This design comes from an exercise in tuning for small area on the open sky130 flow, not from production work. Function was checked by simulation only, so behaviour that the tests miss may differ from the original. The series may have gaps, and a smaller design here may also do less where the tests do not look. No activity file was given, so power comes from the tool's default toggle rates.

Run 1, clock network drawn from the DEF:
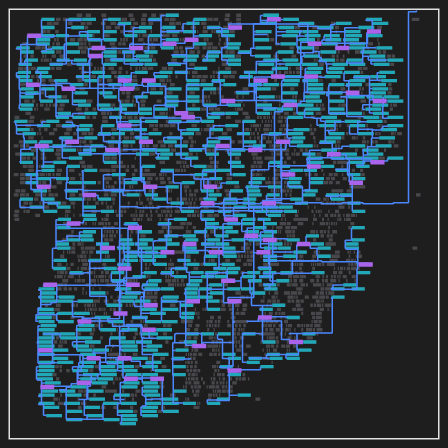
Run 1, clock nets:
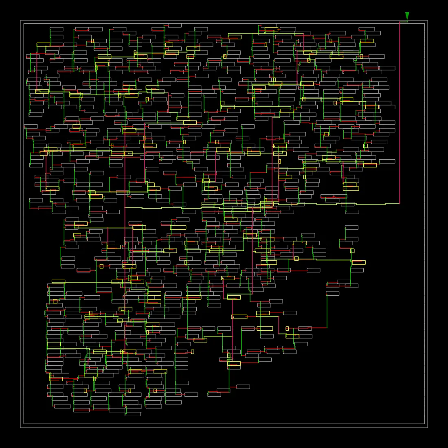
Run 1, wiring by layer:
Bar = 100 um.
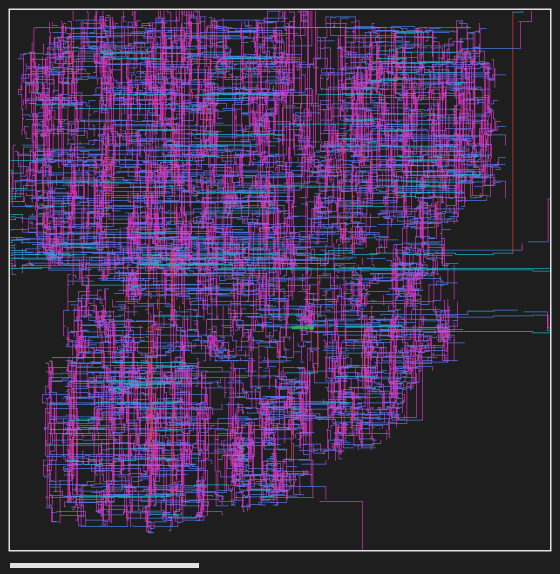
Run 1, placement density heat map:
29 x 29 tiles, from dark purple (low) to yellow (high), 0 to 100% covered.
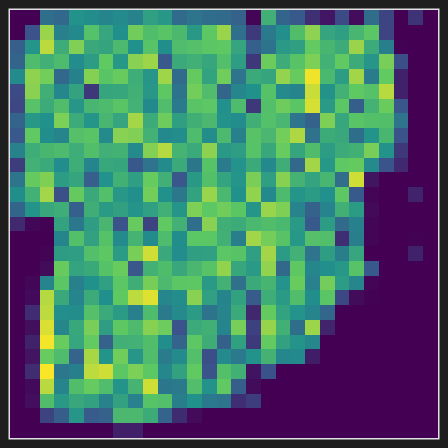
File: design/flow/design.v
`timescale 1ns/1ps
module    UART_FIFO_own(
    input clk,                  
    input rstn,                 
    input fifo_rst,             
    input rd_en,                
    input wr_en,                 
    input [7:0] data_in,         
    output reg [7:0] data_out,   
    output wr_full,               
    output rd_empty,              
    output reg [4:0] fifo_cnt     
);
wire             full;
wire             empty;   
reg  [4:0]      wptr;                 
reg  [4:0]      rptr;                 
reg  [7:0]      ram[15:0];            
assign wr_full=full;
assign rd_empty=empty;
always@(posedge clk or negedge rstn) begin
    if(!rstn) begin
        data_out <= 8'd0;
        rptr   <= 5'd0;
    end
    else begin
        if(fifo_rst) begin
            rptr <= 5'd0;
        end
        else begin
            if(rd_en && !empty) begin
                data_out <= ram[rptr[3:0]];
                rptr   <= rptr + 1'b1;
            end
        end
    end
end
always@(posedge clk or negedge rstn) begin
    if(!rstn) begin
        wptr <= 5'd0;
    end
    else begin
        if(fifo_rst) begin
            wptr <= 5'd0;
        end
        else begin
            if(wr_en && !full) begin
                ram[wptr[3:0]] <= data_in;
                wptr            <= wptr + 1'b1; 
            end
        end
    end
end
always@(posedge clk or negedge rstn) begin
    if(!rstn) begin
        fifo_cnt <= 5'd0;
    end
    else begin
        fifo_cnt <= wptr - rptr;
    end
end
assign    full  = ({!wptr[4],wptr[3:0]}==rptr)? 1'b1 : 1'b0;
assign    empty = (wptr==rptr)? 1'b1:1'b0;
endmodule
`timescale 1ns/1ps
module    UART_BAUD_own(
    input           clk26m, 
    input           rstn, 
    input           tx_bps_en,  
    input           rx_bps_en,
    input    [9:0]  baud_div, 
    output          rx_bpsclk,  
    output          tx_bpsclk 
);
reg  [13:0]     cnt_value;            
reg  [13:0]     cnt_baud_rx;          
reg  [13:0]     cnt_baud_tx;          
always@(posedge clk26m or negedge rstn) begin
    if(!rstn) begin
        cnt_baud_rx <= 14'd0;
    end
    else begin
        if(rx_bps_en) begin
            if(cnt_baud_rx > cnt_value - 1'b1) begin
                cnt_baud_rx <= 14'd0;
            end
            else begin
                cnt_baud_rx <= cnt_baud_rx + 1'b1;
            end
        end
        else begin
            cnt_baud_rx <= 14'd0;
        end
    end
end
assign  rx_bpsclk = (cnt_baud_rx == (cnt_value/2))? 1'b1:1'b0;
always@(posedge clk26m or negedge rstn) begin
    if(!rstn) begin
        cnt_baud_tx <= 14'd0;
    end
    else begin
        if(tx_bps_en) begin
            if(cnt_baud_tx > cnt_value - 1'b1) begin
                cnt_baud_tx <= 14'd0;
            end
            else begin
                cnt_baud_tx <= cnt_baud_tx + 1'b1;
            end
        end
        else begin
            cnt_baud_tx <= 14'd0;
        end
    end
end
assign  tx_bpsclk = (cnt_baud_tx == (cnt_value/2))? 1'b1:1'b0;
always@(posedge clk26m or negedge rstn) begin
    if(!rstn) begin
        cnt_value <= (10'd338+ 1'b1) << 4;
    end
    else begin
        cnt_value <= (baud_div + 1'b1) << 4;
    end
end
endmodule
module UART_REG_IF_own (
    input               clk,
    input               rstn,
    input       [3:0]   paddr_i,    
    input       [31:0]  pwdata_i,   
    input               psel_i,     
    input               penable_i,
    input               pwrite_i,
    input               st_error,        
    input               p_error,         
    input               rx_fifo_rempty,  
    input       [4:0]   rx_fifo_cnt,     
    input       [7:0]   rx_data,         
    input               tx_fifo_wfull,   
    input       [4:0]   tx_fifo_cnt,     
    output  reg         uart_int_o,      
    output  reg [31:0]  prdata_o,
    output  reg         st_check,
    output  reg         p_error_ack,
    output  reg         st_error_ack,
    output  reg         rx_fifo_rst,
    output  reg         stop_bit,
    output  reg [3:0]   two_tx_delay,
    output  reg [7:0]   tx_data,
    output  reg          tx_fifo_rst,
    output reg          check,
    output reg          parity,
    output reg          rx_fifo_rd_en,
    output reg          tx_fifo_wr_en,
    output reg [9:0]    baud_div
);
reg  [31:0]     uart_tx;              
reg  [31:0]     uart_rx;              
reg  [31:0]     uart_baud;            
reg  [31:0]     uart_conf;            
reg  [31:0]     uart_rxtrig;          
reg  [31:0]     uart_txtrig;          
reg  [31:0]     uart_delay;           
reg  [31:0]     uart_status;          
reg  [31:0]     uart_rxfifo_stat;     
reg  [31:0]     uart_txfifo_stat;     
reg             rx_state;                
reg  [1:0]      tx_state;             
reg             rx_state_int;             
reg             tx_state_int;             
reg             uart_status3_delay1;
reg             uart_status3_delay2;
wire            neg_uart_status3;
reg             uart_status2_delay1;
reg             uart_status2_delay2;
wire            neg_uart_status2;
reg             st_error_syn1;
reg             st_error_syn2;
reg             st_error_syn3;
wire            st_error_syn;
reg             p_error_syn1;
reg             p_error_syn2;
reg             p_error_syn3;
wire            p_error_syn;
always@(posedge clk or negedge rstn) begin
    if(!rstn) begin
        uart_status3_delay1 <= 1'b0;
        uart_status3_delay2 <= 1'b0;
    end
    else begin
        uart_status3_delay1 <= uart_status[3];
        uart_status3_delay2 <= uart_status3_delay1;
    end
end
assign  neg_uart_status3 = (!uart_status3_delay1) && uart_status3_delay2;
always@(posedge clk or negedge rstn) begin
    if(!rstn) begin
        uart_status2_delay1 <= 1'b0;
        uart_status2_delay2 <= 1'b0;
    end
    else begin
        uart_status2_delay1 <= uart_status[2];
        uart_status2_delay2 <= uart_status2_delay1;
    end
end
assign  neg_uart_status2 = (!uart_status2_delay1) && uart_status2_delay2;
always@(posedge clk or negedge rstn) begin
    if(!rstn) begin
        p_error_syn1 <= 1'b0;
        p_error_syn2 <= 1'b0;
        p_error_syn3 <= 1'b0;
    end
    else begin
        p_error_syn1 <= p_error;
        p_error_syn2 <= p_error_syn1;
        p_error_syn3 <= p_error_syn2;
    end
end
assign  p_error_syn = p_error_syn2 && (!p_error_syn3);
always@(posedge clk or negedge rstn) begin
    if(!rstn) begin
        st_error_syn1 <= 1'b0;
        st_error_syn2 <= 1'b0;
        st_error_syn3 <= 1'b0;
    end
    else begin
        st_error_syn1 <= st_error;
        st_error_syn2 <= st_error_syn1;
        st_error_syn3 <= st_error_syn2;
    end
end
assign  st_error_syn = st_error_syn2 && (!st_error_syn3);
always@(posedge clk or negedge rstn) begin
    if(!rstn) begin
        uart_tx     <= 32'h0;
        uart_baud   <= 32'hf152;
        uart_conf   <= 32'h34;
        uart_rxtrig <= 32'h1;
        uart_txtrig <= 32'h0;
        uart_delay  <= 32'h2;
    end
    else begin
        if(psel_i && penable_i && pwrite_i) begin
            case(paddr_i)
            4'h0:
                uart_tx     <= pwdata_i;
            4'h2:
                uart_baud   <= pwdata_i;
            4'h3:
                uart_conf   <= pwdata_i;
            4'h4:
                uart_rxtrig <= pwdata_i;
            4'h5:
                uart_txtrig <= pwdata_i;
            4'h6:
                uart_delay  <= pwdata_i;
            endcase
        end
    end
end
always@(posedge clk or negedge rstn) begin
    if(!rstn) begin
        prdata_o <= 32'h0;
    end
    else begin
        if(psel_i && (!penable_i) && (!pwrite_i)) begin
            case(paddr_i)
            4'h0:
                prdata_o <= uart_tx;
            4'h1:
                prdata_o <= uart_rx;
            4'h2:
                prdata_o <= uart_baud;
            4'h3:
                prdata_o <= uart_conf;
            4'h4:
                prdata_o <= uart_rxtrig;
            4'h5:
                prdata_o <= uart_txtrig;
            4'h6:
                prdata_o <= uart_delay;
            4'h7:
                prdata_o <= uart_status;
            4'h8:
                prdata_o <= uart_rxfifo_stat;
            4'h9:
                prdata_o <= uart_txfifo_stat;
            endcase
        end
    end
end
always@(posedge clk or negedge rstn) begin
    if(!rstn) begin
        uart_rxfifo_stat <= 32'h0;
        uart_txfifo_stat <= 32'h0;
    end
    else begin
        uart_rxfifo_stat <= {27'b0,rx_fifo_cnt};
        uart_txfifo_stat <= {27'b0,tx_fifo_cnt};
    end
end
always@(posedge clk or negedge rstn) begin
    if(!rstn) begin
        rx_fifo_rd_en <= 1'b0;
        rx_state       <= 1'b0;
    end
    else begin
        case(rx_state)
        1'b0: begin
            if(psel_i && (!penable_i)&&(!pwrite_i)&&(paddr_i==4'h7)) begin
                if(uart_status[1] && !rx_fifo_rempty) begin
                    rx_fifo_rd_en <= 1'b1;
                    rx_state        <= 1'b1;
                end
            end
            if(psel_i &&(!penable_i)&&(!pwrite_i)&&(paddr_i==4'h1)) begin
                rx_fifo_rd_en <= 1'b1;
                rx_state        <= 1'b1;
            end
        end
        1'b1: begin
            rx_fifo_rd_en <= 1'b0;
            rx_state        <= 1'b0;
        end
        endcase
    end
end
always@(posedge clk or negedge rstn) begin
    if(!rstn) begin
        tx_fifo_wr_en <= 1'b0;
        tx_state     <= 2'b0;
    end
    else begin
        case(tx_state)
        2'b0: begin
            if(psel_i && penable_i && pwrite_i && (paddr_i==4'h0)) begin
                tx_state <= 2'b01;
            end
        end
        2'b01: begin
            tx_state    <= 2'b10;
            tx_fifo_wr_en <= 1'b1;
        end
        2'b10: begin
            tx_fifo_wr_en <= 1'b0;
            tx_state     <= 2'b0;
        end
        endcase
    end
end
always@(posedge clk or negedge rstn) begin
    if(!rstn) begin
        p_error_ack  <= 1'b0;
        st_error_ack <= 1'b0;
        uart_status  <= 32'h0;
        rx_state_int     <= 1'b0;
        tx_state_int     <= 1'b0;
    end
    else begin
        if(st_error_syn) begin
            uart_status[3]   <= 1'b1;
        end
        else begin
            if(neg_uart_status3) begin
                st_error_ack <= 1'b1;
            end
            else begin
                if(!st_error_syn2) begin
                    st_error_ack <= 1'b0;
                end
            end
        end
        if(p_error_syn) begin
            uart_status[2]   <= 1'b1;
        end
        else begin
            if(neg_uart_status2) begin
                p_error_ack  <= 1'b1;
            end
            else begin
                if(!p_error_syn2) begin
                    p_error_ack  <= 1'b0;
                end
            end
        end
        case(rx_state_int)
        1'b0: begin
            if(rx_fifo_cnt == (uart_rxtrig[3:0] - 1'b1)) begin
                rx_state_int      <= 1'b1;
            end
            else begin
                rx_state_int      <= 1'b0;
            end
        end
        1'b1: begin
            if(rx_fifo_cnt == uart_rxtrig[3:0]) begin
                uart_status[1] <= 1'b1;
                rx_state_int       <= 1'b0;
            end
            else begin
                rx_state_int       <= 1'b1;
            end
        end
        endcase
        case(tx_state_int)
        1'b0: begin
            if(tx_fifo_cnt == (uart_txtrig[3:0] + 1'b1)) begin
                tx_state_int       <= 1'b1;
            end
            else begin
                tx_state_int       <= 1'b0;
            end
        end
        1'b1: begin
            if(tx_fifo_cnt == uart_txtrig[3:0]) begin
                uart_status[0] <= 1'b1;
                tx_state_int       <= 1'b0;
            end
            else begin
                tx_state_int       <= 1'b1;
            end
        end
        endcase
        if(psel_i && penable_i && pwrite_i && (paddr_i==4'h7)) begin
            uart_status <= uart_status & (~pwdata_i);
        end
    end
end
always @(posedge clk or negedge rstn) begin
    if(!rstn) begin
	      uart_int_o <= 1'b0;
		end
	  else begin
	      if(|uart_status[3:0]) begin
            uart_int_o <= 1'b1;
        end
		    else begin
            uart_int_o <= 1'b0;
        end
		end
end
always@(posedge clk or negedge rstn) begin
    if(!rstn) begin
        uart_rx <= 8'h0;
    end
    else begin
        uart_rx <= {24'b0,rx_data};
    end
end
always@(posedge clk or negedge rstn) begin
    if(!rstn) begin
        tx_data         <= 8'h0;
        baud_div        <= 10'h152;
        rx_fifo_rst     <= 1'b0;
        tx_fifo_rst     <= 1'b0;
        st_check        <= 1'b0;
        stop_bit        <= 1'b0;
        parity          <= 1'b0;
        check           <= 1'b0;
        two_tx_delay    <= 4'h2;
    end
    else begin
        tx_data         <= uart_tx[7:0];
        baud_div        <= uart_baud[9:0];
        rx_fifo_rst     <= uart_conf[15];
        tx_fifo_rst     <= uart_conf[14];
        st_check        <= uart_conf[3];
        stop_bit        <= uart_conf[2];
        parity          <= uart_conf[1];
        check           <= uart_conf[0];
        two_tx_delay    <= uart_delay[3:0];
    end
end
endmodule
module UART_RX_own (
    input           clk,                 
    input           rstn,               
    input           clk26m,              
    input           rst26m_n,            
    input           rx_in,               
    input           rx_bps_clk,          
    input           st_check,            
    input           parity,              
    input           check_en,            
    input           p_error_ack,         
    input           st_error_ack,        
    input           rx_fifo_rst,         
    input           rx_fifo_rd_en,       
    output  reg     rx_bps_en,           
    output  reg     st_error,            
    output  reg     p_error,             
    output          rx_fifo_rempty,      
    output [4:0]    rx_fifo_cnt,         
    output [7:0]    data_to_regif        
);
    reg             rx_fifo_wr_en;       
    reg    [2:0]    state;
    reg    [2:0]    nextstate;
    reg    [1:0]    wdata_state;
    reg    [4:0]    data_cnt;
    reg    [7:0]    data_rx;
    wire            rx_fifo_wfull;
    wire            neg_rx_in;           
    reg             start_right;         
    reg             rx_start;            
    reg             rx_ack;              
    reg             rx_in_delay1;
    reg             rx_in_delay2;
    reg             rx_ack_delay1;
    reg             rx_ack_delay2;
    reg             st_error_ack_delay1;
    reg             st_error_ack_delay2;
    reg             p_error_ack_delay1;
    reg             p_error_ack_delay2;
    reg             rx_start_delay1;
    reg             rx_start_delay2;
    reg             st_check_syn1;
    reg             st_check_syn2;
    reg             parity_syn1;
    reg             parity_syn2;
    reg             check_en_syn1;
    reg             check_en_syn2;
parameter           IDLE        = 3'b000;
parameter           START       = 3'b001;
parameter           RX_DATA     = 3'b010;
parameter           CHECK_DATA  = 3'b011;
parameter           STOP        = 3'b110;
parameter           SEND        = 3'b111;
UART_FIFO_own   uart_rx_fifo(
    .clk(clk),
    .rstn(rstn),
    .fifo_rst(rx_fifo_rst),
    .rd_en(rx_fifo_rd_en),
    .wr_en(rx_fifo_wr_en),
    .data_in(data_rx),
    .data_out(data_to_regif),
    .wr_full(rx_fifo_wfull),
    .rd_empty(rx_fifo_rempty),
    .fifo_cnt(rx_fifo_cnt)
);
always @(posedge clk26m or negedge rst26m_n) begin
    if(!rst26m_n)begin
        rx_ack_delay1 <= 1'b0;
        rx_ack_delay2 <= 1'b0;
    end
    else begin
        rx_ack_delay1 <= rx_ack;
        rx_ack_delay2 <= rx_ack_delay1;
    end 
end
always @(posedge clk26m or negedge rst26m_n) begin
    if(!rst26m_n)begin
        st_error_ack_delay1 <= 1'b0;
        st_error_ack_delay2 <= 1'b0;
    end
    else begin
       st_error_ack_delay1 <= st_error_ack;
       st_error_ack_delay2 <= st_error_ack_delay1; 
    end
end
always @(posedge clk26m or negedge rst26m_n) begin
    if(!rst26m_n)begin
        p_error_ack_delay1 <= 1'b0;
        p_error_ack_delay2 <= 1'b0;
    end
    else begin
        p_error_ack_delay1 <= p_error_ack;
        p_error_ack_delay2 <= p_error_ack_delay1; 
    end
end
always @(posedge clk or negedge rstn) begin
    if(!rstn)begin
        rx_start_delay1 <= 1'b0;
        rx_start_delay2 <= 1'b0;       
    end
    else begin
       rx_start_delay1 <= rx_start;
       rx_start_delay2 <= rx_start_delay1; 
    end
end
always @(posedge clk26m or negedge rst26m_n) begin
    if(!rst26m_n)begin
        st_check_syn1 <= 1'b0;
        st_check_syn2 <= 1'b0;
    end
    else begin
        st_check_syn1 <= st_check;
        st_check_syn2 <= st_check_syn1;
    end
end
always @(posedge clk26m or negedge rst26m_n) begin
    if(!rst26m_n)begin
        parity_syn1 <= 1'b0;
        parity_syn2 <= 1'b0;
    end
    else begin
        parity_syn1 <= parity;
        parity_syn2 <= parity_syn1;
    end
end
always@(posedge clk26m or negedge rst26m_n)begin
    if(!rst26m_n)begin
        check_en_syn1 <= 1'b0;
        check_en_syn2 <= 1'b0;
    end
    else begin
        check_en_syn1 <= check_en;
        check_en_syn2 <= check_en_syn1;
    end
end
always @(posedge clk26m or negedge rst26m_n) begin
    if(!rst26m_n)begin
        rx_in_delay1 <= 1'b0;
        rx_in_delay2 <= 1'b0;
    end
    else begin
        rx_in_delay1 <= rx_in;
        rx_in_delay2 <= rx_in_delay1;
    end
end
assign neg_rx_in = !rx_in_delay1 && rx_in_delay2;
always @(posedge clk26m or negedge rst26m_n) begin
    if(!rst26m_n)begin
        state <= IDLE;
    end
    else begin
        state <= nextstate;
    end
end
always @(*) begin
    case(state)
    IDLE:begin
        if(neg_rx_in)begin
            nextstate = START;
        end
        else begin
            nextstate = IDLE; 
        end 
    end
    START:begin
        if(start_right==1)begin
            nextstate = RX_DATA;
        end
        else if(rx_bps_clk && rx_in)begin
            nextstate = IDLE;
        end
        else begin
            nextstate = START;
        end
    end
    RX_DATA:begin
        if(data_cnt < 4'd8)begin
            nextstate = RX_DATA;
        end
        else begin
            if(rx_bps_clk) begin 
                if(check_en_syn2) begin
                    nextstate = CHECK_DATA; 
                end
                else begin
                    nextstate = STOP;
                end
            end
            else begin
                nextstate = RX_DATA;
            end 
        end 
    end
    CHECK_DATA:begin
        if(p_error_ack_delay2)begin
            nextstate = IDLE;
        end
        else begin
            if(rx_bps_clk)begin
                    if(p_error)begin
                        nextstate = CHECK_DATA;  
                    end
                    else begin
                        if(st_check_syn2)begin
                            nextstate = STOP;
                        end
                        else begin
                            nextstate = SEND;
                        end
                end
            end
            else begin
                nextstate = CHECK_DATA;
            end
        end
    end
    STOP:begin
        if(st_error_ack_delay2)begin
            nextstate = IDLE;
        end
        else begin
            if(rx_bps_clk)begin
                if(st_error) begin
                    nextstate = STOP;
                end
                else begin
                    nextstate = SEND;
                end
            end
            else begin
                nextstate = STOP;
            end
        end    
    end
    SEND: begin
        if(rx_ack_delay2)begin
            nextstate = IDLE;
        end
        else begin
            nextstate = SEND;
        end
    end
    default:begin
        nextstate = IDLE;
    end
    endcase
end    
always @(posedge clk26m or negedge rst26m_n) begin
    if(!rst26m_n)begin
        rx_bps_en   <= 1'b0;
        st_error    <= 1'b0;
        p_error     <= 1'b0;
        data_cnt    <= 4'd0;
        data_rx     <= 8'd0;
        start_right <= 1'b0;
        rx_start    <= 1'b0;
    end
    else begin
        case(nextstate)
        IDLE:begin
            rx_bps_en   <= 1'b0;
            st_error    <= 1'b0;
            p_error     <= 1'b0;
            data_cnt    <= 4'b0;
            data_rx     <= 8'b0;
            start_right <= 1'b0;
            rx_start    <= 1'b0;
        end
        START:begin
            rx_bps_en   <= 1'b1;
            if(rx_bps_clk)begin
                if(rx_in == 1'b0)begin
                    start_right <= 1'b1;
                end
                else begin
                    start_right <= 1'b0;
                end
            end
        end
        RX_DATA:begin
            if(rx_bps_clk)begin
                data_rx[data_cnt] <= rx_in;
                data_cnt <=data_cnt +1'b1;
            end
        end
        CHECK_DATA:begin
            if(rx_bps_clk)begin
                if(parity_syn2)begin
                    if(^data_rx ==  rx_in) begin
                        p_error     <= 1'b1;
                        rx_bps_en   <= 1'b0;
                    end
                end
                else begin
                    if (^data_rx == !rx_in) begin
                        p_error     <= 1'b1;
                        rx_bps_en   <= 1'b0;
                    end
                end
            end
        end    
        STOP:begin
            if(rx_bps_clk)begin
                if(rx_in == 1'b0) begin
                    st_error    <= 1'b1;
                    rx_bps_en   <= 1'b0;
                end
            end
        end
        SEND:begin
            rx_start <= 1'b1;
        end
        endcase
    end
end
always @(posedge clk or negedge rstn) begin
    if(!rstn)begin
        rx_ack          <= 1'b0;
        rx_fifo_wr_en   <= 1'b0;
        wdata_state     <= 2'b0;
    end
    else begin
        case(wdata_state)
        2'b00:begin
            if(!rx_fifo_wfull && rx_start_delay2)begin
                rx_ack          <= 1'b1;
                rx_fifo_wr_en   <= 1'b1;
                wdata_state     <= 2'b01;
            end
        end
        2'b01:begin
            rx_fifo_wr_en       <=1'b0;
            if(!rx_start_delay2)begin
                rx_ack          <=1'b0;
                wdata_state     <=2'b10;
            end 
        end
        2'b10:begin
            wdata_state         <=2'b00;
        end
        endcase
    end
end
endmodule
 module UART_TX_own(
    input           clk,                 
    input           rstn,               
    input           clk26m,              
    input           rst26m_n,            
    input           tx_bps_clk,          
    input           check_en,            
    input           parity,              
    input           stop_bit,            
    input [7:0]     data_from_regif,     
    input [3:0]     two_tx_delay,        
    input           tx_fifo_rst,         
    input           tx_fifo_wr_en,       
    output  reg     tx_bps_en,           
    output  reg     tx_out,              
    output          tx_fifo_wfull,       
    output [4:0]    tx_fifo_cnt          
);
    reg  [2:0]      state;
    reg  [2:0]      nextstate;
    reg  [1:0]      rdata_state;
    reg  [3:0]      data_cnt;              
    reg  [3:0]      baud_cnt;              
    reg             tx_fifo_rd_en;         
    wire [7:0]      data_tx;               
    wire            tx_fifo_rempty;        
    reg             tx_ack;                
    reg             tx_start;             
    reg            tx_ack_delay1;
    reg            tx_ack_delay2;
    reg            tx_start_delay1;
    reg            tx_start_delay2;
    reg            stop_bit_syn1;
    reg            stop_bit_syn2;
    reg            check_en_syn1;
    reg            check_en_syn2;
    reg            parity_syn1;
    reg            parity_syn2;
    reg  [3:0]     two_tx_delay_syn1;
    reg  [3:0]     two_tx_delay_syn2;
    parameter     IDLE      = 3'b000;
    parameter     IRQ       = 3'b001;
    parameter     START_BIT = 3'b011;
    parameter     TX_DATA   = 3'b010;
    parameter     CHECK_BIT = 3'b110;
    parameter     STOP      = 3'b111;
    parameter     DELAY     = 3'b101;
UART_FIFO_own   uart_tx_fifo(
    .clk(clk),
    .rstn(rstn),
    .fifo_rst(tx_fifo_rst),
    .rd_en(tx_fifo_rd_en),
    .wr_en(tx_fifo_wr_en),
    .data_in(data_from_regif),
    .data_out(data_tx),
    .wr_full(tx_fifo_wfull),
    .rd_empty(tx_fifo_rempty),
    .fifo_cnt(tx_fifo_cnt)
);
always@(posedge clk26m or negedge rst26m_n) begin
    if(!rst26m_n) begin
        tx_ack_delay1 <= 1'b0;
        tx_ack_delay2 <= 1'b0;
    end
    else begin
        tx_ack_delay1 <= tx_ack;
        tx_ack_delay2 <= tx_ack_delay1;
    end
end
always@(posedge clk or negedge rstn) begin
    if(!rstn) begin
        tx_start_delay1 <= 1'b0;
        tx_start_delay2 <= 1'b0;
    end
    else begin
        tx_start_delay1 <= tx_start;
        tx_start_delay2 <= tx_start_delay1;
    end
end
always@(posedge clk26m or negedge rst26m_n) begin
    if(!rst26m_n) begin
        stop_bit_syn1 <= 1'b1;
        stop_bit_syn2 <= 1'b1;
    end
    else begin
        stop_bit_syn1 <= stop_bit;
        stop_bit_syn2 <= stop_bit_syn1;
    end
end
always@(posedge clk26m or negedge rst26m_n) begin
    if(!rst26m_n) begin
        check_en_syn1 <= 1'b0;
        check_en_syn2 <= 1'b0;
    end
    else begin
        check_en_syn1 <= check_en;
        check_en_syn2 <= check_en_syn1;
    end
end
always@(posedge clk26m or negedge rst26m_n) begin
    if(!rst26m_n) begin
        parity_syn1 <= 1'b0;
        parity_syn2 <= 1'b0;
    end
    else begin
        parity_syn1 <= parity;
        parity_syn2 <= parity_syn1;
    end
end
always@(posedge clk26m or negedge rst26m_n) begin
    if(!rst26m_n) begin
        two_tx_delay_syn1 <= 4'h2;
        two_tx_delay_syn2 <= 4'h2;
    end
    else begin
        two_tx_delay_syn1 <= two_tx_delay;
        two_tx_delay_syn2 <= two_tx_delay_syn1;
    end
end
always @(posedge clk26m or negedge rst26m_n) begin
    if(!rst26m_n)begin
        state <= IDLE;
    end
    else begin
        state <= nextstate;
    end
end
always@(*) begin
    case(state)
    IDLE: begin
        if(tx_ack_delay2) begin
            nextstate = IRQ;
        end
        else begin
            nextstate = IDLE;
        end
    end
    IRQ: begin
        if(tx_bps_clk) begin
            nextstate = START_BIT;
        end
        else begin
            nextstate = IRQ;
        end
    end
    START_BIT: begin
        if(tx_bps_clk) begin
            nextstate = TX_DATA;
        end
        else begin
            nextstate = START_BIT;
        end
    end
    TX_DATA: begin
        if(data_cnt < 4'd8) begin
            nextstate = TX_DATA;
        end
        else begin
            if(tx_bps_clk) begin
                if(check_en_syn2) begin
                    nextstate = CHECK_BIT;
                end
                else begin
                    nextstate = STOP;
                end
            end 
            else begin
                nextstate = TX_DATA;
            end
        end
    end
    CHECK_BIT: begin
        if(tx_bps_clk) begin
            if(stop_bit_syn2) begin
                nextstate = STOP;
            end
            else begin
                nextstate = DELAY;
            end
        end
        else begin
            nextstate = CHECK_BIT;
        end
    end
    STOP: begin
        if(tx_bps_clk) begin
            nextstate = DELAY;
        end
        else begin
            nextstate = STOP;
        end
    end
    DELAY: begin
        if(baud_cnt < two_tx_delay_syn2) begin
            nextstate = DELAY;
        end
        else begin
            nextstate = IDLE;
        end
    end
    default: begin
        nextstate = IDLE;
    end
    endcase
end
always@(posedge clk26m or negedge rst26m_n) begin
    if(!rst26m_n) begin
        tx_bps_en <= 1'b0;
        tx_start <= 1'b0;
        tx_out   <= 1'b1;
        data_cnt <= 4'd0;
        baud_cnt <= 4'd0;
    end
    else begin
        case(nextstate)
        IDLE: begin
            tx_start   <= 1'b1;
            baud_cnt   <= 4'd0;
            data_cnt   <= 4'd0;
        end
        IRQ: begin
            tx_bps_en   <= 1'b1;
            tx_start   <= 1'b0;
        end
        START_BIT: begin
            if(tx_bps_clk) begin
                tx_out <= 1'b0;
            end
        end
        TX_DATA: begin
            if(tx_bps_clk) begin
                tx_out   <= data_tx[data_cnt];
                data_cnt <= data_cnt + 1'b1;
            end
        end
        CHECK_BIT: begin
            if(tx_bps_clk) begin
                if(parity_syn2) begin
                    tx_out <= ^data_tx;
                end
                else begin
                    tx_out <= ^~data_tx;
                end
            end
        end
        STOP: begin
            if(tx_bps_clk) begin
                tx_out <= 1'b1;
            end
        end
        DELAY: begin
            if(tx_bps_clk) begin
                baud_cnt <= baud_cnt + 1'b1;
                tx_out   <= 1'b1;     
            end
        end
        endcase
    end
end
always @(posedge clk or negedge rstn) begin
    if(!rstn)begin
        tx_ack              <= 1'b0;
        tx_fifo_rd_en       <= 1'b0;
        rdata_state         <= 2'b0;
    end
    else begin
        case(rdata_state)
        2'b00: begin
            if(!tx_fifo_rempty && tx_start_delay2) begin
                tx_ack       <= 1'b1;
                tx_fifo_rd_en <= 1'b1;
                rdata_state  <= 2'b01;
            end
        end
        2'b01: begin
            tx_fifo_rd_en <= 1'b0;
            if(!tx_start_delay2) begin
                tx_ack      <= 1'b0;
                rdata_state <= 2'b10;
            end
        end
        2'b10: begin
            rdata_state <= 2'b0;
        end
        endcase
    end
end
endmodule
module UART_TOP_own (
    input               clk,
    input               rstn,
    input       [3:0]   paddr_i,    
    input       [31:0]  pwdata_i,   
    input               psel_i,     
    input               penable_i,
    input               pwrite_i,
    input               rx_in,
    output              tx_out,
    output              uart_int_o,
    output      [31:0]  prdata_o
);
    wire                clk26m   = clk;
    wire                rst26m_n = rstn;
    wire                rx_bps_clk;
    wire                st_check;
    wire                parity;
    wire                check_en;
    wire                p_error_ack;
    wire                st_error_ack;
    wire                rx_fifo_rst;
    wire                rx_fifo_rd_en;
    wire                rx_bps_en;
    wire                st_error;
    wire                p_error;
    wire                rx_fifo_rempty;
    wire        [4:0]   rx_fifo_cnt;
    wire        [7:0]   data_to_regif; 
    wire                tx_bps_clk;
    wire                stop_bit;
    wire        [3:0]   two_tx_delay;
    wire                tx_fifo_rst;
    wire                tx_fifo_wr_en;
    wire                tx_bps_en;
    wire                tx_fifo_wfull;
    wire        [4:0]   tx_fifo_cnt;
    wire        [7:0]   data_from_regif; 
    wire        [9:0]   baud_div;
    UART_RX_own    uart_rx(
        .clk(clk),
        .rstn(rstn),
        .clk26m(clk26m),
        .rst26m_n(rst26m_n),
        .rx_in(rx_in),
        .rx_bps_clk(rx_bps_clk),
        .st_check(st_check),
        .parity(parity),
        .check_en(check_en),
        .p_error_ack(p_error_ack),
        .st_error_ack(st_error_ack),
        .rx_fifo_rst(rx_fifo_rst),
        .rx_fifo_rd_en(rx_fifo_rd_en),
        .rx_bps_en(rx_bps_en),
        .st_error(st_error),
        .p_error(p_error),
        .rx_fifo_rempty(rx_fifo_rempty),
        .rx_fifo_cnt(rx_fifo_cnt),
        .data_to_regif(data_to_regif)
);
    UART_TX_own    uart_tx(
        .clk(clk),
        .rstn(rstn),
        .clk26m(clk26m),
        .rst26m_n(rst26m_n),
        .check_en(check_en),
        .parity(parity),
        .tx_bps_clk(tx_bps_clk),
        .stop_bit(stop_bit),
        .data_from_regif(data_from_regif),
        .two_tx_delay(two_tx_delay),
        .tx_fifo_rst(tx_fifo_rst),
        .tx_fifo_wr_en(tx_fifo_wr_en),
        .tx_bps_en(tx_bps_en),
        .tx_out(tx_out),
        .tx_fifo_wfull(tx_fifo_wfull),
        .tx_fifo_cnt(tx_fifo_cnt)
);
    UART_BAUD_own    uart_baud(
        .clk26m(clk26m),
        .rstn(rst26m_n),
        .tx_bps_en(tx_bps_en),
        .rx_bps_en(rx_bps_en),
        .baud_div(baud_div),
        .rx_bpsclk(rx_bps_clk),
        .tx_bpsclk(tx_bps_clk)
);
    UART_REG_IF_own uart_reg_if_own(
        .clk(clk),
        .rstn(rstn),
        .paddr_i(paddr_i),
        .pwdata_i(pwdata_i),
        .psel_i(psel_i),
        .penable_i(penable_i),
        .pwrite_i(pwrite_i),
        .st_error(st_error),
        .p_error(p_error),
        .rx_fifo_rempty(rx_fifo_rempty),
        .rx_fifo_cnt(rx_fifo_cnt),
        .rx_data(data_to_regif),
        .tx_fifo_wfull(tx_fifo_wfull),
        .tx_fifo_cnt(tx_fifo_cnt),
        .uart_int_o(uart_int_o),
        .prdata_o(prdata_o),
        .st_check(st_check),
        .p_error_ack(p_error_ack),
        .st_error_ack(st_error_ack),
        .rx_fifo_rst(rx_fifo_rst),
        .stop_bit(stop_bit),
        .two_tx_delay(two_tx_delay),
        .tx_data(data_from_regif),
        .tx_fifo_rst(tx_fifo_rst),
        .check(check_en),
        .parity(parity),
        .rx_fifo_rd_en(rx_fifo_rd_en),
        .tx_fifo_wr_en(tx_fifo_wr_en),
        .baud_div(baud_div)
);
endmodule
File: design/flow/run.sh
#!/bin/bash
# synth_recipe.tcl (not shown) runs the flow's synth.tcl, then flattens the netlist and writes it again
# the make line also repeats each setting of config.mk as NAME=value (left out here)
make -C /OpenROAD-flow-scripts/flow DESIGN_CONFIG=/design/flow/config.mk WORK_HOME=/design/flow/orfs CLKGATE_MAP_FILE= SYNTH_SCRIPT=/design/flow/synth_recipe.tcl finish
File: design/flow/config.mk
export PLATFORM = sky130hd
export DESIGN_NAME = UART_TOP_own
export DESIGN_NICKNAME = UART_TOP_own
export VERILOG_FILES = /design/flow/design.v
export SDC_FILE = /design/flow/constraint.sdc
export NUM_CORES = 4
export LEC_CHECK = 0
export CAP_MARGIN = 20
export CORE_MARGIN = 2
export CORE_UTILIZATION = 40
export SLEW_MARGIN = 20
File: design/flow/constraint.sdc
create_clock -name core_clock -period 8.0 [get_ports {clk}]
set_input_delay 1.6000 -clock core_clock [delete_from_list [all_inputs] [get_ports {clk}]]
set_output_delay 1.6000 -clock core_clock [all_outputs]
set_load 0.01 [all_outputs]
==> impl_metrics.py, run 1 <==
metrics = {
    "critical_path": {
        "rr_endpoint": "uart_tx.uart_tx_fifo.ram[10][1]$_DFFE_PP_",
        "cp.required_ps": 8520,
        "cp_max_fo": 24,
        "r2r-start": "uart_tx.uart_tx_fifo.rptr[2]$_DFFE_PN0P_",
        "r2r_cells": 8,
        "slowest_stage": "clkdlybuf4s50_1",
        "ff2ff_setup_slack_ps": 3920,
        "cp-start-kind": "primary input",
        "cpPeakStageDelay_ps": 1160,
        "critPathCapture": "uart_reg_if_own.prdata_o[4]$_DFFE_PN0P_",
        "crit_arrival_ps": 5130,
        "worstSetupEndpointType": "register",
        "worst-setup-path-type": "in -> reg",
        "crit_start": "paddr_i[0]",
        "path_cells": "clkdlybuf4s50_1 > clkinv_1 > nor3_4 > buf_4 > a222oi_1 > o21ai_0 > a211oi_1 > o31ai_1",
    },
    "placed_design": {
        "dp_hpwl_mm": 48.6,
        "place_inst": 3479,
        "gp_congestion": 0.852,
        "place_area_um2": 33500,
        "portBuffers": 75,
        "dp_slack_ps": 2800,
    },
    "routing": {
        "drt_first_pass_iters": 8,
        "postRouteAntennaNets": 0,
        "drtIter0Drc": 1711,
        "drc": 0,
        "vias_per_cell": 5.64,
    },
    "synthesis": {
        "syn_inst": 2447,
        "async_flop_share_pct": 65.2,
        "avgSynthCellArea_um2": 12.9,
        "yosysUniqueCellTypes": 89,
        "synth_edf_count": 256,
        "yosysSeqAreaShare_pct": 62.4,
        "syn_nets": 2564,
        "yosys_warnings": 6,
        "syn-cell-area_um2": 31600,
        "synth.ff_latch_count": 735,
        "synth_flop_cell": "dfrtp_1",
    },
    "clocking": {
        "cts_tree": "built",
        "h-tree-depth": 3,
        "clkTransAtPathRegs_ps": 60,
        "clock_path_buffers": 3,
        "clk_latency_ps": 620,
        "ctsHoldBuffers": 0,
        "cts_setup_buffers": 0,
        "cts_root_buf": "clkbuf_16",
        "ctsResizeCount": 0,
        "numCtsBuffers": 77,
    },
    "pwr": {
        "power.leakage_nw": 14.6,
        "ir_worst_vdd_v": 0.000167,
        "powerDensity_nw_per_um2": 302,
    },
    "sta": {
        "drv_slew": 0,
        "hold_viol": 0,
        "setup_slack_ps": 3390,
        "setup_tns_ps": 0,
        "period_share_pct": 57.6,
        "setup_violations": 0,
        "worst_pin_slew_ps": 1130,
        "max_freq_mhz": 217,
        "rsz0062_at_grt": "false",
        "relSlewSlack_pct": 24.2,
        "period_needed_ps": 4610,
    },
    "final_layout": {
        "layout-drive-gt1-share_pct": 16.8,
        "final_common_cell": "dfrtp_1",
        "antenna_cells": 0,
        "final_cell_area_um2": 36100,
        "nets": 2625,
        "area_delta_synth_final_pct": 14.2,
        "final_cells": 3619,
        "final_cell_mix": "dfrtp_1, edfxtp_1, mux2_2",
    },
    "grt": {
        "antenna_found_initial": 5,
        "overflow": 0,
        "grt_pass1_vias": 21200,
        "grt_pass1_wl_mm": 124,
        "grt_max_degree": 170,
    },
    "hold_path": {
        "hp-start": "uart_tx.two_tx_delay_syn1[0]$_DFF_PN0_",
        "hold_class": "reg -> reg",
        "whs_path_depth": 0,
        "hold_path_end": "uart_tx.two_tx_delay_syn2[0]$_DFF_PN0_",
    },
    "die": {
        "fp.dieW_um": 285,
        "die_area_um2": 81200,
        "io_pins": 76,
        "dieHeight_um": 285,
        "core_area_um2": 78600,
        "fp-row-count": 103,
    },
    "flow_run": {
        "cap_violations": 0,
    },
    "run_status": {
        "run_status": "no timing/DRC/antenna violations",
    },
}
Back to the opening pictures, 'clock network drawn from the DEF':
- cyan: flip-flops (count 735)
- blue: clock wires (length 8620 um)
- purple: cells driving clock nets (count 77)
- routed clock nets: 78
clk_skew: 20.8 ps
Clk power: 3.51 mW
Clk network pwr share: 32.3%

Back to the opening pictures, 'clock nets':
clock buffers: 105
clock sinks: 735
FF+latch count: 735

Back to the opening pictures, 'wiring by layer':
- red: met4 (wire length 1200 um)
- magenta: met2 (wire length 37.9 mm)
- cyan: met3 (wire length 4810 um)
- blue: met1 (wire length 34.4 mm)
- green: met5 (wire length 10.1 um)
vias post-DR: 20400
Tot GR Track Use: 19.3%
routed length per placed instance: 21.7 um
final wirelength: 78.4 mm

Back to the opening pictures, 'placement density heat map':
- fullest tile: 99%
- emptiest ninth of the die: bottom right
- densest ninth of the die: middle
Initial Util: 40.2%
Post-Route Utilization: 45.9%

[run 1: layer usage]
layer / track usage (%) / routed length [um] / vias up
met5: 0 / 10 / -
met4: 5.00 / 1200 / 2
met3: 3.29 / 4810 / 89
met2: 31.9 / 37900 / 611
met1: 26.6 / 34400 / 10500
li1: - / - / 9229
[run 1: cells by family after synthesis]
logic type,count (synthesis),synth area share [%]
simple gates,538,8.57
compound gates,552,12.2
mux,216,7.80
xor+xnor,114,3.30
flops,735,62.4
fa+ha+maj,75,3.02
buf+inv,217,2.69
[run 1: through the flow]
step | total power [mW] | hold WS (ps)
4_1_cts | 11.0 | 339
6_report | 10.9 | 340
3_5_place_dp | 7.42 | 335
3_3_place_gp | 7.32 | 334
2_1_floorplan | 6.57 | 331
5_1_grt | 11.5 | 348
[run 1: cell usage after synthesis, types with 25 or more instances]
cell type / number / area share [%]
ha_1: 73 / 2.9
nor2b_1: 25 / 0.50
clkbuf_1: 94 / 1.1
nand3_1: 84 / 1.3
inv_1: 85 / 1.0
a21oi_1: 79 / 1.3
a222oi_1: 36 / 1.1
dfrtp_1: 451 / 36
a22oi_1: 70 / 1.7
a31oi_1: 27 / 0.53
nor2_1: 128 / 1.5
xnor2_1: 81 / 2.2
nand2_1: 133 / 1.6
xor2_1: 28 / 0.78
o21ai_0: 131 / 2.1
nor3_1: 29 / 0.46
mux2_2: 198 / 7.1
a221oi_1: 44 / 1.2
dfstp_2: 28 / 2.3
edfxtp_1: 256 / 24
a21boi_0: 30 / 0.71
[run 1: layout make-up]
class	count	area, um^2
Inverter	87	327
Sequential cell	735	19700
Multi-Input combinational cell	1495	11100
Fill cell	7021	42600
Clock buffer	105	2190
Clock inverter	35	334
Timing Repair Buffer	112	1070
Tap cell	1050	1310
[run 1: where the power goes]
group          total, mW  internal, mW  switching (mW)  leakage (nW)
clock               3.51          2.03            1.48          1.23
combinational       2.27         0.986            1.28          4.90
sequential          5.10          4.54           0.561          8.48
[run 1: critical path: cells and delay by family]
family | cells | cell delay (ps)
compound gates | 4 | 590
buf+inv | 3 | 2170
simple gates | 1 | 760
--- run 2 (changed files replaced; the others as in run 1) ---
==> design/flow/design.v <==
module UART_TOP_own (
    input               clk,
    input               rstn,
    input       [3:0]   paddr_i,
    input       [31:0]  pwdata_i,
    input               psel_i,
    input               penable_i,
    input               pwrite_i,
    input               rx_in,
    output reg          tx_out,
    output reg          uart_int_o,
    output reg  [31:0]  prdata_o
);
wire apb_wr = psel_i & penable_i & pwrite_i;
wire apb_rs = psel_i & ~penable_i & ~pwrite_i;       
reg  [31:0] r_tx, r_baud, r_conf, r_rxtrig, r_txtrig, r_delay;
reg         wv_tx, wv_baud, wv_conf, wv_rxtrig, wv_txtrig, wv_delay;
always @(posedge clk) begin
    if (apb_wr && paddr_i == 4'h0) r_tx     <= pwdata_i;
    if (apb_wr && paddr_i == 4'h2) r_baud   <= pwdata_i;
    if (apb_wr && paddr_i == 4'h3) r_conf   <= pwdata_i;
    if (apb_wr && paddr_i == 4'h4) r_rxtrig <= pwdata_i;
    if (apb_wr && paddr_i == 4'h5) r_txtrig <= pwdata_i;
    if (apb_wr && paddr_i == 4'h6) r_delay  <= pwdata_i;
end
always @(posedge clk or negedge rstn) begin
    if (!rstn) begin
        wv_tx <= 1'b0; wv_baud <= 1'b0; wv_conf <= 1'b0;
        wv_rxtrig <= 1'b0; wv_txtrig <= 1'b0; wv_delay <= 1'b0;
    end else begin
        if (apb_wr && paddr_i == 4'h0) wv_tx     <= 1'b1;
        if (apb_wr && paddr_i == 4'h2) wv_baud   <= 1'b1;
        if (apb_wr && paddr_i == 4'h3) wv_conf   <= 1'b1;
        if (apb_wr && paddr_i == 4'h4) wv_rxtrig <= 1'b1;
        if (apb_wr && paddr_i == 4'h5) wv_txtrig <= 1'b1;
        if (apb_wr && paddr_i == 4'h6) wv_delay  <= 1'b1;
    end
end
wire [31:0] uart_tx     = wv_tx     ? r_tx     : 32'h0;
wire [31:0] uart_baud   = wv_baud   ? r_baud   : 32'hf152;
wire [31:0] uart_conf   = wv_conf   ? r_conf   : 32'h34;
wire [31:0] uart_rxtrig = wv_rxtrig ? r_rxtrig : 32'h1;
wire [31:0] uart_txtrig = wv_txtrig ? r_txtrig : 32'h0;
wire [31:0] uart_delay  = wv_delay  ? r_delay  : 32'h2;
reg  [7:0]  txm [0:15];
reg  [7:0]  rxm [0:15];
reg  [4:0]  tx_cnt, rx_cnt;        
reg  [4:0]  tx_fcnt, rx_fcnt;      
reg  [7:0]  tx_dout, rx_dout;
wire        tx_wr_en, tx_rd_en, rx_wr_en, rx_rd_en;
wire        tx_frst, rx_frst;
wire [7:0]  rx_din;
wire tx_empty = (tx_cnt == 5'd0);
wire tx_full  = tx_cnt[4];
wire rx_empty = (rx_cnt == 5'd0);
wire rx_full  = rx_cnt[4];
wire tx_we = tx_wr_en & ~tx_full  & ~tx_frst;
wire tx_re = tx_rd_en & ~tx_empty & ~tx_frst;
wire rx_we = rx_wr_en & ~rx_full  & ~rx_frst;
wire rx_re = rx_rd_en & ~rx_empty & ~rx_frst;
integer i;
always @(posedge clk) begin
    if (tx_we) begin
        txm[1] <= uart_tx[7:0];
        for (i = 2; i < 16; i = i + 1) txm[i] <= txm[i-1];
        txm[0] <= txm[15];
    end
    if (rx_we) begin
        rxm[1] <= rx_din;
        for (i = 2; i < 16; i = i + 1) rxm[i] <= rxm[i-1];
        rxm[0] <= rxm[15];
    end
end
always @(posedge clk or negedge rstn) begin
    if (!rstn) begin
        tx_cnt <= 5'd0; rx_cnt <= 5'd0;
        tx_fcnt <= 5'd0; rx_fcnt <= 5'd0;
        tx_dout <= 8'd0; rx_dout <= 8'd0;
    end else begin
        tx_fcnt <= tx_cnt;
        rx_fcnt <= rx_cnt;
        if (tx_frst) tx_cnt <= 5'd0;
        else if (tx_we & ~tx_re) tx_cnt <= tx_cnt + 5'd1;
        else if (tx_re & ~tx_we) tx_cnt <= tx_cnt - 5'd1;
        if (rx_frst) rx_cnt <= 5'd0;
        else if (rx_we & ~rx_re) rx_cnt <= rx_cnt + 5'd1;
        else if (rx_re & ~rx_we) rx_cnt <= rx_cnt - 5'd1;
        if (tx_re) tx_dout <= txm[tx_cnt[3:0]];
        if (rx_re) rx_dout <= rxm[rx_cnt[3:0]];
    end
end
reg  [3:0]  uart_status;
reg  [4:0]  rx_stat, tx_stat;        
reg         rx_fifo_rd_en;
reg         txw1, txw2;              
reg         rx_state_int, tx_state_int;
reg         st3_d1, st3_d2, st2_d1, st2_d2;
reg         pe_s1, pe_s2, pe_s3, se_s1, se_s2, se_s3;
reg         p_error_ack, st_error_ack;
wire        p_error, st_error;
assign rx_rd_en = rx_fifo_rd_en;
assign tx_wr_en = txw2;
wire pe_syn = pe_s2 & ~pe_s3;
wire se_syn = se_s2 & ~se_s3;
wire neg_st3 = ~st3_d1 & st3_d2;
wire neg_st2 = ~st2_d1 & st2_d2;
always @(posedge clk or negedge rstn) begin
    if (!rstn) begin
        st3_d1 <= 1'b0; st3_d2 <= 1'b0; st2_d1 <= 1'b0; st2_d2 <= 1'b0;
        pe_s1 <= 1'b0; pe_s2 <= 1'b0; pe_s3 <= 1'b0;
        se_s1 <= 1'b0; se_s2 <= 1'b0; se_s3 <= 1'b0;
        rx_stat <= 5'd0; tx_stat <= 5'd0;
        rx_fifo_rd_en <= 1'b0;
        txw1 <= 1'b0; txw2 <= 1'b0;
        p_error_ack <= 1'b0; st_error_ack <= 1'b0;
        uart_status <= 4'd0;
        rx_state_int <= 1'b0; tx_state_int <= 1'b0;
        uart_int_o <= 1'b0;
    end else begin
        st3_d1 <= uart_status[3]; st3_d2 <= st3_d1;
        st2_d1 <= uart_status[2]; st2_d2 <= st2_d1;
        pe_s1 <= p_error;  pe_s2 <= pe_s1; pe_s3 <= pe_s2;
        se_s1 <= st_error; se_s2 <= se_s1; se_s3 <= se_s2;
        rx_stat <= rx_fcnt;
        tx_stat <= tx_fcnt;
        rx_fifo_rd_en <= apb_rs & ~rx_fifo_rd_en &
                         ((paddr_i == 4'h1) | ((paddr_i == 4'h7) & uart_status[1] & ~rx_empty));
        txw1 <= apb_wr & (paddr_i == 4'h0);
        txw2 <= txw1;
        if (se_syn) uart_status[3] <= 1'b1;
        else if (neg_st3) st_error_ack <= 1'b1;
        else if (!se_s2) st_error_ack <= 1'b0;
        if (pe_syn) uart_status[2] <= 1'b1;
        else if (neg_st2) p_error_ack <= 1'b1;
        else if (!pe_s2) p_error_ack <= 1'b0;
        if (!rx_state_int) begin
            rx_state_int <= (rx_fcnt == ({1'b0, uart_rxtrig[3:0]} - 5'd1));
        end else if (rx_fcnt == {1'b0, uart_rxtrig[3:0]}) begin
            uart_status[1] <= 1'b1;
            rx_state_int <= 1'b0;
        end
        if (!tx_state_int) begin
            tx_state_int <= (tx_fcnt == ({1'b0, uart_txtrig[3:0]} + 5'd1));
        end else if (tx_fcnt == {1'b0, uart_txtrig[3:0]}) begin
            uart_status[0] <= 1'b1;
            tx_state_int <= 1'b0;
        end
        if (apb_wr && paddr_i == 4'h7)
            uart_status <= uart_status & ~pwdata_i[3:0];
        uart_int_o <= |uart_status;
    end
end
reg [4:0] cap;
always @(posedge clk)
    cap <= paddr_i[3] ? (paddr_i[0] ? tx_stat : rx_stat) : {1'b0, uart_status};
always @(*) begin
    case (paddr_i)
    4'h0: prdata_o = uart_tx;
    4'h1: prdata_o = {24'b0, rx_dout};
    4'h2: prdata_o = uart_baud;
    4'h3: prdata_o = uart_conf;
    4'h4: prdata_o = uart_rxtrig;
    4'h5: prdata_o = uart_txtrig;
    4'h6: prdata_o = uart_delay;
    default: prdata_o = {27'b0, cap};
    endcase
end
reg  [9:0]  baud_div;
reg         rx_fifo_rst, tx_fifo_rst, st_check, stop_bit, parity, check;
reg  [3:0]  two_tx_delay;
assign tx_frst = tx_fifo_rst;
assign rx_frst = rx_fifo_rst;
always @(posedge clk or negedge rstn) begin
    if (!rstn) begin
        baud_div <= 10'h152;
        rx_fifo_rst <= 1'b0; tx_fifo_rst <= 1'b0;
        st_check <= 1'b0; stop_bit <= 1'b0; parity <= 1'b0; check <= 1'b0;
        two_tx_delay <= 4'h2;
    end else begin
        baud_div     <= uart_baud[9:0];
        rx_fifo_rst  <= uart_conf[15];
        tx_fifo_rst  <= uart_conf[14];
        st_check     <= uart_conf[3];
        stop_bit     <= uart_conf[2];
        parity       <= uart_conf[1];
        check        <= uart_conf[0];
        two_tx_delay <= uart_delay[3:0];
    end
end
reg  [13:0] cnt_value, cnt_baud_rx, cnt_baud_tx;
reg         tx_bps_en, rx_bps_en;
always @(posedge clk or negedge rstn) begin
    if (!rstn) begin
        cnt_value <= (14'd338 + 14'd1) << 4;
        cnt_baud_rx <= 14'd0;
        cnt_baud_tx <= 14'd0;
    end else begin
        cnt_value <= {baud_div + 10'd1, 4'b0};
        if (rx_bps_en && !(cnt_baud_rx > cnt_value - 14'd1)) cnt_baud_rx <= cnt_baud_rx + 14'd1;
        else cnt_baud_rx <= 14'd0;
        if (tx_bps_en && !(cnt_baud_tx > cnt_value - 14'd1)) cnt_baud_tx <= cnt_baud_tx + 14'd1;
        else cnt_baud_tx <= 14'd0;
    end
end
wire rx_bps_clk = (cnt_baud_rx == {1'b0, cnt_value[13:1]});
wire tx_bps_clk = (cnt_baud_tx == {1'b0, cnt_value[13:1]});
localparam T_IDLE = 3'b000, T_IRQ = 3'b001, T_START = 3'b011, T_DATA = 3'b010,
           T_CHECK = 3'b110, T_STOP = 3'b111, T_DELAY = 3'b101;
reg  [2:0]  tstate, tnext;
reg  [1:0]  rdata_state;
reg  [3:0]  tdata_cnt, tbaud_cnt;
reg         tx_fifo_rd_en, tx_ack, tx_start;
reg         tx_ack_d1, tx_ack_d2, tx_start_d1, tx_start_d2;
reg         t_stop_s1, t_stop_s2, t_chk_s1, t_chk_s2, t_par_s1, t_par_s2;
reg  [3:0]  t_dly_s1, t_dly_s2;
assign tx_rd_en = tx_fifo_rd_en;
always @(posedge clk or negedge rstn) begin
    if (!rstn) begin
        tx_ack_d1 <= 1'b0; tx_ack_d2 <= 1'b0;
        tx_start_d1 <= 1'b0; tx_start_d2 <= 1'b0;
        t_stop_s1 <= 1'b1; t_stop_s2 <= 1'b1;
        t_chk_s1 <= 1'b0; t_chk_s2 <= 1'b0;
        t_par_s1 <= 1'b0; t_par_s2 <= 1'b0;
        t_dly_s1 <= 4'h2; t_dly_s2 <= 4'h2;
    end else begin
        tx_ack_d1 <= tx_ack; tx_ack_d2 <= tx_ack_d1;
        tx_start_d1 <= tx_start; tx_start_d2 <= tx_start_d1;
        t_stop_s1 <= stop_bit; t_stop_s2 <= t_stop_s1;
        t_chk_s1 <= check; t_chk_s2 <= t_chk_s1;
        t_par_s1 <= parity; t_par_s2 <= t_par_s1;
        t_dly_s1 <= two_tx_delay; t_dly_s2 <= t_dly_s1;
    end
end
always @(*) begin
    case (tstate)
    T_IDLE:  tnext = tx_ack_d2 ? T_IRQ : T_IDLE;
    T_IRQ:   tnext = tx_bps_clk ? T_START : T_IRQ;
    T_START: tnext = tx_bps_clk ? T_DATA : T_START;
    T_DATA:  tnext = (tdata_cnt < 4'd8) ? T_DATA :
                     (tx_bps_clk ? (t_chk_s2 ? T_CHECK : T_STOP) : T_DATA);
    T_CHECK: tnext = tx_bps_clk ? (t_stop_s2 ? T_STOP : T_DELAY) : T_CHECK;
    T_STOP:  tnext = tx_bps_clk ? T_DELAY : T_STOP;
    T_DELAY: tnext = (tbaud_cnt < t_dly_s2) ? T_DELAY : T_IDLE;
    default: tnext = T_IDLE;
    endcase
end
always @(posedge clk or negedge rstn) begin
    if (!rstn) begin
        tstate <= T_IDLE;
        tx_bps_en <= 1'b0;
        tx_start <= 1'b0;
        tx_out <= 1'b1;
        tdata_cnt <= 4'd0;
        tbaud_cnt <= 4'd0;
    end else begin
        tstate <= tnext;
        case (tnext)
        T_IDLE: begin
            tx_start <= 1'b1;
            tbaud_cnt <= 4'd0;
            tdata_cnt <= 4'd0;
        end
        T_IRQ: begin
            tx_bps_en <= 1'b1;
            tx_start <= 1'b0;
        end
        T_START: if (tx_bps_clk) tx_out <= 1'b0;
        T_DATA: if (tx_bps_clk) begin
            tx_out <= tx_dout[tdata_cnt[2:0]];
            tdata_cnt <= tdata_cnt + 4'd1;
        end
        T_CHECK: if (tx_bps_clk) tx_out <= t_par_s2 ? ^tx_dout : ~^tx_dout;
        T_STOP: if (tx_bps_clk) tx_out <= 1'b1;
        T_DELAY: if (tx_bps_clk) begin
            tbaud_cnt <= tbaud_cnt + 4'd1;
            tx_out <= 1'b1;
        end
        default: ;
        endcase
    end
end
always @(posedge clk or negedge rstn) begin
    if (!rstn) begin
        tx_ack <= 1'b0;
        tx_fifo_rd_en <= 1'b0;
        rdata_state <= 2'b00;
    end else begin
        case (rdata_state)
        2'b00: if (!tx_empty && tx_start_d2) begin
            tx_ack <= 1'b1;
            tx_fifo_rd_en <= 1'b1;
            rdata_state <= 2'b01;
        end
        2'b01: begin
            tx_fifo_rd_en <= 1'b0;
            if (!tx_start_d2) begin
                tx_ack <= 1'b0;
                rdata_state <= 2'b10;
            end
        end
        2'b10: rdata_state <= 2'b00;
        default: ;
        endcase
    end
end
localparam R_IDLE = 3'b000, R_START = 3'b001, R_DATA = 3'b010, R_CHECK = 3'b011,
           R_STOP = 3'b110, R_SEND = 3'b111;
reg  [2:0]  rstate, rnext;
reg  [1:0]  wdata_state;
reg  [3:0]  rdata_cnt;
reg  [7:0]  data_rx;
reg         r_fifo_wr_en, rx_ack, rx_start, start_right, p_err, st_err;
reg         rx_ack_d1, rx_ack_d2, sea_d1, sea_d2, pea_d1, pea_d2, rx_start_d1, rx_start_d2;
reg         r_stc_s1, r_stc_s2, r_par_s1, r_par_s2, r_chk_s1, r_chk_s2;
reg         rx_in_d1, rx_in_d2;
assign rx_wr_en = r_fifo_wr_en;
assign rx_din = data_rx;
assign p_error = p_err;
assign st_error = st_err;
always @(posedge clk or negedge rstn) begin
    if (!rstn) begin
        rx_ack_d1 <= 1'b0; rx_ack_d2 <= 1'b0;
        sea_d1 <= 1'b0; sea_d2 <= 1'b0;
        pea_d1 <= 1'b0; pea_d2 <= 1'b0;
        rx_start_d1 <= 1'b0; rx_start_d2 <= 1'b0;
        r_stc_s1 <= 1'b0; r_stc_s2 <= 1'b0;
        r_par_s1 <= 1'b0; r_par_s2 <= 1'b0;
        r_chk_s1 <= 1'b0; r_chk_s2 <= 1'b0;
        rx_in_d1 <= 1'b0; rx_in_d2 <= 1'b0;
    end else begin
        rx_ack_d1 <= rx_ack; rx_ack_d2 <= rx_ack_d1;
        sea_d1 <= st_error_ack; sea_d2 <= sea_d1;
        pea_d1 <= p_error_ack; pea_d2 <= pea_d1;
        rx_start_d1 <= rx_start; rx_start_d2 <= rx_start_d1;
        r_stc_s1 <= st_check; r_stc_s2 <= r_stc_s1;
        r_par_s1 <= parity; r_par_s2 <= r_par_s1;
        r_chk_s1 <= check; r_chk_s2 <= r_chk_s1;
        rx_in_d1 <= rx_in; rx_in_d2 <= rx_in_d1;
    end
end
wire neg_rx_in = ~rx_in_d1 & rx_in_d2;
always @(*) begin
    case (rstate)
    R_IDLE:  rnext = neg_rx_in ? R_START : R_IDLE;
    R_START: rnext = start_right ? R_DATA : ((rx_bps_clk && rx_in) ? R_IDLE : R_START);
    R_DATA:  rnext = (rdata_cnt < 4'd8) ? R_DATA :
                     (rx_bps_clk ? (r_chk_s2 ? R_CHECK : R_STOP) : R_DATA);
    R_CHECK: rnext = pea_d2 ? R_IDLE :
                     (rx_bps_clk ? (p_err ? R_CHECK : (r_stc_s2 ? R_STOP : R_SEND)) : R_CHECK);
    R_STOP:  rnext = sea_d2 ? R_IDLE :
                     (rx_bps_clk ? (st_err ? R_STOP : R_SEND) : R_STOP);
    R_SEND:  rnext = rx_ack_d2 ? R_IDLE : R_SEND;
    default: rnext = R_IDLE;
    endcase
end
always @(posedge clk or negedge rstn) begin
    if (!rstn) begin
        rstate <= R_IDLE;
        rx_bps_en <= 1'b0;
        st_err <= 1'b0;
        p_err <= 1'b0;
        rdata_cnt <= 4'd0;
        data_rx <= 8'd0;
        start_right <= 1'b0;
        rx_start <= 1'b0;
    end else begin
        rstate <= rnext;
        case (rnext)
        R_IDLE: begin
            rx_bps_en <= 1'b0;
            st_err <= 1'b0;
            p_err <= 1'b0;
            rdata_cnt <= 4'd0;
            data_rx <= 8'd0;
            start_right <= 1'b0;
            rx_start <= 1'b0;
        end
        R_START: begin
            rx_bps_en <= 1'b1;
            if (rx_bps_clk) start_right <= ~rx_in;
        end
        R_DATA: if (rx_bps_clk) begin
            data_rx[rdata_cnt[2:0]] <= rx_in;
            rdata_cnt <= rdata_cnt + 4'd1;
        end
        R_CHECK: if (rx_bps_clk) begin
            if (r_par_s2 ? (^data_rx == rx_in) : (^data_rx == !rx_in)) begin
                p_err <= 1'b1;
                rx_bps_en <= 1'b0;
            end
        end
        R_STOP: if (rx_bps_clk && !rx_in) begin
            st_err <= 1'b1;
            rx_bps_en <= 1'b0;
        end
        R_SEND: rx_start <= 1'b1;
        default: ;
        endcase
    end
end
always @(posedge clk or negedge rstn) begin
    if (!rstn) begin
        rx_ack <= 1'b0;
        r_fifo_wr_en <= 1'b0;
        wdata_state <= 2'b00;
    end else begin
        case (wdata_state)
        2'b00: if (!rx_full && rx_start_d2) begin
            rx_ack <= 1'b1;
            r_fifo_wr_en <= 1'b1;
            wdata_state <= 2'b01;
        end
        2'b01: begin
            r_fifo_wr_en <= 1'b0;
            if (!rx_start_d2) begin
                rx_ack <= 1'b0;
                wdata_state <= 2'b10;
            end
        end
        2'b10: wdata_state <= 2'b00;
        default: ;
        endcase
    end
end
endmodule
Run 2, clock network drawn from the DEF:
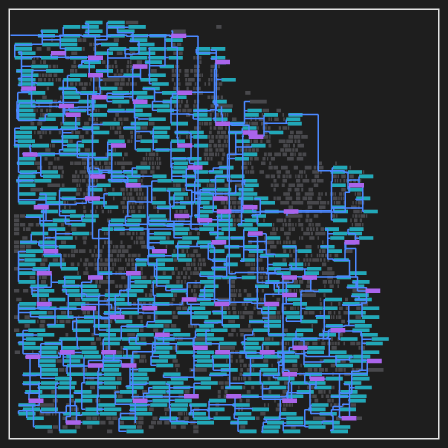
- cyan: flip-flops (count 657)
- purple: cells driving clock nets (count 70)
- blue: clock wires (length 8130 um)
- routed clock nets: 71
Clk network pwr share: 34.2%
Clk power: 3.36 mW

Run 2, clock nets:
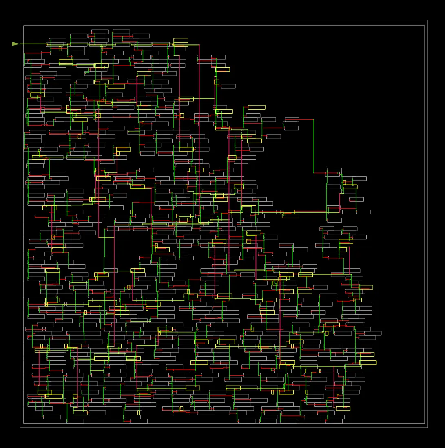
clock buffers: 91
clock sinks: 657

==> run 2 against run 1 <==
  * Die area down 14%
  * Clock skew barely moved
  * Fmax shrank 28%
  * Non-clock buffer count shrank 7
  * Via count down 18%
  * Combinational power down 6%
  * Sequential share of layout area grew 4.7 points
  * Worst setup slack got worse by 1800 ps
  * Clock power down 4%
  * Critical endpoint is now prdata_o[1]
  * Largest power group unchanged
  * Highest routed layer is now met4
==> impl_metrics.py, run 2 <==
metrics = {
    "clocking": {
        "clock_path_buffers": 3,
        "ctsHoldBuffers": 0,
        "numCtsBuffers": 70,
        "cts_tree": "built",
        "cts_setup_buffers": 0,
        "clkTransAtPathRegs_ps": 60,
        "h-tree-depth": 3,
        "ctsResizeCount": 0,
        "cts_root_buf": "clkbuf_16",
        "clk_latency_ps": 620,
    },
    "critical_path": {
        "crit_arrival_ps": 4780,
        "worst-setup-path-type": "in -> out",
        "cp.required_ps": 6400,
        "cp_max_fo": 22,
        "cp-start-kind": "primary input",
        "ff2ff_setup_slack_ps": 4200,
        "r2r-start": "tx_cnt[1]$_DFFE_PN0P_",
        "r2r_cells": 11,
        "worstSetupEndpointType": "output pin",
        "rr_endpoint": "tx_cnt[4]$_DFFE_PN0P_",
    },
    "synthesis": {
        "synth.ff_latch_count": 657,
        "yosysTopAreaCellShare_pct": 49.5,
        "synth_top_area_cell": "edfxtp_1",
        "synth_edf_count": 448,
        "yosysMostFrequentCell": "edfxtp_1",
        "yosysSeqAreaShare_pct": 68.7,
        "yosys_warnings": 3,
        "synth.top_cells.by_area": "edfxtp_1, dfrtp_1, ha_1",
        "synth_flop_cell": "edfxtp_1",
        "syn-cell-area_um2": 27200,
        "yosysUniqueCellTypes": 81,
        "avgSynthCellArea_um2": 13.8,
        "syn_inst": 1968,
        "netlist_top_cells_count": "edfxtp_1, dfrtp_1, nand2_1",
        "syn_nets": 2061,
        "async_flop_share_pct": 31.1,
    },
    "final_layout": {
        "final_cell_mix": "edfxtp_1, dfrtp_1, nand2_1",
        "layout-drive-gt1-share_pct": 10.0,
        "nets": 2143,
        "area_delta_synth_final_pct": 15.6,
        "final_common_cell": "edfxtp_1",
        "postLayoutCoreUtil_pct": 46.7,
    },
    "die": {
        "dieHeight_um": 265,
        "start_util_pct": 40.4,
        "fp.dieW_um": 265,
        "core_area_um2": 67300,
        "fp-row-count": 95,
        "io_pins": 76,
        "die_area_um2": 70100,
    },
    "sta": {
        "setup_tns_ps": 0,
        "drv_slew": 0,
        "setup_violations": 0,
        "clock-skew-final_ps": 20.5,
        "hold_viol": 0,
        "worst_pin_slew_ps": 1010,
        "rsz0062_at_grt": "false",
        "period_share_pct": 79.7,
        "period_needed_ps": 6380,
        "relSlewSlack_pct": 32.7,
        "max_freq_mhz": 157,
    },
    "placed_design": {
        "portBuffers": 75,
        "gp_congestion": 0.845,
        "dp_hpwl_mm": 39.0,
    },
    "routing": {
        "drc": 0,
        "drt_first_pass_iters": 7,
        "drtIter0Drc": 1729,
        "postRouteAntennaNets": 0,
        "vias_per_cell": 5.64,
    },
    "grt": {
        "grt_pass1_wl_mm": 98.4,
        "grt_max_degree": 132,
        "grt_pass1_vias": 17000,
        "antenna_found_initial": 2,
        "overflow": 0,
    },
    "hold_path": {
        "hold_class": "reg -> reg",
        "whs_path_depth": 0,
        "hp-start": "txw1$_DFF_PN0_",
        "hold_path_end": "txw2$_DFF_PN0_",
    },
    "pwr": {
        "p_int_mw": 6.84,
        "powerDensity_nw_per_um2": 312,
        "power_mw": 9.82,
        "sw_frac_of_total_pct": 30.3,
        "seq_power_share_pct": 44.1,
        "power.leakage_nw": 11.6,
        "p_comb_share_pct": 21.7,
        "ir_worst_vdd_v": 0.000199,
        "switchingPower_mw": 2.98,
    },
    "flow_run": {
        "cap_violations": 0,
    },
    "run_status": {
        "run_status": "no timing/DRC/antenna violations",
    },
}
Run 2, wiring by layer:
Bar = 100 um.
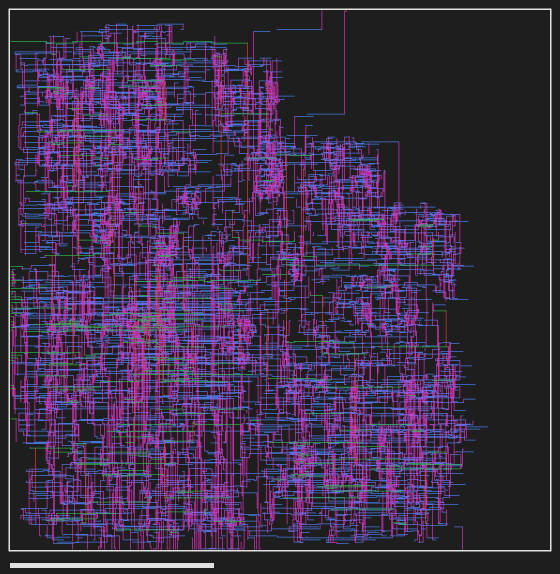
- magenta: met2 (wire length 29.2 mm)
- red: met4 (wire length 1290 um)
- green: met3 (wire length 3350 um)
- blue: met1 (wire length 28.2 mm)
routed length per placed instance: 20.8 um
final wirelength: 62.1 mm
vias post-DR: 16800
Tot GR Track Use: 17.8%

run 2: metrics by stage:
| stage | area [um^2] | cells | setup WS (ps) | hold WS [ps] |
|---|---|---|---|---|
| 2_1_floorplan | 27200 | 1968 | 2170 | 331 |
| 3_3_place_gp | 28900 | 2848 | 1360 | 336 |
| 3_5_place_dp | 29000 | 2849 | 1300 | 336 |
| 4_1_cts | 31400 | 2977 | 1280 | 344 |
| 5_1_grt | 31400 | 2981 | 1460 | 352 |
| 6_report | 31400 | 2981 | 1620 | 346 |
run 2: layer usage:
| metal | track usage, % | wire length, um | up-vias |
|---|---|---|---|
| met2 | 27.9 | 29200 | 531 |
| met4 | 5.97 | 1290 | 0 |
| met5 | 0 | 0 | - |
| li1 | - | - | 7660 |
| met1 | 25.5 | 28200 | 8534 |
| met3 | 2.57 | 3350 | 87 |
run 2: critical path, stage by stage:
cell and delay, ps:
clkdlybuf4s50_1 820, nor2b_1 430, and3_1 550, buf_4 400
a221oi_1 170, o31ai_1 160, clkdlybuf4s50_1 640
run 2: final cells by class:
class | count | area, um^2
diodes | 2 | 5.00
clock buffers | 91 | 2000
clock inverters | 37 | 423
fillers | 5941 | 35800
inverters | 58 | 218
multi-input cells | 1158 | 7990
flip-flops and latches | 657 | 18700
well taps | 873 | 1090
repair buffers | 105 | 1040
run 2: kinds of logic (layout without fill, tap and decap cells):
logic type	Yosys count	count (layout)	share of synthesized area (%)
flops	657	657	68.7
simple gates	516	516	9.61
compound gates	426	426	11.0
buf+inv	153	291	2.19
xor+xnor	96	96	3.12
mux	69	69	3.04
fa+ha+maj	51	51	2.40
other cells	0	2	0
run 2: worst max path at each step:
stage                     slack [ps]                      from  cells past startpoint               endpoint
after CTS                       1280                paddr_i[1]                      8            prdata_o[9]
after global routing            1460                paddr_i[3]                      7            prdata_o[1]
after floorplan                 2170  r_fifo_wr_en$_DFFE_PN0P_                      9  rx_cnt[4]$_DFFE_PN0P_
final                           1620                paddr_i[3]                      7            prdata_o[1]
after detailed placement        1300                paddr_i[1]                      8            prdata_o[3]
after global placement          1360                paddr_i[1]                      8            prdata_o[3]
run 2: power groups by stage:
stage	clock network, mW	registers, mW	logic (mW)
final	3.36	4.33	2.13
after CTS	3.44	4.32	2.15
after global routing	3.57	4.37	2.37
after detailed placement	0	4.39	2.14
after global placement	0	4.38	2.10
after floorplan	0	4.27	1.55
--- run 3 (changed files replaced; the others as in run 2) ---
==> design/flow/design.v <==
module UART_TOP_own (
    input               clk,
    input               rstn,
    input       [3:0]   paddr_i,
    input       [31:0]  pwdata_i,
    input               psel_i,
    input               penable_i,
    input               pwrite_i,
    input               rx_in,
    output reg          tx_out,
    output reg          uart_int_o,
    output reg  [31:0]  prdata_o
);
wire apb_wr = psel_i & penable_i & pwrite_i;
wire apb_rs = psel_i & ~penable_i & ~pwrite_i;       
wire wr_st  = apb_wr & (paddr_i == 4'h7);            
reg  [31:0] r_tx, r_baud, r_conf, r_rxtrig, r_txtrig, r_delay;
reg         wv_tx, wv_baud, wv_conf, wv_rxtrig, wv_txtrig, wv_delay;
always @(posedge clk) begin
    if (apb_wr && paddr_i == 4'h0) r_tx     <= pwdata_i;
    if (apb_wr && paddr_i == 4'h2) r_baud   <= pwdata_i;
    if (apb_wr && paddr_i == 4'h3) r_conf   <= pwdata_i;
    if (apb_wr && paddr_i == 4'h4) r_rxtrig <= pwdata_i;
    if (apb_wr && paddr_i == 4'h5) r_txtrig <= pwdata_i;
    if (apb_wr && paddr_i == 4'h6) r_delay  <= pwdata_i;
end
always @(posedge clk or negedge rstn) begin
    if (!rstn) begin
        wv_tx <= 1'b0; wv_baud <= 1'b0; wv_conf <= 1'b0;
        wv_rxtrig <= 1'b0; wv_txtrig <= 1'b0; wv_delay <= 1'b0;
    end else begin
        if (apb_wr && paddr_i == 4'h0) wv_tx     <= 1'b1;
        if (apb_wr && paddr_i == 4'h2) wv_baud   <= 1'b1;
        if (apb_wr && paddr_i == 4'h3) wv_conf   <= 1'b1;
        if (apb_wr && paddr_i == 4'h4) wv_rxtrig <= 1'b1;
        if (apb_wr && paddr_i == 4'h5) wv_txtrig <= 1'b1;
        if (apb_wr && paddr_i == 4'h6) wv_delay  <= 1'b1;
    end
end
wire [31:0] uart_tx     = wv_tx     ? r_tx     : 32'h0;
wire [31:0] uart_baud   = wv_baud   ? r_baud   : 32'hf152;
wire [31:0] uart_conf   = wv_conf   ? r_conf   : 32'h34;
wire [31:0] uart_rxtrig = wv_rxtrig ? r_rxtrig : 32'h1;
wire [31:0] uart_txtrig = wv_txtrig ? r_txtrig : 32'h0;
wire [31:0] uart_delay  = wv_delay  ? r_delay  : 32'h2;
reg         aw1, aw2, aw3;
reg  [9:0]  cv;              
reg  [3:0]  cfs;             
reg  [3:0]  dls;             
reg         rx_frst, tx_frst;
always @(posedge clk or negedge rstn) begin
    if (!rstn) begin
        aw1 <= 1'b0; aw2 <= 1'b0; aw3 <= 1'b0;
        cv  <= 10'd339;
        cfs <= 4'b0100;
        dls <= 4'h2;
        rx_frst <= 1'b0; tx_frst <= 1'b0;
    end else begin
        aw1 <= apb_wr; aw2 <= aw1; aw3 <= aw2;
        if (aw2) cv <= uart_baud[9:0] + 10'd1;
        if (aw3) begin
            cfs <= uart_conf[3:0];
            dls <= uart_delay[3:0];
        end
        rx_frst <= uart_conf[15];
        tx_frst <= uart_conf[14];
    end
end
wire c_check  = cfs[0];
wire c_parity = cfs[1];
wire c_stop   = cfs[2];
wire c_stchk  = cfs[3];
reg  [7:0]  txm [0:15];
reg  [7:0]  rxm [0:15];
reg  [4:0]  tx_cnt, rx_cnt;        
reg  [4:0]  tx_fcnt, rx_fcnt;      
reg  [7:0]  tx_dout, rx_dout;
wire        tx_wr_en, tx_rd_en, rx_wr_en, rx_rd_en;
wire [7:0]  rx_din;
wire tx_empty = (tx_cnt == 5'd0);
wire tx_full  = tx_cnt[4];
wire rx_empty = (rx_cnt == 5'd0);
wire rx_full  = rx_cnt[4];
wire tx_we = tx_wr_en & ~tx_full  & ~tx_frst;
wire tx_re = tx_rd_en & ~tx_empty & ~tx_frst;
wire rx_we = rx_wr_en & ~rx_full  & ~rx_frst;
wire rx_re = rx_rd_en & ~rx_empty & ~rx_frst;
function [7:0] mux16;
    input [127:0] d;
    input [3:0]   s;
    reg   [31:0]  l;
    integer k;
    begin
        for (k = 0; k < 4; k = k + 1)
            case (s[1:0])
            2'd0: l[k*8 +: 8] = d[(4*k+0)*8 +: 8];
            2'd1: l[k*8 +: 8] = d[(4*k+1)*8 +: 8];
            2'd2: l[k*8 +: 8] = d[(4*k+2)*8 +: 8];
            default: l[k*8 +: 8] = d[(4*k+3)*8 +: 8];
            endcase
        case (s[3:2])
        2'd0: mux16 = l[7:0];
        2'd1: mux16 = l[15:8];
        2'd2: mux16 = l[23:16];
        default: mux16 = l[31:24];
        endcase
    end
endfunction
wire [7:0] tx_q = mux16({txm[15], txm[14], txm[13], txm[12], txm[11], txm[10], txm[9], txm[8],
                         txm[7], txm[6], txm[5], txm[4], txm[3], txm[2], txm[1], txm[0]}, tx_cnt[3:0]);
wire [7:0] rx_q = mux16({rxm[15], rxm[14], rxm[13], rxm[12], rxm[11], rxm[10], rxm[9], rxm[8],
                         rxm[7], rxm[6], rxm[5], rxm[4], rxm[3], rxm[2], rxm[1], rxm[0]}, rx_cnt[3:0]);
integer i;
always @(posedge clk) begin
    if (tx_we) begin
        txm[1] <= uart_tx[7:0];
        for (i = 2; i < 16; i = i + 1) txm[i] <= txm[i-1];
        txm[0] <= txm[15];
    end
    if (rx_we) begin
        rxm[1] <= rx_din;
        for (i = 2; i < 16; i = i + 1) rxm[i] <= rxm[i-1];
        rxm[0] <= rxm[15];
    end
end
always @(posedge clk or negedge rstn) begin
    if (!rstn) begin
        tx_cnt <= 5'd0; rx_cnt <= 5'd0;
        tx_fcnt <= 5'd0; rx_fcnt <= 5'd0;
        tx_dout <= 8'd0; rx_dout <= 8'd0;
    end else begin
        tx_fcnt <= tx_cnt;
        rx_fcnt <= rx_cnt;
        if (tx_frst) tx_cnt <= 5'd0;
        else if (tx_we & ~tx_re) tx_cnt <= tx_cnt + 5'd1;
        else if (tx_re & ~tx_we) tx_cnt <= tx_cnt - 5'd1;
        if (rx_frst) rx_cnt <= 5'd0;
        else if (rx_we & ~rx_re) rx_cnt <= rx_cnt + 5'd1;
        else if (rx_re & ~rx_we) rx_cnt <= rx_cnt - 5'd1;
        if (tx_re) tx_dout <= tx_q;
        if (rx_re) rx_dout <= rx_q;
    end
end
reg  [13:0] cnt_rx, cnt_tx;
reg         tx_bps_en;
wire        rx_bps_en;
wire        cv_nz   = |cv;
wire        rx_wrap = cv_nz & (cnt_rx[13:4] >= cv);
wire        tx_wrap = cv_nz & (cnt_tx[13:4] >= cv);
always @(posedge clk or negedge rstn) begin
    if (!rstn) begin
        cnt_rx <= 14'd0;
        cnt_tx <= 14'd0;
    end else begin
        if (rx_bps_en && !rx_wrap) cnt_rx <= cnt_rx + 14'd1;
        else cnt_rx <= 14'd0;
        if (tx_bps_en && !tx_wrap) cnt_tx <= cnt_tx + 14'd1;
        else cnt_tx <= 14'd0;
    end
end
wire rx_tick = (cnt_rx == {1'b0, cv, 3'b0});
wire tx_tick = (cnt_tx == {1'b0, cv, 3'b0});
localparam T_IDLE = 3'b000, T_IRQ = 3'b001, T_START = 3'b011, T_DATA = 3'b010,
           T_CHECK = 3'b110, T_STOP = 3'b111, T_DELAY = 3'b101;
reg  [2:0]  ts, tn;
reg  [3:0]  tc;
assign tx_rd_en = (ts == T_IDLE) & (tc == 4'd3);
always @(*) begin
    case (ts)
    T_IDLE:  tn = (tc == 4'd5) ? T_IRQ : T_IDLE;
    T_IRQ:   tn = tx_tick ? T_START : T_IRQ;
    T_START: tn = tx_tick ? T_DATA : T_START;
    T_DATA:  tn = (!tc[3] || !tx_tick) ? T_DATA : (c_check ? T_CHECK : T_STOP);
    T_CHECK: tn = tx_tick ? (c_stop ? T_STOP : T_DELAY) : T_CHECK;
    T_STOP:  tn = tx_tick ? T_DELAY : T_STOP;
    T_DELAY: tn = (tc < dls) ? T_DELAY : T_IDLE;
    default: tn = T_IDLE;
    endcase
end
always @(posedge clk or negedge rstn) begin
    if (!rstn) begin
        ts <= T_IDLE;
        tc <= 4'd7;
        tx_bps_en <= 1'b0;
        tx_out <= 1'b1;
    end else begin
        ts <= tn;
        if (tn != ts) begin
            tc <= (tn == T_DATA || tn == T_DELAY) ? 4'd1 : 4'd0;
        end else if (ts == T_IDLE) begin
            if (tc == 4'd7) tc <= 4'd0;
            else if (!(tc == 4'd2 && tx_empty)) tc <= tc + 4'd1;
        end else if ((ts == T_DATA || ts == T_DELAY) && tx_tick) begin
            tc <= tc + 4'd1;
        end
        if (tn == T_IRQ) tx_bps_en <= 1'b1;
        if (tx_tick) begin
            case (tn)
            T_START: tx_out <= 1'b0;
            T_DATA:  tx_out <= tx_dout[tc[2:0]];
            T_CHECK: tx_out <= c_parity ? ^tx_dout : ~^tx_dout;
            T_STOP:  tx_out <= 1'b1;
            T_DELAY: tx_out <= 1'b1;
            default: ;
            endcase
        end
    end
end
localparam R_IDLE = 3'b000, R_START = 3'b001, R_DATA = 3'b010, R_CHECK = 3'b011,
           R_STOP = 3'b110, R_SEND = 3'b111, R_PERR = 3'b100, R_SERR = 3'b101;
reg  [2:0]  rs, rn;
reg  [3:0]  rc;
reg  [7:0]  data_rx;
reg         rx_in_d1, rx_in_d2;
reg  [3:0]  uart_status;
wire        neg_rx_in = ~rx_in_d1 & rx_in_d2;
wire        r_err     = (rs == R_PERR) | (rs == R_SERR);
wire        r_errbit  = (rs == R_PERR) ? uart_status[2] : uart_status[3];
wire        par_bad   = c_parity ? (^data_rx == rx_in) : (^data_rx == !rx_in);
assign rx_bps_en = (rs != R_IDLE) & ~r_err;
assign rx_wr_en  = (rs == R_SEND) & (rc == 4'd3);
assign rx_din    = data_rx;
always @(*) begin
    case (rs)
    R_IDLE:  rn = neg_rx_in ? R_START : R_IDLE;
    R_START: rn = rc[0] ? R_DATA : ((rx_tick && rx_in) ? R_IDLE : R_START);
    R_DATA:  rn = (!rc[3] || !rx_tick) ? R_DATA :
                  (c_check ? (par_bad ? R_PERR : R_CHECK) : (rx_in ? R_STOP : R_SERR));
    R_CHECK: rn = rx_tick ? (c_stchk ? (rx_in ? R_STOP : R_SERR) : R_SEND) : R_CHECK;
    R_STOP:  rn = rx_tick ? R_SEND : R_STOP;
    R_SEND:  rn = (rc == 4'd5) ? R_IDLE : R_SEND;
    default: rn = (rc == 4'd7) ? R_IDLE : rs;       
    endcase
end
always @(posedge clk) begin
    if (rn == R_DATA && rx_tick) data_rx <= {rx_in, data_rx[7:1]};
end
always @(posedge clk or negedge rstn) begin
    if (!rstn) begin
        rs <= R_IDLE;
        rc <= 4'd0;
        rx_in_d1 <= 1'b0;
        rx_in_d2 <= 1'b0;
    end else begin
        rx_in_d1 <= rx_in;
        rx_in_d2 <= rx_in_d1;
        rs <= rn;
        if (rn != rs) begin
            rc <= {3'b0, rx_tick & ((rn == R_DATA) | ((rn == R_START) & ~rx_in))};
        end else begin
            case (rs)
            R_START: if (rx_tick) rc[0] <= 1'b1;
            R_DATA:  if (rx_tick) rc <= rc + 4'd1;
            R_SEND:  if (!(rc == 4'd2 && rx_full)) rc <= rc + 4'd1;
            R_PERR, R_SERR: begin
                if (rc == 4'd2) rc <= wr_st ? 4'd8 : 4'd3;
                else if (rc == 4'd3) begin
                    if (!r_errbit) rc <= 4'd4;
                end else if (rc != 4'd8) rc <= rc + 4'd1;
            end
            default: ;
            endcase
        end
    end
end
reg  [4:0]  rx_stat, tx_stat;        
reg         rx_fifo_rd_en;
reg         txw1, txw2;              
reg         rx_state_int, tx_state_int;
assign rx_rd_en = rx_fifo_rd_en;
wire [4:0] rx_lvl = rx_state_int ? rx_fcnt : rx_fcnt + 5'd1;
wire [4:0] tx_lvl = tx_state_int ? tx_fcnt : tx_fcnt - 5'd1;
wire       rx_hit = (rx_lvl == {1'b0, uart_rxtrig[3:0]});
wire       tx_hit = (tx_lvl == {1'b0, uart_txtrig[3:0]});
assign tx_wr_en = txw2;
always @(posedge clk or negedge rstn) begin
    if (!rstn) begin
        rx_stat <= 5'd0; tx_stat <= 5'd0;
        rx_fifo_rd_en <= 1'b0;
        txw1 <= 1'b0; txw2 <= 1'b0;
        uart_status <= 4'd0;
        rx_state_int <= 1'b0; tx_state_int <= 1'b0;
        uart_int_o <= 1'b0;
    end else begin
        rx_stat <= rx_fcnt;
        tx_stat <= tx_fcnt;
        rx_fifo_rd_en <= apb_rs & ~rx_fifo_rd_en &
                         ((paddr_i == 4'h1) | ((paddr_i == 4'h7) & uart_status[1] & ~rx_empty));
        txw1 <= apb_wr & (paddr_i == 4'h0);
        txw2 <= txw1;
        if (rs == R_SERR && rc == 4'd2) uart_status[3] <= 1'b1;
        if (rs == R_PERR && rc == 4'd2) uart_status[2] <= 1'b1;
        if (!rx_state_int) begin
            rx_state_int <= rx_hit;
        end else if (rx_hit) begin
            uart_status[1] <= 1'b1;
            rx_state_int <= 1'b0;
        end
        if (!tx_state_int) begin
            tx_state_int <= tx_hit;
        end else if (tx_hit) begin
            uart_status[0] <= 1'b1;
            tx_state_int <= 1'b0;
        end
        if (wr_st)
            uart_status <= uart_status & ~pwdata_i[3:0];
        uart_int_o <= |uart_status;
    end
end
reg [4:0] cap;
always @(posedge clk)
    cap <= paddr_i[3] ? (paddr_i[0] ? tx_stat : rx_stat) : {1'b0, uart_status};
wire        a_0 = (paddr_i == 4'h0), a_1 = (paddr_i == 4'h1), a_2 = (paddr_i == 4'h2),
            a_3 = (paddr_i == 4'h3), a_4 = (paddr_i == 4'h4), a_5 = (paddr_i == 4'h5),
            a_6 = (paddr_i == 4'h6), a_c = paddr_i[3] | (paddr_i == 4'h7);
always @(*) begin
    prdata_o = ({32{a_0 & wv_tx}}     & r_tx)
             | ({32{a_2 & wv_baud}}   & r_baud)   | ({32{a_2 & ~wv_baud}}   & 32'hf152)
             | ({32{a_3 & wv_conf}}   & r_conf)   | ({32{a_3 & ~wv_conf}}   & 32'h34)
             | ({32{a_4 & wv_rxtrig}} & r_rxtrig) | ({32{a_4 & ~wv_rxtrig}} & 32'h1)
             | ({32{a_5 & wv_txtrig}} & r_txtrig)
             | ({32{a_6 & wv_delay}}  & r_delay)  | ({32{a_6 & ~wv_delay}}  & 32'h2)
             | {24'b0, {8{a_1}} & rx_dout}
             | {27'b0, {5{a_c}} & cap};
end
endmodule
==> design/flow/config.mk <==
export PLATFORM = sky130hd
export DESIGN_NAME = UART_TOP_own
export DESIGN_NICKNAME = UART_TOP_own
export VERILOG_FILES = /design/flow/design.v
export SDC_FILE = /design/flow/constraint.sdc
export NUM_CORES = 4
export LEC_CHECK = 0
export CAP_MARGIN = 20
export CORE_MARGIN = 2
export CORE_UTILIZATION = 55
export CTS_CLUSTER_DIAMETER = 80
export CTS_CLUSTER_SIZE = 20
export SLEW_MARGIN = 20
Run 3, placed cells, one color a class:
Bar = 50 um.
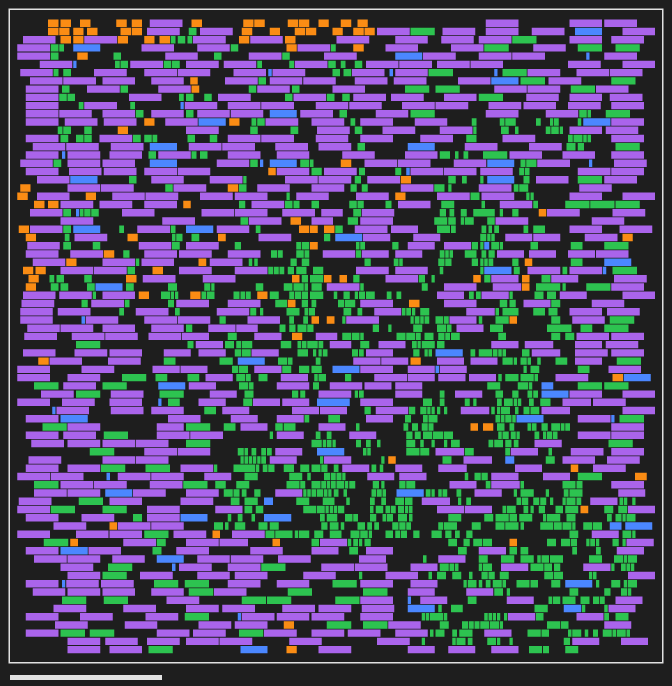
- green: all other logic (cells 917; share of their area 27%)
- purple: flip-flops (cells 592; share of their area 65%)
- orange: other buffers and delay cells (cells 104; share of their area 3.7%)
- blue: clock drivers and dummy loads (cells 68; share of their area 4.3%)
design area: 27200 um^2
Post-Route Utilization: 61.6%
sequential cell area share: 62.8%

Run 3, clock nets:
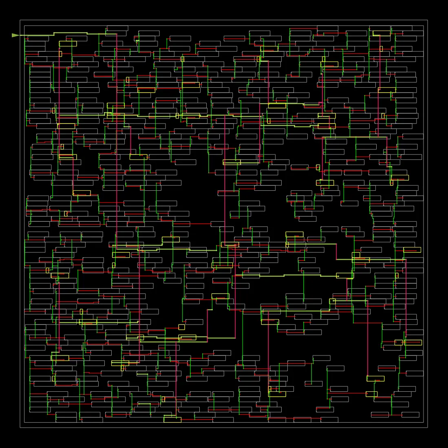
clock sinks: 592
FF+latch count: 592
cts bufs inserted: 37
Clk power: 1.97 mW

==> run 3 against run 2 <==
  * Still clean on timing, DRC and antenna
  * Wire length decreased by 16%
  * Non-clock buffer count decreased by 1
  * Worst setup slack got worse by 380 ps
  * Combinational power decreased by 42%
  * Synthesized area decreased by 9.9%
  * Die area decreased by 34%
  * Final cell count decreased by 24%
  * Core utilization increased by 15 points
  * Sequential power decreased by 13%
  * Fmax decreased by 5.6%
  * Clock-buffer cell count decreased by 31
  * Critical path depth increased by 1
  * Largest cell class unchanged
  * Highest routed layer is now met5
==> impl_metrics.py, run 3 <==
metrics = {
    "synthesis": {
        "synth.top_cells.by_area": "edfxtp_1, dfrtp_1, mux4_2",
        "synth.ff_latch_count": 592,
        "yosysMostFrequentCell": "edfxtp_1",
        "syn_nets": 1660,
        "yosysTopAreaCellShare_pct": 55.8,
        "yosysSeqAreaShare_pct": 69.7,
        "synth_top_area_cell": "edfxtp_1",
        "netlist_top_cells_count": "edfxtp_1, dfrtp_1, nor2_1",
        "syn_inst": 1573,
        "avgSynthCellArea_um2": 15.6,
        "yosysUniqueCellTypes": 73,
        "yosys_warnings": 3,
        "syn-cell-area_um2": 24500,
        "synth_flop_cell": "edfxtp_1",
        "synth_edf_count": 456,
        "async_flop_share_pct": 22.1,
    },
    "sta": {
        "drv_slew": 0,
        "rsz0062_at_grt": "false",
        "period_needed_ps": 6750,
        "setup_violations": 0,
        "period_share_pct": 84.4,
        "relSlewSlack_pct": 28.6,
        "clock-skew-final_ps": 18.0,
        "max_freq_mhz": 148,
        "worst_pin_slew_ps": 1070,
        "setup_slack_ps": 1250,
        "hold_viol": 0,
        "hold_ws_ps": 351,
        "setup_tns_ps": 0,
    },
    "clocking": {
        "clk_latency_ps": 580,
        "cts_tree": "built",
        "h-tree-depth": 2,
        "ctsResizeCount": 0,
        "cts_setup_buffers": 0,
        "clkTransAtPathRegs_ps": 80,
        "cts_root_buf": "clkbuf_16",
        "clock_path_buffers": 3,
        "ctsHoldBuffers": 0,
    },
    "grt": {
        "grt_pass1_vias": 13900,
        "grt_pass1_wl_mm": 81.8,
        "track_usage_pct": 22.9,
        "antenna_found_initial": 3,
        "grt_max_degree": 84,
        "overflow": 0,
    },
    "pwr": {
        "power_mw": 6.97,
        "power.leakage_nw": 9.47,
        "ir_worst_vdd_v": 0.000201,
        "powerDensity_nw_per_um2": 257,
    },
    "critical_path": {
        "timing.critical_path.mode_cell": "clkdlybuf4s50_1",
        "cp-start-kind": "primary input",
        "cp_num_buf_inv": 3,
        "cp_top_family": "simple AND/OR/NAND/NOR gates",
        "worstSetupEndpointType": "output pin",
        "path_cells": "clkdlybuf4s50_1 > nand2b_1 > nor2_1 > and2_1 > buf_4 > a22oi_1 > nand3_1 > clkdlybuf4s50_1",
        "cpPeakStageDelay_ps": 880,
        "cp_max_fo": 20,
        "crit_arrival_ps": 5150,
        "cp.required_ps": 6400,
        "slowest_stage": "and2_1",
        "worst-setup-path-type": "in -> out",
    },
    "routing": {
        "wl_per_cell_um": 22.9,
        "drtIter0Drc": 1218,
        "postRouteAntennaNets": 0,
        "wl_mm": 52.2,
        "vias": 13700,
        "drt_first_pass_iters": 5,
        "drc": 0,
        "vias_per_cell": 6.01,
    },
    "die": {
        "dieHeight_um": 215,
        "fp-row-count": 77,
        "die_area_um2": 46300,
        "io_pins": 76,
        "fp.dieW_um": 215,
    },
    "placed_design": {
        "place_area_um2": 26000,
        "place_inst": 2205,
        "portBuffers": 75,
        "gp_congestion": 0.878,
        "dp_hpwl_mm": 33.1,
        "dp_slack_ps": 1310,
    },
    "final_layout": {
        "seqCellArea_um2": 17100,
        "layout-drive-gt1-share_pct": 12.3,
        "area_delta_synth_final_pct": 10.9,
        "final_cells": 2275,
        "final_cell_mix": "edfxtp_1, dfrtp_1, nor2_1",
        "fill_cells": 3390,
        "nets": 1739,
        "final_common_cell": "edfxtp_1",
        "multi_input_area_um2": 7040,
    },
    "run_status": {
        "run_status": "no timing/DRC/antenna violations",
    },
    "flow_run": {
        "cap_violations": 0,
    },
    "hold_path": {
        "hold_class": "reg -> reg",
    },
}
Run 3, placement density heat map:
22 x 22 tiles, from dark purple (low) to yellow (high), 0 to 100% covered.
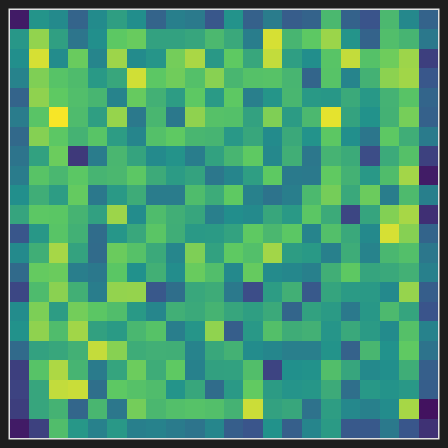
- mean over tiles: 57%
- fullest tile: 99%
- tiles over 75% full: 14%
- emptiest ninth of the die: bottom right
Initial Util: 55.6%
Placeable Area: 44100 um^2

run 3: cell types whose count changed after synthesis, sizes merged, moves of 14 or more:
cell,change
nor3,-21
o21ai,-59
a21oi,-14
dfrtp,-69
a222oi,-52
mux4,+65
a31oi,-14
nor2b,-26
nand2,-67
a22oi,+47
mux2i,-27
clkbuf,-27
nor2,-15
run 3: final timing paths:
kind	start	end	slack, ps	cells after the start
worst min register to register	txw1$_DFF_PN0_	txw2$_DFF_PN0_	350	0
worst min-delay path	txw1$_DFF_PN0_	txw2$_DFF_PN0_	350	0
worst max register to register	tx_cnt[3]$_DFFE_PN0P_	tx_cnt[4]$_DFFE_PN0P_	4340	12
min in group asynchronous	rstn	cnt_tx[12]$_DFF_PN0_	1070	1
max in group asynchronous	rstn	rx_cnt[0]$_DFFE_PN0P_	5760	2
worst max-delay path	paddr_i[3]	prdata_o[25]	1250	8
run 3: area by class of cell:
type / count / share of cell area (%)
Sequential cell: 592 / 62.8
Multi-Input combinational cell: 865 / 25.9
Clock buffer: 60 / 3.88
Timing Repair Buffer: 104 / 3.57
Tap cell: 592 / 2.72
Inverter: 52 / 0.727
Clock inverter: 8 / 0.350
Antenna cell: 2 / 0.0184
run 3: metal layers:
layer / GRT usage [%] / share of wire (%) / up-vias
li1: - / - / 6236
met1: 33.0 / 45 / 7016
met2: 36.2 / 48 / 336
met3: 3.93 / 4.8 / 75
met4: 6.62 / 2.2 / 2
met5: 0 / 0.025 / -
run 3: cell families after synthesis:
family          synth area share, %
compound gates                 7.02
xor+xnor                       3.19
fa+ha+maj                      2.36
buf+inv                        1.83
flops                          69.7
mux                            8.18
simple gates                   7.74
run 3: power by group:
part	leakage [nW]	internal [mW]	total, mW	switching, mW
Clock	0.553	0.958	1.97	1.02
Combinational	3.08	0.633	1.24	0.603
Sequential	5.83	3.48	3.77	0.281
Total	9.47	5.08	6.97	1.90
run 3: worst register-to-register path: stages (launching register included):
cell	delay, ps
dfrtp_1	760
nor4_1	660
nor4b_2	90
buf_4	220
or2_2	330
nor2_1	200
inv_1	120
ha_1	330
nor2b_1	140
o21ai_0	140
nand2b_1	110
or3_1	310
a31oi_1	160
==> run 3 -> run 4 <==
--- a/design/flow/config.mk
+++ b/design/flow/config.mk
@@ -9,5 +9,5 @@
 export CORE_MARGIN = 2
 export CORE_UTILIZATION = 55
-export CTS_CLUSTER_DIAMETER = 80
-export CTS_CLUSTER_SIZE = 20
+export CTS_CLUSTER_DIAMETER = 100
+export CTS_CLUSTER_SIZE = 24
 export SLEW_MARGIN = 20
Run 4, placement density heat map:
22 x 22 tiles, from dark purple (low) to yellow (high), 0 to 100% covered.
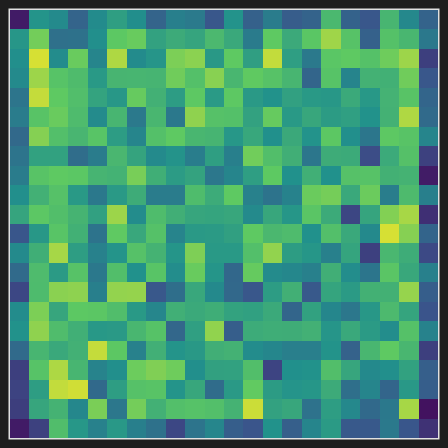
- emptiest ninth of the die: bottom right
- tiles over 75% full: 12%
- mean over tiles: 56%
- fullest tile: 94%
Post-Route Utilization: 60.8%

Run 4, placed cells, one color a class:
Bar = 50 um.
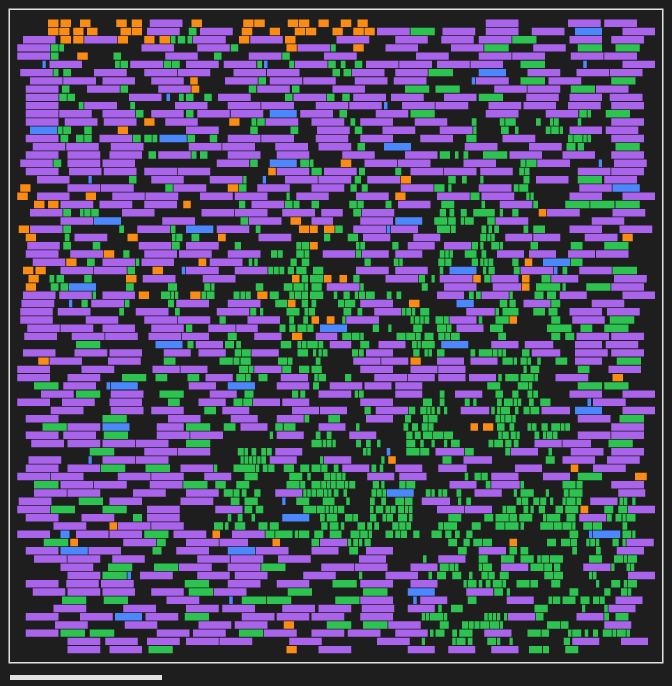
- purple: flip-flops (cells 592; share of their area 65%)
- orange: other buffers and delay cells (cells 104; share of their area 3.7%)
- blue: clock drivers and dummy loads (cells 52; share of their area 3.1%)
- green: all other logic (cells 917; share of their area 28%)
sequential cell area share: 63.6%
design area: 26800 um^2

==> run 4 against run 3 <==
  * Still clean
  * Non-clock buffer count did not move
  * Synthesized area unchanged
  * Final cell count shrank 0.70%
  * Sequential share of layout area grew 0.80 points
  * Combinational power about the same
  * Core utilization down 0.77 points
  * Power decreased by 5.4%
==> impl_metrics.py, run 4 <==
metrics = {
    "synthesis": {
        "yosys_warnings": 3,
        "yosysMostFrequentCell": "edfxtp_1",
        "synth-adder-area-share_pct": 2.36,
        "synth.top_cells.by_area": "edfxtp_1, dfrtp_1, mux4_2",
        "yosys.area_share.simple_pct": 7.74,
        "synth_flop_cell": "edfxtp_1",
        "yosysUniqueCellTypes": 73,
        "synth_edf_count": 456,
        "syn-cell-area_um2": 24500,
        "avgSynthCellArea_um2": 15.6,
        "synth_top_family_by_area": "multiplexers",
        "yosysTopAreaCellShare_pct": 55.8,
        "netlist_top_cells_count": "edfxtp_1, dfrtp_1, nor2_1",
        "synth.ff_latch_count": 592,
        "async_flop_share_pct": 22.1,
        "synth_top_area_cell": "edfxtp_1",
        "yosysSeqAreaShare_pct": 69.7,
        "synth_compound_area_share_pct": 7.02,
        "synth_xor_area_share_pct": 3.19,
        "syn_nets": 1660,
    },
    "run_status": {
        "run_status": "no timing/DRC/antenna violations",
    },
    "final_layout": {
        "seqCellArea_um2": 17100,
        "area_delta_synth_final_pct": 9.50,
        "nets": 1730,
        "fill_cells": 3419,
        "multi_input_area_um2": 7040,
        "final_common_cell": "edfxtp_1",
        "layout-drive-gt1-share_pct": 11.5,
    },
    "pwr": {
        "power_mw": 6.60,
        "powerDensity_nw_per_um2": 246,
        "power.leakage_nw": 9.30,
    },
    "sta": {
        "relSlewSlack_pct": 32.4,
        "period_needed_ps": 6730,
        "setup_slack_ps": 1270,
        "period_share_pct": 84.1,
        "hold_viol": 0,
        "setup_tns_ps": 0,
        "worst_pin_slew_ps": 1010,
        "setup_violations": 0,
        "rsz0062_at_grt": "false",
        "max_freq_mhz": 149,
    },
    "routing": {
        "vias_per_cell": 6.01,
        "drc": 0,
        "wl_mm": 51.7,
        "postRouteAntennaNets": 0,
        "wl_per_cell_um": 22.9,
        "drt_first_pass_iters": 5,
        "drtIter0Drc": 1347,
    },
    "critical_path": {
        "ff2ff_setup_slack_ps": 4340,
        "crit_arrival_ps": 5130,
        "cp.required_ps": 6400,
        "rr_endpoint": "tx_cnt[4]$_DFFE_PN0P_",
        "critPathCapture": "prdata_o[25]",
        "r2r_cells": 12,
        "cp-start-kind": "primary input",
        "cp_max_fo": 20,
        "r2r-start": "tx_cnt[3]$_DFFE_PN0P_",
        "worstSetupEndpointType": "output pin",
    },
    "placed_design": {
        "portBuffers": 75,
        "dp_hpwl_mm": 33.1,
        "gp_congestion": 0.878,
        "dp_slack_ps": 1310,
    },
    "die": {
        "fp.dieW_um": 215,
        "die_area_um2": 46300,
        "fp-row-count": 77,
        "start_util_pct": 55.6,
        "core_area_um2": 44100,
    },
    "grt": {
        "grt_pass1_vias": 13800,
        "antenna_found_initial": 3,
        "track_usage_pct": 22.5,
        "grt_max_degree": 84,
    },
    "clocking": {
        "clock_path_buffers": 3,
        "numCtsBuffers": 28,
        "cts_tree": "built",
        "cts_sinks": 592,
        "ctsHoldBuffers": 0,
        "ctsResizeCount": 0,
        "cts_root_buf": "clkbuf_16",
    },
    "flow_run": {
        "cap_violations": 0,
    },
    "hold_path": {
        "hold_class": "reg -> reg",
    },
}
Run 4, clock network drawn from the DEF:
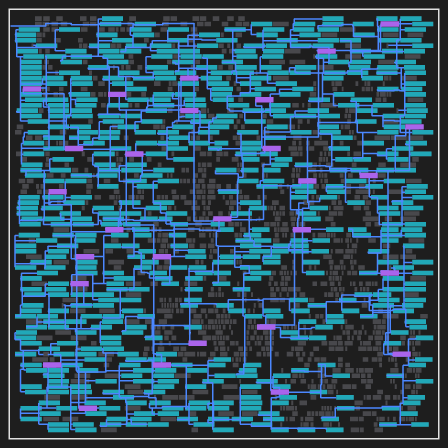
- purple: cells driving clock nets (count 28)
- blue: clock wires (length 6170 um)
- cyan: flip-flops (count 592)
- flops lie: widely spread
- routed clock nets: 29
Clk network pwr share: 24.2%
Clk power: 1.60 mW
clk_skew: 25.2 ps
Worst-Skew Late Latency: 610 ps

[run 4: area by class of cell]
| cell class | count | area share [%] |
|---|---|---|
| Antenna cell | 2 | 0.0186 |
| Clock buffer | 50 | 2.92 |
| Clock inverter | 2 | 0.0932 |
| Inverter | 52 | 0.736 |
| Multi-Input combinational cell | 865 | 26.2 |
| Sequential cell | 592 | 63.6 |
| Tap cell | 592 | 2.76 |
| Timing Repair Buffer | 104 | 3.61 |
[run 4: how the worst min path moves through the flow]
| stage | startpoint | to | slack, ps | depth (start not counted) |
|---|---|---|---|---|
| 2_1_floorplan | aw1$_DFF_PN0_ | aw2$_DFF_PN0_ | 330 | 0 |
| 3_3_place_gp | txw1$_DFF_PN0_ | txw2$_DFF_PN0_ | 330 | 0 |
| 3_5_place_dp | txw1$_DFF_PN0_ | txw2$_DFF_PN0_ | 340 | 0 |
| 4_1_cts | txw1$_DFF_PN0_ | txw2$_DFF_PN0_ | 360 | 0 |
| 5_1_grt | txw1$_DFF_PN0_ | txw2$_DFF_PN0_ | 360 | 0 |
| 6_report | txw1$_DFF_PN0_ | txw2$_DFF_PN0_ | 360 | 0 |
[run 4: report_power, final]
part | internal (mW) | switching [mW]
registers | 3.48 | 0.282
logic | 0.633 | 0.602
clock network | 0.673 | 0.923
total | 4.79 | 1.81
[run 4: routing by layer]
layer,up-vias,GRT usage (%),part of all wire (%)
met5,-,0,0.021
met4,2,4.99,2.1
met3,65,2.93,3.7
met2,282,36.4,48
met1,7042,33.3,46
li1,6189,-,-
[run 4: worst max-delay path, stage by stage]
cell and delay (ps):
clkdlybuf4s50_1 760, nand2b_1 470, nor2_1 260, and2_1 840
buf_4 340, a22oi_1 110, nand3_1 150, clkdlybuf4s50_1 580
[run 4: per-stage QoR]
step	std cells	instance area, um^2	hold WS, ps
finish	2259	26800	356
global route	2259	26800	362
floorplan	1573	24500	331
CTS	2257	26800	358
detailed placement	2205	26000	336
global placement	2205	26000	334
[run 4: cells by family after synthesis]
family                     count (synthesis)
muxes                                    106
and+or+nand+nor                          370
buffers and inverters                    116
DFF                                      592
AOI/OAI and AO/OA                        257
xor gates and xnor gates                  87
adders and majority gates                 45
==> run 4 -> run 5 <==
==> design/flow/flow/run.sh (new file) <==
#!/bin/bash
# Layout flow: the standard flow (standard.sh, unchanged synthesis), with
# 1x buffers on the ports and an area-oriented clock tree (larger sink
# clusters, no dummy loads). The make output goes to standard_flow.log; ORFS
# writes each step's own log under orfs/logs.
set -euo pipefail
export BUFFER_PORTS_ARGS="-buffer_cell sky130_fd_sc_hd__buf_1"
export CTS_ARGS="-sink_clustering_enable -repair_clock_nets -sink_clustering_size 24 -sink_clustering_max_diameter 100 -dont_use_dummy_load"
bash standard.sh finish > standard_flow.log 2>&1
==> design/flow/standard.sh (new file) <==
#!/bin/bash
# synth_recipe.tcl (not shown) runs the flow's synth.tcl, then flattens the netlist and writes it again
# the make line also repeats each setting of config.mk as NAME=value (left out here)
make -C /OpenROAD-flow-scripts/flow DESIGN_CONFIG=/design/flow/config.mk WORK_HOME=/design/flow/orfs CLKGATE_MAP_FILE= SYNTH_SCRIPT=/design/flow/synth_recipe.tcl "${@:-finish}"
--- a/design/flow/config.mk
+++ b/design/flow/config.mk
@@ -9,5 +9,3 @@
 export CORE_MARGIN = 2
 export CORE_UTILIZATION = 55
-export CTS_CLUSTER_DIAMETER = 100
-export CTS_CLUSTER_SIZE = 24
 export SLEW_MARGIN = 20
removed: design/flow/run.sh
Run 5, clock nets:
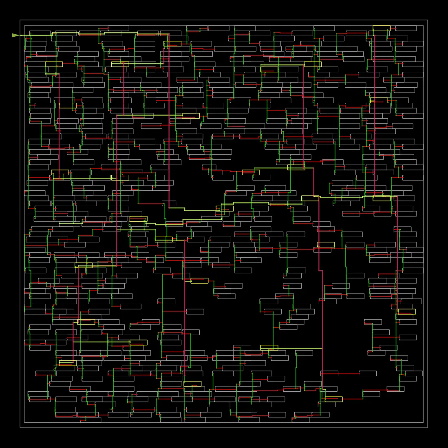
clk_skew: 45.3 ps
Clk power: 1.50 mW

Run 5, clock network drawn from the DEF:
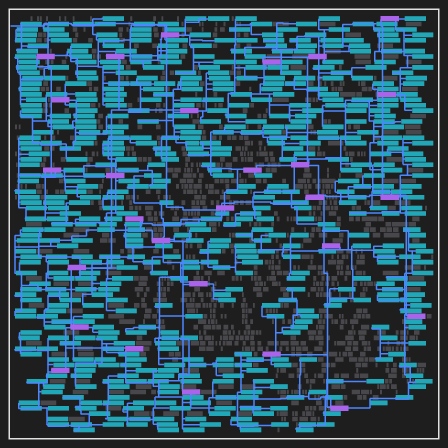
- cyan: flip-flops (count 592)
- blue: clock wires (length 6030 um)
- purple: cells driving clock nets (count 28)
- routed clock nets: 29
Clk network pwr share: 23.2%

==> run 5 against run 4 <==
  * Largest cell class unchanged
  * Fmax increased by 17%
  * Critical path type unchanged
  * Power decreased by 1.7%
  * Sequential power hardly changed
==> impl_metrics.py, run 5 <==
metrics = {
    "run_status": {
        "run_status": "no timing/DRC/antenna violations",
    },
    "clocking": {
        "cts_tree": "built",
        "numCtsBuffers": 28,
        "ctsResizeCount": 0,
        "cts_setup_buffers": 0,
        "clk_latency_ps": 610,
        "h-tree-depth": 1,
        "cts_root_buf": "clkbuf_16",
        "cts_sinks": 592,
        "clock_path_buffers": 3,
        "clkTransAtPathRegs_ps": 80,
        "ctsHoldBuffers": 0,
    },
    "synthesis": {
        "synth_top_family_by_area": "multiplexers",
        "synthMuxAreaShare_pct": 8.18,
        "synth-adder-area-share_pct": 2.36,
        "syn-cell-area_um2": 24500,
        "netlist_top_cells_count": "edfxtp_1, dfrtp_1, nor2_1",
        "synth_top_area_cell": "edfxtp_1",
        "yosys_warnings": 3,
        "yosysUniqueCellTypes": 73,
        "synth_compound_area_share_pct": 7.02,
        "synth.ff_latch_count": 592,
        "synth_edf_count": 456,
        "synth_flop_cell": "edfxtp_1",
        "synth_xor_area_share_pct": 3.19,
        "avgSynthCellArea_um2": 15.6,
        "syn_nets": 1660,
        "yosys.area_share.simple_pct": 7.74,
        "async_flop_share_pct": 22.1,
        "synth.top_cells.by_area": "edfxtp_1, dfrtp_1, mux4_2",
        "yosysMostFrequentCell": "edfxtp_1",
        "syn_inst": 1573,
        "yosysTopAreaCellShare_pct": 55.8,
        "yosysSeqAreaShare_pct": 69.7,
    },
    "die": {
        "start_util_pct": 55.6,
        "dieHeight_um": 215,
        "core_area_um2": 44100,
        "fp.dieW_um": 215,
        "io_pins": 76,
        "die_area_um2": 46300,
    },
    "routing": {
        "drc": 0,
        "drtIter0Drc": 1241,
        "wl_mm": 51.4,
        "drt_first_pass_iters": 7,
        "vias_per_cell": 6.03,
        "wl_per_cell_um": 23.1,
        "vias": 13500,
        "postRouteAntennaNets": 0,
    },
    "final_layout": {
        "multi_input_area_um2": 7040,
        "nets": 1728,
        "final_common_cell": "edfxtp_1",
        "layout-drive-gt1-share_pct": 11.5,
        "area_delta_synth_final_pct": 7.10,
        "fill_cells": 3455,
        "final_cell_mix": "edfxtp_1, dfrtp_1, nor2_1",
        "antenna_cells": 0,
        "final_cells": 2231,
        "seqCellArea_um2": 17100,
    },
    "sta": {
        "drv_slew": 0,
        "hold_viol": 0,
        "rsz0062_at_grt": "false",
        "period_share_pct": 71.7,
        "max_freq_mhz": 174,
        "setup_violations": 0,
        "relSlewSlack_pct": 25.3,
        "worst_pin_slew_ps": 1110,
        "period_needed_ps": 5730,
        "setup_tns_ps": 0,
    },
    "critical_path": {
        "worst-setup-path-type": "in -> out",
        "cpPeakStageDelay_ps": 550,
        "slowest_stage": "buf_1",
        "worstSetupEndpointType": "output pin",
        "cp.required_ps": 6400,
        "path_cells": "buf_1 > nand2b_1 > nor3_1 > and2_1 > buf_4 > a22o_1 > a221oi_1 > nand4_1 > buf_1",
        "cp-start-kind": "primary input",
        "crit_arrival_ps": 4130,
        "timing.critical_path.mode_cell": "buf_1",
        "cp_top_family": "simple AND/OR/NAND/NOR gates",
        "cp_max_fo": 28,
        "cp_num_buf_inv": 3,
    },
    "placed_design": {
        "dp_hpwl_mm": 32.4,
        "portBuffers": 75,
        "gp_congestion": 0.896,
        "place_inst": 2203,
    },
    "pwr": {
        "ir_worst_vdd_v": 0.000192,
        "power_mw": 6.49,
        "powerDensity_nw_per_um2": 247,
        "seq_power_share_pct": 58.1,
        "p_comb_share_pct": 18.7,
        "p_int_mw": 4.71,
        "sw_frac_of_total_pct": 27.4,
        "power.leakage_nw": 9.06,
        "switchingPower_mw": 1.78,
    },
    "grt": {
        "overflow": 0,
        "grt_pass1_vias": 13400,
        "grt_pass1_wl_mm": 80.5,
        "grt_max_degree": 93,
        "track_usage_pct": 22.4,
        "antenna_found_initial": 1,
    },
    "flow_run": {
        "cap_violations": 0,
    },
    "hold_path": {
        "hold_class": "reg -> reg",
    },
}
Run 5, placed cells, one color a class:
Bar = 50 um.
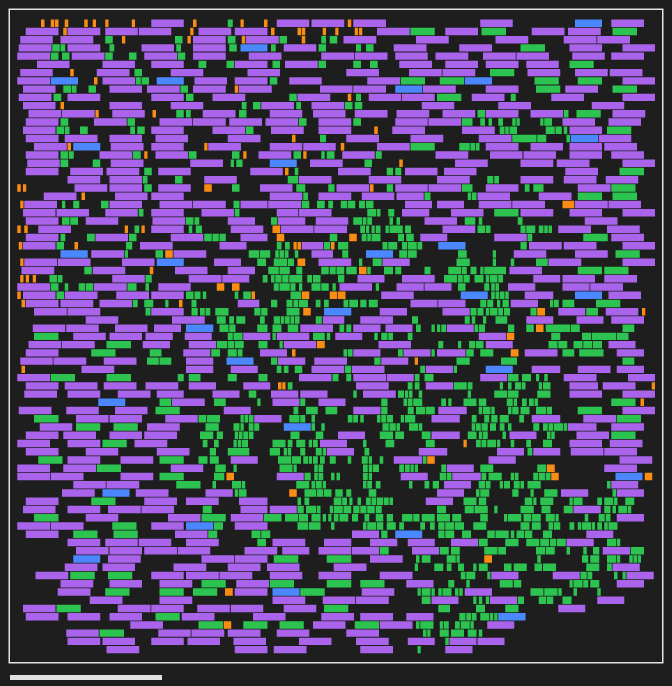
- purple: flip-flops (cells 592; share of their area 67%)
- orange: other buffers and delay cells (cells 102; share of their area 1.9%)
- green: all other logic (cells 917; share of their area 28%)
- blue: cells driving clock nets (cells 28; share of their area 2.7%)
Post-Route Utilization: 59.5%
design area: 26300 um^2
row count: 77

run 5: worst reg2reg max path: cells and delay by family, from the launching register on:
| kind | cells | cell delay (ps) |
|---|---|---|
| and+or+nand+nor | 7 | 1810 |
| adders and majority gates | 1 | 330 |
| AOI/OAI and AO/OA | 2 | 300 |
| buffers and inverters | 2 | 330 |
| DFF | 1 | 770 |
run 5: per-stage QoR:
stage | util (%) | hold slack (ps) | instance area, um^2 | setup slack [ps]
2_1_floorplan | - | 331 | 24500 | 1460
3_3_place_gp | 57.9 | 334 | 25600 | 2440
3_5_place_dp | 57.9 | 335 | 25600 | 2320
4_1_cts | 59.5 | 354 | 26300 | 2310
5_1_grt | 59.5 | 366 | 26300 | 2160
6_report | 59.5 | 354 | 26300 | 2270
run 5: worst paths after layout:
| path | cells past startpoint | start | endpoint | slack [ps] |
|---|---|---|---|---|
| worst max-delay path | 9 | paddr_i[3] | prdata_o[6] | 2270 |
| worst min-delay path | 0 | txw1$_DFF_PN0_ | txw2$_DFF_PN0_ | 350 |
| worst max register to register | 12 | tx_cnt[3]$_DFFE_PN0P_ | tx_cnt[4]$_DFFE_PN0P_ | 4400 |
| worst min register to register | 0 | txw1$_DFF_PN0_ | txw2$_DFF_PN0_ | 350 |
| max in group asynchronous | 2 | rstn | tx_fcnt[4]$_DFF_PN0_ | 5390 |
| min in group asynchronous | 1 | rstn | rs[2]$_DFF_PN0_ | 1130 |
run 5: power groups by stage:
stage	logic (mW)	registers, mW	clock network [mW]
floorplan	1.00	3.67	0
global placement	1.20	3.83	0
detailed placement	1.22	3.84	0
CTS	1.23	3.77	1.56
global route	1.35	3.80	1.66
finish	1.21	3.77	1.50
run 5: cell families (layout without fill, tap and decap cells):
kind of cell	Yosys count	count (layout)
muxes	106	106
xor gates and xnor gates	87	87
adders and majority gates	45	45
AOI/OAI and AO/OA	257	257
buffers and inverters	116	182
DFF	592	592
and+or+nand+nor	370	370
run 5: layer usage:
| metal | track usage, % | wire length (um) |
|---|---|---|
| met5 | 0 | 10 |
| met2 | 35.2 | 24200 |
| met3 | 3.09 | 2290 |
| met1 | 33.9 | 23800 |
| met4 | 4.69 | 1070 |
run 5: layout make-up:
| type | count | area share (%) |
|---|---|---|
| sequential | 592 | 65.1 |
| multi-input combinational | 865 | 26.8 |
| tap | 592 | 2.82 |
| clock buffer | 28 | 2.67 |
| timing repair buffer | 102 | 1.87 |
| inverter | 52 | 0.753 |
==> run 5 -> run 6 <==
--- a/design/flow/flow/run.sh
+++ b/design/flow/flow/run.sh
@@ -6,4 +6,4 @@
 set -euo pipefail
 export BUFFER_PORTS_ARGS="-buffer_cell sky130_fd_sc_hd__buf_1"
-export CTS_ARGS="-sink_clustering_enable -repair_clock_nets -sink_clustering_size 24 -sink_clustering_max_diameter 100 -dont_use_dummy_load"
+export CTS_ARGS="-sink_clustering_enable -repair_clock_nets -sink_clustering_size 28 -sink_clustering_max_diameter 120 -dont_use_dummy_load"
 bash standard.sh finish > standard_flow.log 2>&1
--- a/design/flow/config.mk
+++ b/design/flow/config.mk
@@ -8,4 +8,4 @@
 export CAP_MARGIN = 20
 export CORE_MARGIN = 2
-export CORE_UTILIZATION = 55
+export CORE_UTILIZATION = 65
 export SLEW_MARGIN = 20
Run 6, wiring by layer:
Bar = 50 um.
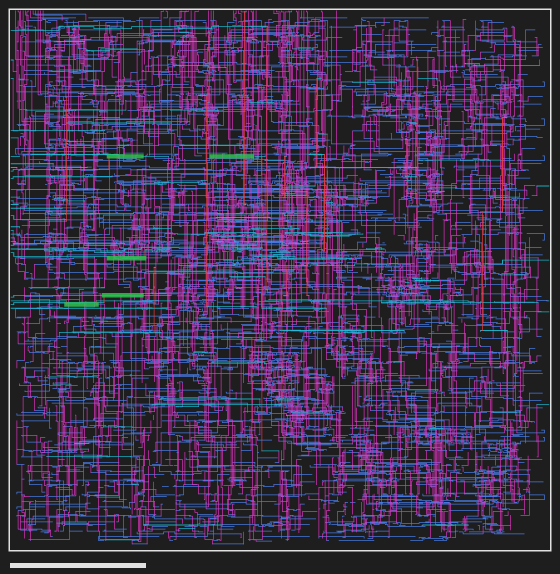
- green: met5 (wire length 64.4 um)
- red: met4 (wire length 1350 um)
- magenta: met2 (wire length 23.2 mm)
- cyan: met3 (wire length 3100 um)
- blue: met1 (wire length 21.6 mm)
vias post-DR: 13600
routed length per placed instance: 22.9 um
final wirelength: 49.3 mm
Tot GR Track Use: 25.8%

Run 6, clock network drawn from the DEF:
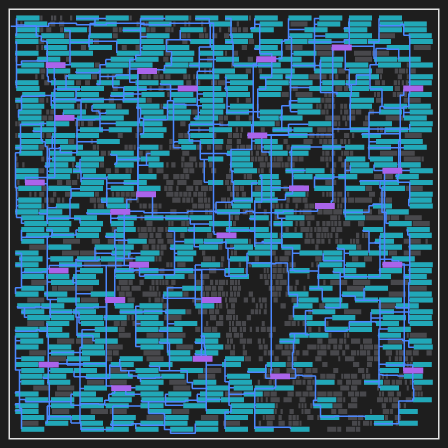
- purple: cells driving clock nets (count 25)
- blue: clock wires (length 5680 um)
- cyan: flip-flops (count 592)
- flops lie: widely spread
- routed clock nets: 26
Clk power: 1.42 mW
clk_skew: 63.8 ps

==> run 6 against run 5 <==
  * Clock power down 5%
  * Critical endpoint is now prdata_o[9]
  * Critical path type unchanged
  * Highest routed layer unchanged
  * Core utilization up 10 points
  * Still clean
  * Clock skew up 19 ps
==> impl_metrics.py, run 6 <==
metrics = {
    "run_status": {
        "run_status": "no timing/DRC/antenna violations",
    },
    "synthesis": {
        "synthMuxAreaShare_pct": 8.18,
        "syn-cell-area_um2": 24500,
        "async_flop_share_pct": 22.1,
        "synth_xor_area_share_pct": 3.19,
        "synth_edf_count": 456,
        "synth_flop_cell": "edfxtp_1",
        "synth_compound_area_share_pct": 7.02,
        "syn_inst": 1573,
        "synth-adder-area-share_pct": 2.36,
        "synth_top_family_by_area": "multiplexers",
        "yosysMostFrequentCell": "edfxtp_1",
        "synth.top_cells.by_area": "edfxtp_1, dfrtp_1, mux4_2",
        "synth.ff_latch_count": 592,
        "synth_top_area_cell": "edfxtp_1",
        "yosysSeqAreaShare_pct": 69.7,
        "syn_nets": 1660,
        "yosysTopAreaCellShare_pct": 55.8,
        "avgSynthCellArea_um2": 15.6,
        "yosys.area_share.simple_pct": 7.74,
        "yosys_warnings": 3,
    },
    "routing": {
        "wl_met2_mm": 23.2,
        "wl_met3_mm": 3.10,
        "drtIter0Drc": 1282,
        "postRouteAntennaNets": 0,
        "drt_first_pass_iters": 5,
        "m1WireLength_mm": 21.6,
        "highest_layer": "met5",
        "drc": 0,
    },
    "die": {
        "dieHeight_um": 198,
        "start_util_pct": 65.6,
        "fp.dieW_um": 198,
        "io_pins": 76,
        "die_area_um2": 39300,
    },
    "clocking": {
        "clk_latency_ps": 600,
        "cts_setup_buffers": 0,
        "ctsHoldBuffers": 0,
        "cts_tree": "built",
        "ctsResizeCount": 0,
        "cts_sinks": 592,
        "cts_root_buf": "clkbuf_16",
        "clkTransAtPathRegs_ps": 110,
        "h-tree-depth": 1,
    },
    "sta": {
        "period_share_pct": 74.5,
        "period_needed_ps": 5960,
        "setup_slack_ps": 2040,
        "setup_tns_ps": 0,
        "setup_violations": 0,
        "relSlewSlack_pct": 31.2,
        "hold_viol": 0,
        "worst_pin_slew_ps": 1030,
        "rsz0062_at_grt": "false",
        "max_freq_mhz": 168,
        "drv_slew": 0,
    },
    "final_layout": {
        "final_cell_area_um2": 26100,
        "area_delta_synth_final_pct": 6.45,
        "final_common_cell": "edfxtp_1",
        "nets": 1726,
        "final_cell_mix": "edfxtp_1, dfrtp_1, nor2_1",
        "layout-drive-gt1-share_pct": 11.4,
    },
    "critical_path": {
        "cp.required_ps": 6400,
        "rr_endpoint": "rx_cnt[4]$_DFFE_PN0P_",
        "cp_max_fo": 19,
        "worstSetupEndpointType": "output pin",
        "r2r-start": "rs[0]$_DFF_PN0_",
        "cpPeakStageDelay_ps": 640,
        "timing.critical_path.mode_cell": "buf_1",
        "cp-start-kind": "primary input",
        "slowest_stage": "and2_1",
        "crit_arrival_ps": 4360,
        "worst-setup-path-type": "in -> out",
    },
    "pwr": {
        "powerDensity_nw_per_um2": 244,
        "ir_worst_vdd_v": 0.000241,
        "power.leakage_nw": 9.03,
    },
    "hold_path": {
        "whs_path_depth": 0,
        "hold_class": "reg -> reg",
        "hp-start": "txw1$_DFF_PN0_",
        "hold_path_end": "txw2$_DFF_PN0_",
    },
    "grt": {
        "antenna_found_initial": 9,
        "grt_pass1_wl_mm": 77.3,
        "grt_pass1_vias": 13500,
    },
    "placed_design": {
        "dp_slack_ps": 2090,
        "gp_congestion": 0.916,
        "portBuffers": 75,
        "dp_hpwl_mm": 31.7,
        "place_area_um2": 25500,
    },
}
Run 6, placed cells, one color a class:
Bar = 50 um.
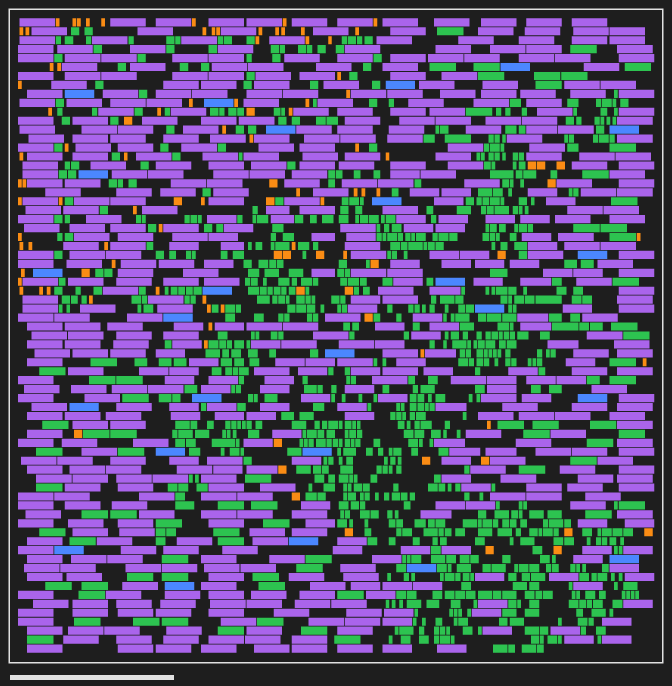
- green: all other logic (cells 917; share of their area 28%)
- purple: flip-flops (cells 592; share of their area 67%)
- blue: cells driving clock nets (cells 25; share of their area 2.5%)
- orange: other buffers and delay cells (cells 103; share of their area 1.9%)
row count: 71
Placeable Area: 37400 um^2

==> run 6: critical path: cells and delay by family <==
| family | cells | cell delay [ps] |
|---|---|---|
| buffers and inverters | 3 | 880 |
| and+or+nand+nor | 4 | 1730 |
| AOI/OAI and AO/OA | 1 | 130 |
==> run 6: logic make-up (layout without fill, tap and decap cells) <==
family,Yosys count,in the layout
AOI/OAI and AO/OA,257,257
xor gates and xnor gates,87,87
adders and majority gates,45,45
buffers and inverters,116,180
DFF,592,592
muxes,106,106
other,0,6
and+or+nand+nor,370,370
==> run 6: worst max path at each step <==
stage | cells after the start | startpoint | slack [ps] | endpoint
2_1_floorplan | 2 | tx_cnt[4]$_DFFE_PN0P_ | 1460 | txm[0][0]$_DFFE_PP_
3_3_place_gp | 8 | paddr_i[3] | 2190 | prdata_o[9]
3_5_place_dp | 8 | paddr_i[3] | 2090 | prdata_o[9]
4_1_cts | 8 | paddr_i[3] | 2090 | prdata_o[9]
5_1_grt | 8 | paddr_i[3] | 1850 | prdata_o[9]
6_report | 8 | paddr_i[3] | 2040 | prdata_o[9]
==> run 6: power breakdown <==
group	internal, mW	switching, mW
clock network	0.561	0.858
registers	3.48	0.253
logic	0.601	0.619
==> run 6: through the flow <==
step / cells / hold WS (ps) / util (%)
6_report: 2154 / 360 / 69.8
5_1_grt: 2150 / 373 / 69.8
4_1_cts: 2148 / 360 / 69.7
3_5_place_dp: 2123 / 336 / 68.1
3_3_place_gp: 2123 / 334 / 68.1
2_1_floorplan: 1573 / 331 / -
==> run 6: layer usage <==
metal	track usage [%]	vias up
met5	0	-
met4	7.30	10
met3	4.21	83
met2	40.3	413
met1	38.5	6904
li1	-	6177
==> run 6: cell type report <==
type	instances	area, um^2
Antenna cell	6	15.0
Clock buffer	25	626
Fill cell	2529	11300
Inverter	52	198
Multi-Input combinational cell	865	7040
Sequential cell	592	17100
Tap cell	511	639
Timing Repair Buffer	103	495

==> gallery <==
Placement density heat map.
(a)
20 x 20 tiles, from dark purple (low) to yellow (high), 0 to 100% covered.
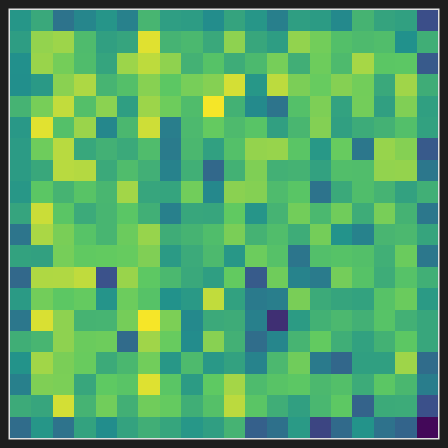
(b)
26 x 26 tiles, from dark purple (low) to yellow (high), 0 to 100% covered.
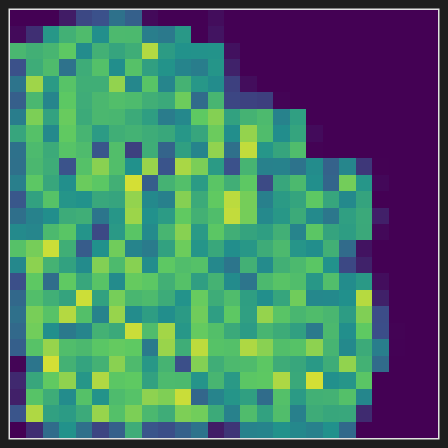
(c)
22 x 22 tiles, from dark purple (low) to yellow (high), 0 to 100% covered.
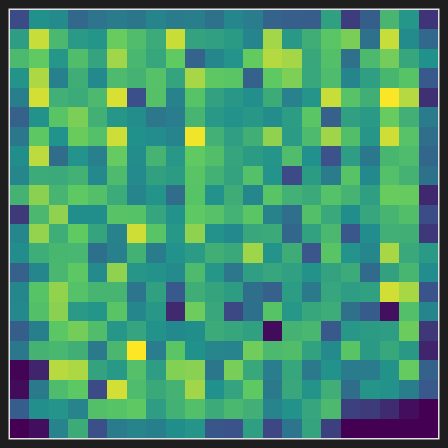
Of these, highest utilization: (a)
Of these, lowest utilization: (b)
(c): run 5
(b): run 2
(a): run 6

## re-timing with driven ports
The flow's constraints put no driver on any port. The routed layouts listed below were extracted and timed again, unchanged, in two steps.
Step 1 (the two cells are an assumption about what drives the block):
set clk [get_ports {clk}]
set_driving_cell -lib_cell sky130_fd_sc_hd__clkbuf_16 $clk
set_driving_cell -lib_cell sky130_fd_sc_hd__buf_2 [delete_from_list [all_inputs] $clk]
Step 2 also shifts input and output timing later by t, the mid clock arrival at the registers, as if the neighbouring blocks saw the same clock.
Three values: ideal, step 1, step 2; two values: the first two.
| run | t, ns | setup WS [ns] | worst hold slack (ns) | worst slew at a driven data input, ns | pins driven straight from the clock port |
|---|---|---|---|---|---|
| run 1 | 0.673 | 3.389 / 3.422 / 2.748 | 0.340 / 0.340 / 0.340 | 0.13 | 1 |
| run 2 | 0.667 | 1.623 / 1.597 / 1.597 | 0.346 / 0.346 / 0.346 | 0.09 | 1 |
| run 3 | 0.633 | 1.245 / 1.183 / 1.183 | 0.351 / 0.351 / 0.351 | 0.10 | 1 |
| run 4 | 0.659 | 1.273 / 1.211 / 1.211 | 0.356 / 0.356 / 0.356 | 0.09 | 1 |
| run 5 | 0.643 | 2.267 / 2.185 / 2.185 | 0.354 / 0.354 / 0.354 | 0.10 | 1 |
| run 6 | 0.624 | 2.041 / 1.983 / 1.983 | 0.360 / 0.360 / 0.360 | 0.09 | 1 |
After both steps every run listed still meets setup and hold. For run 1, which loses most, drivers alone change the setup slack by +0.033 ns; drivers and shift together by -0.641 ns.
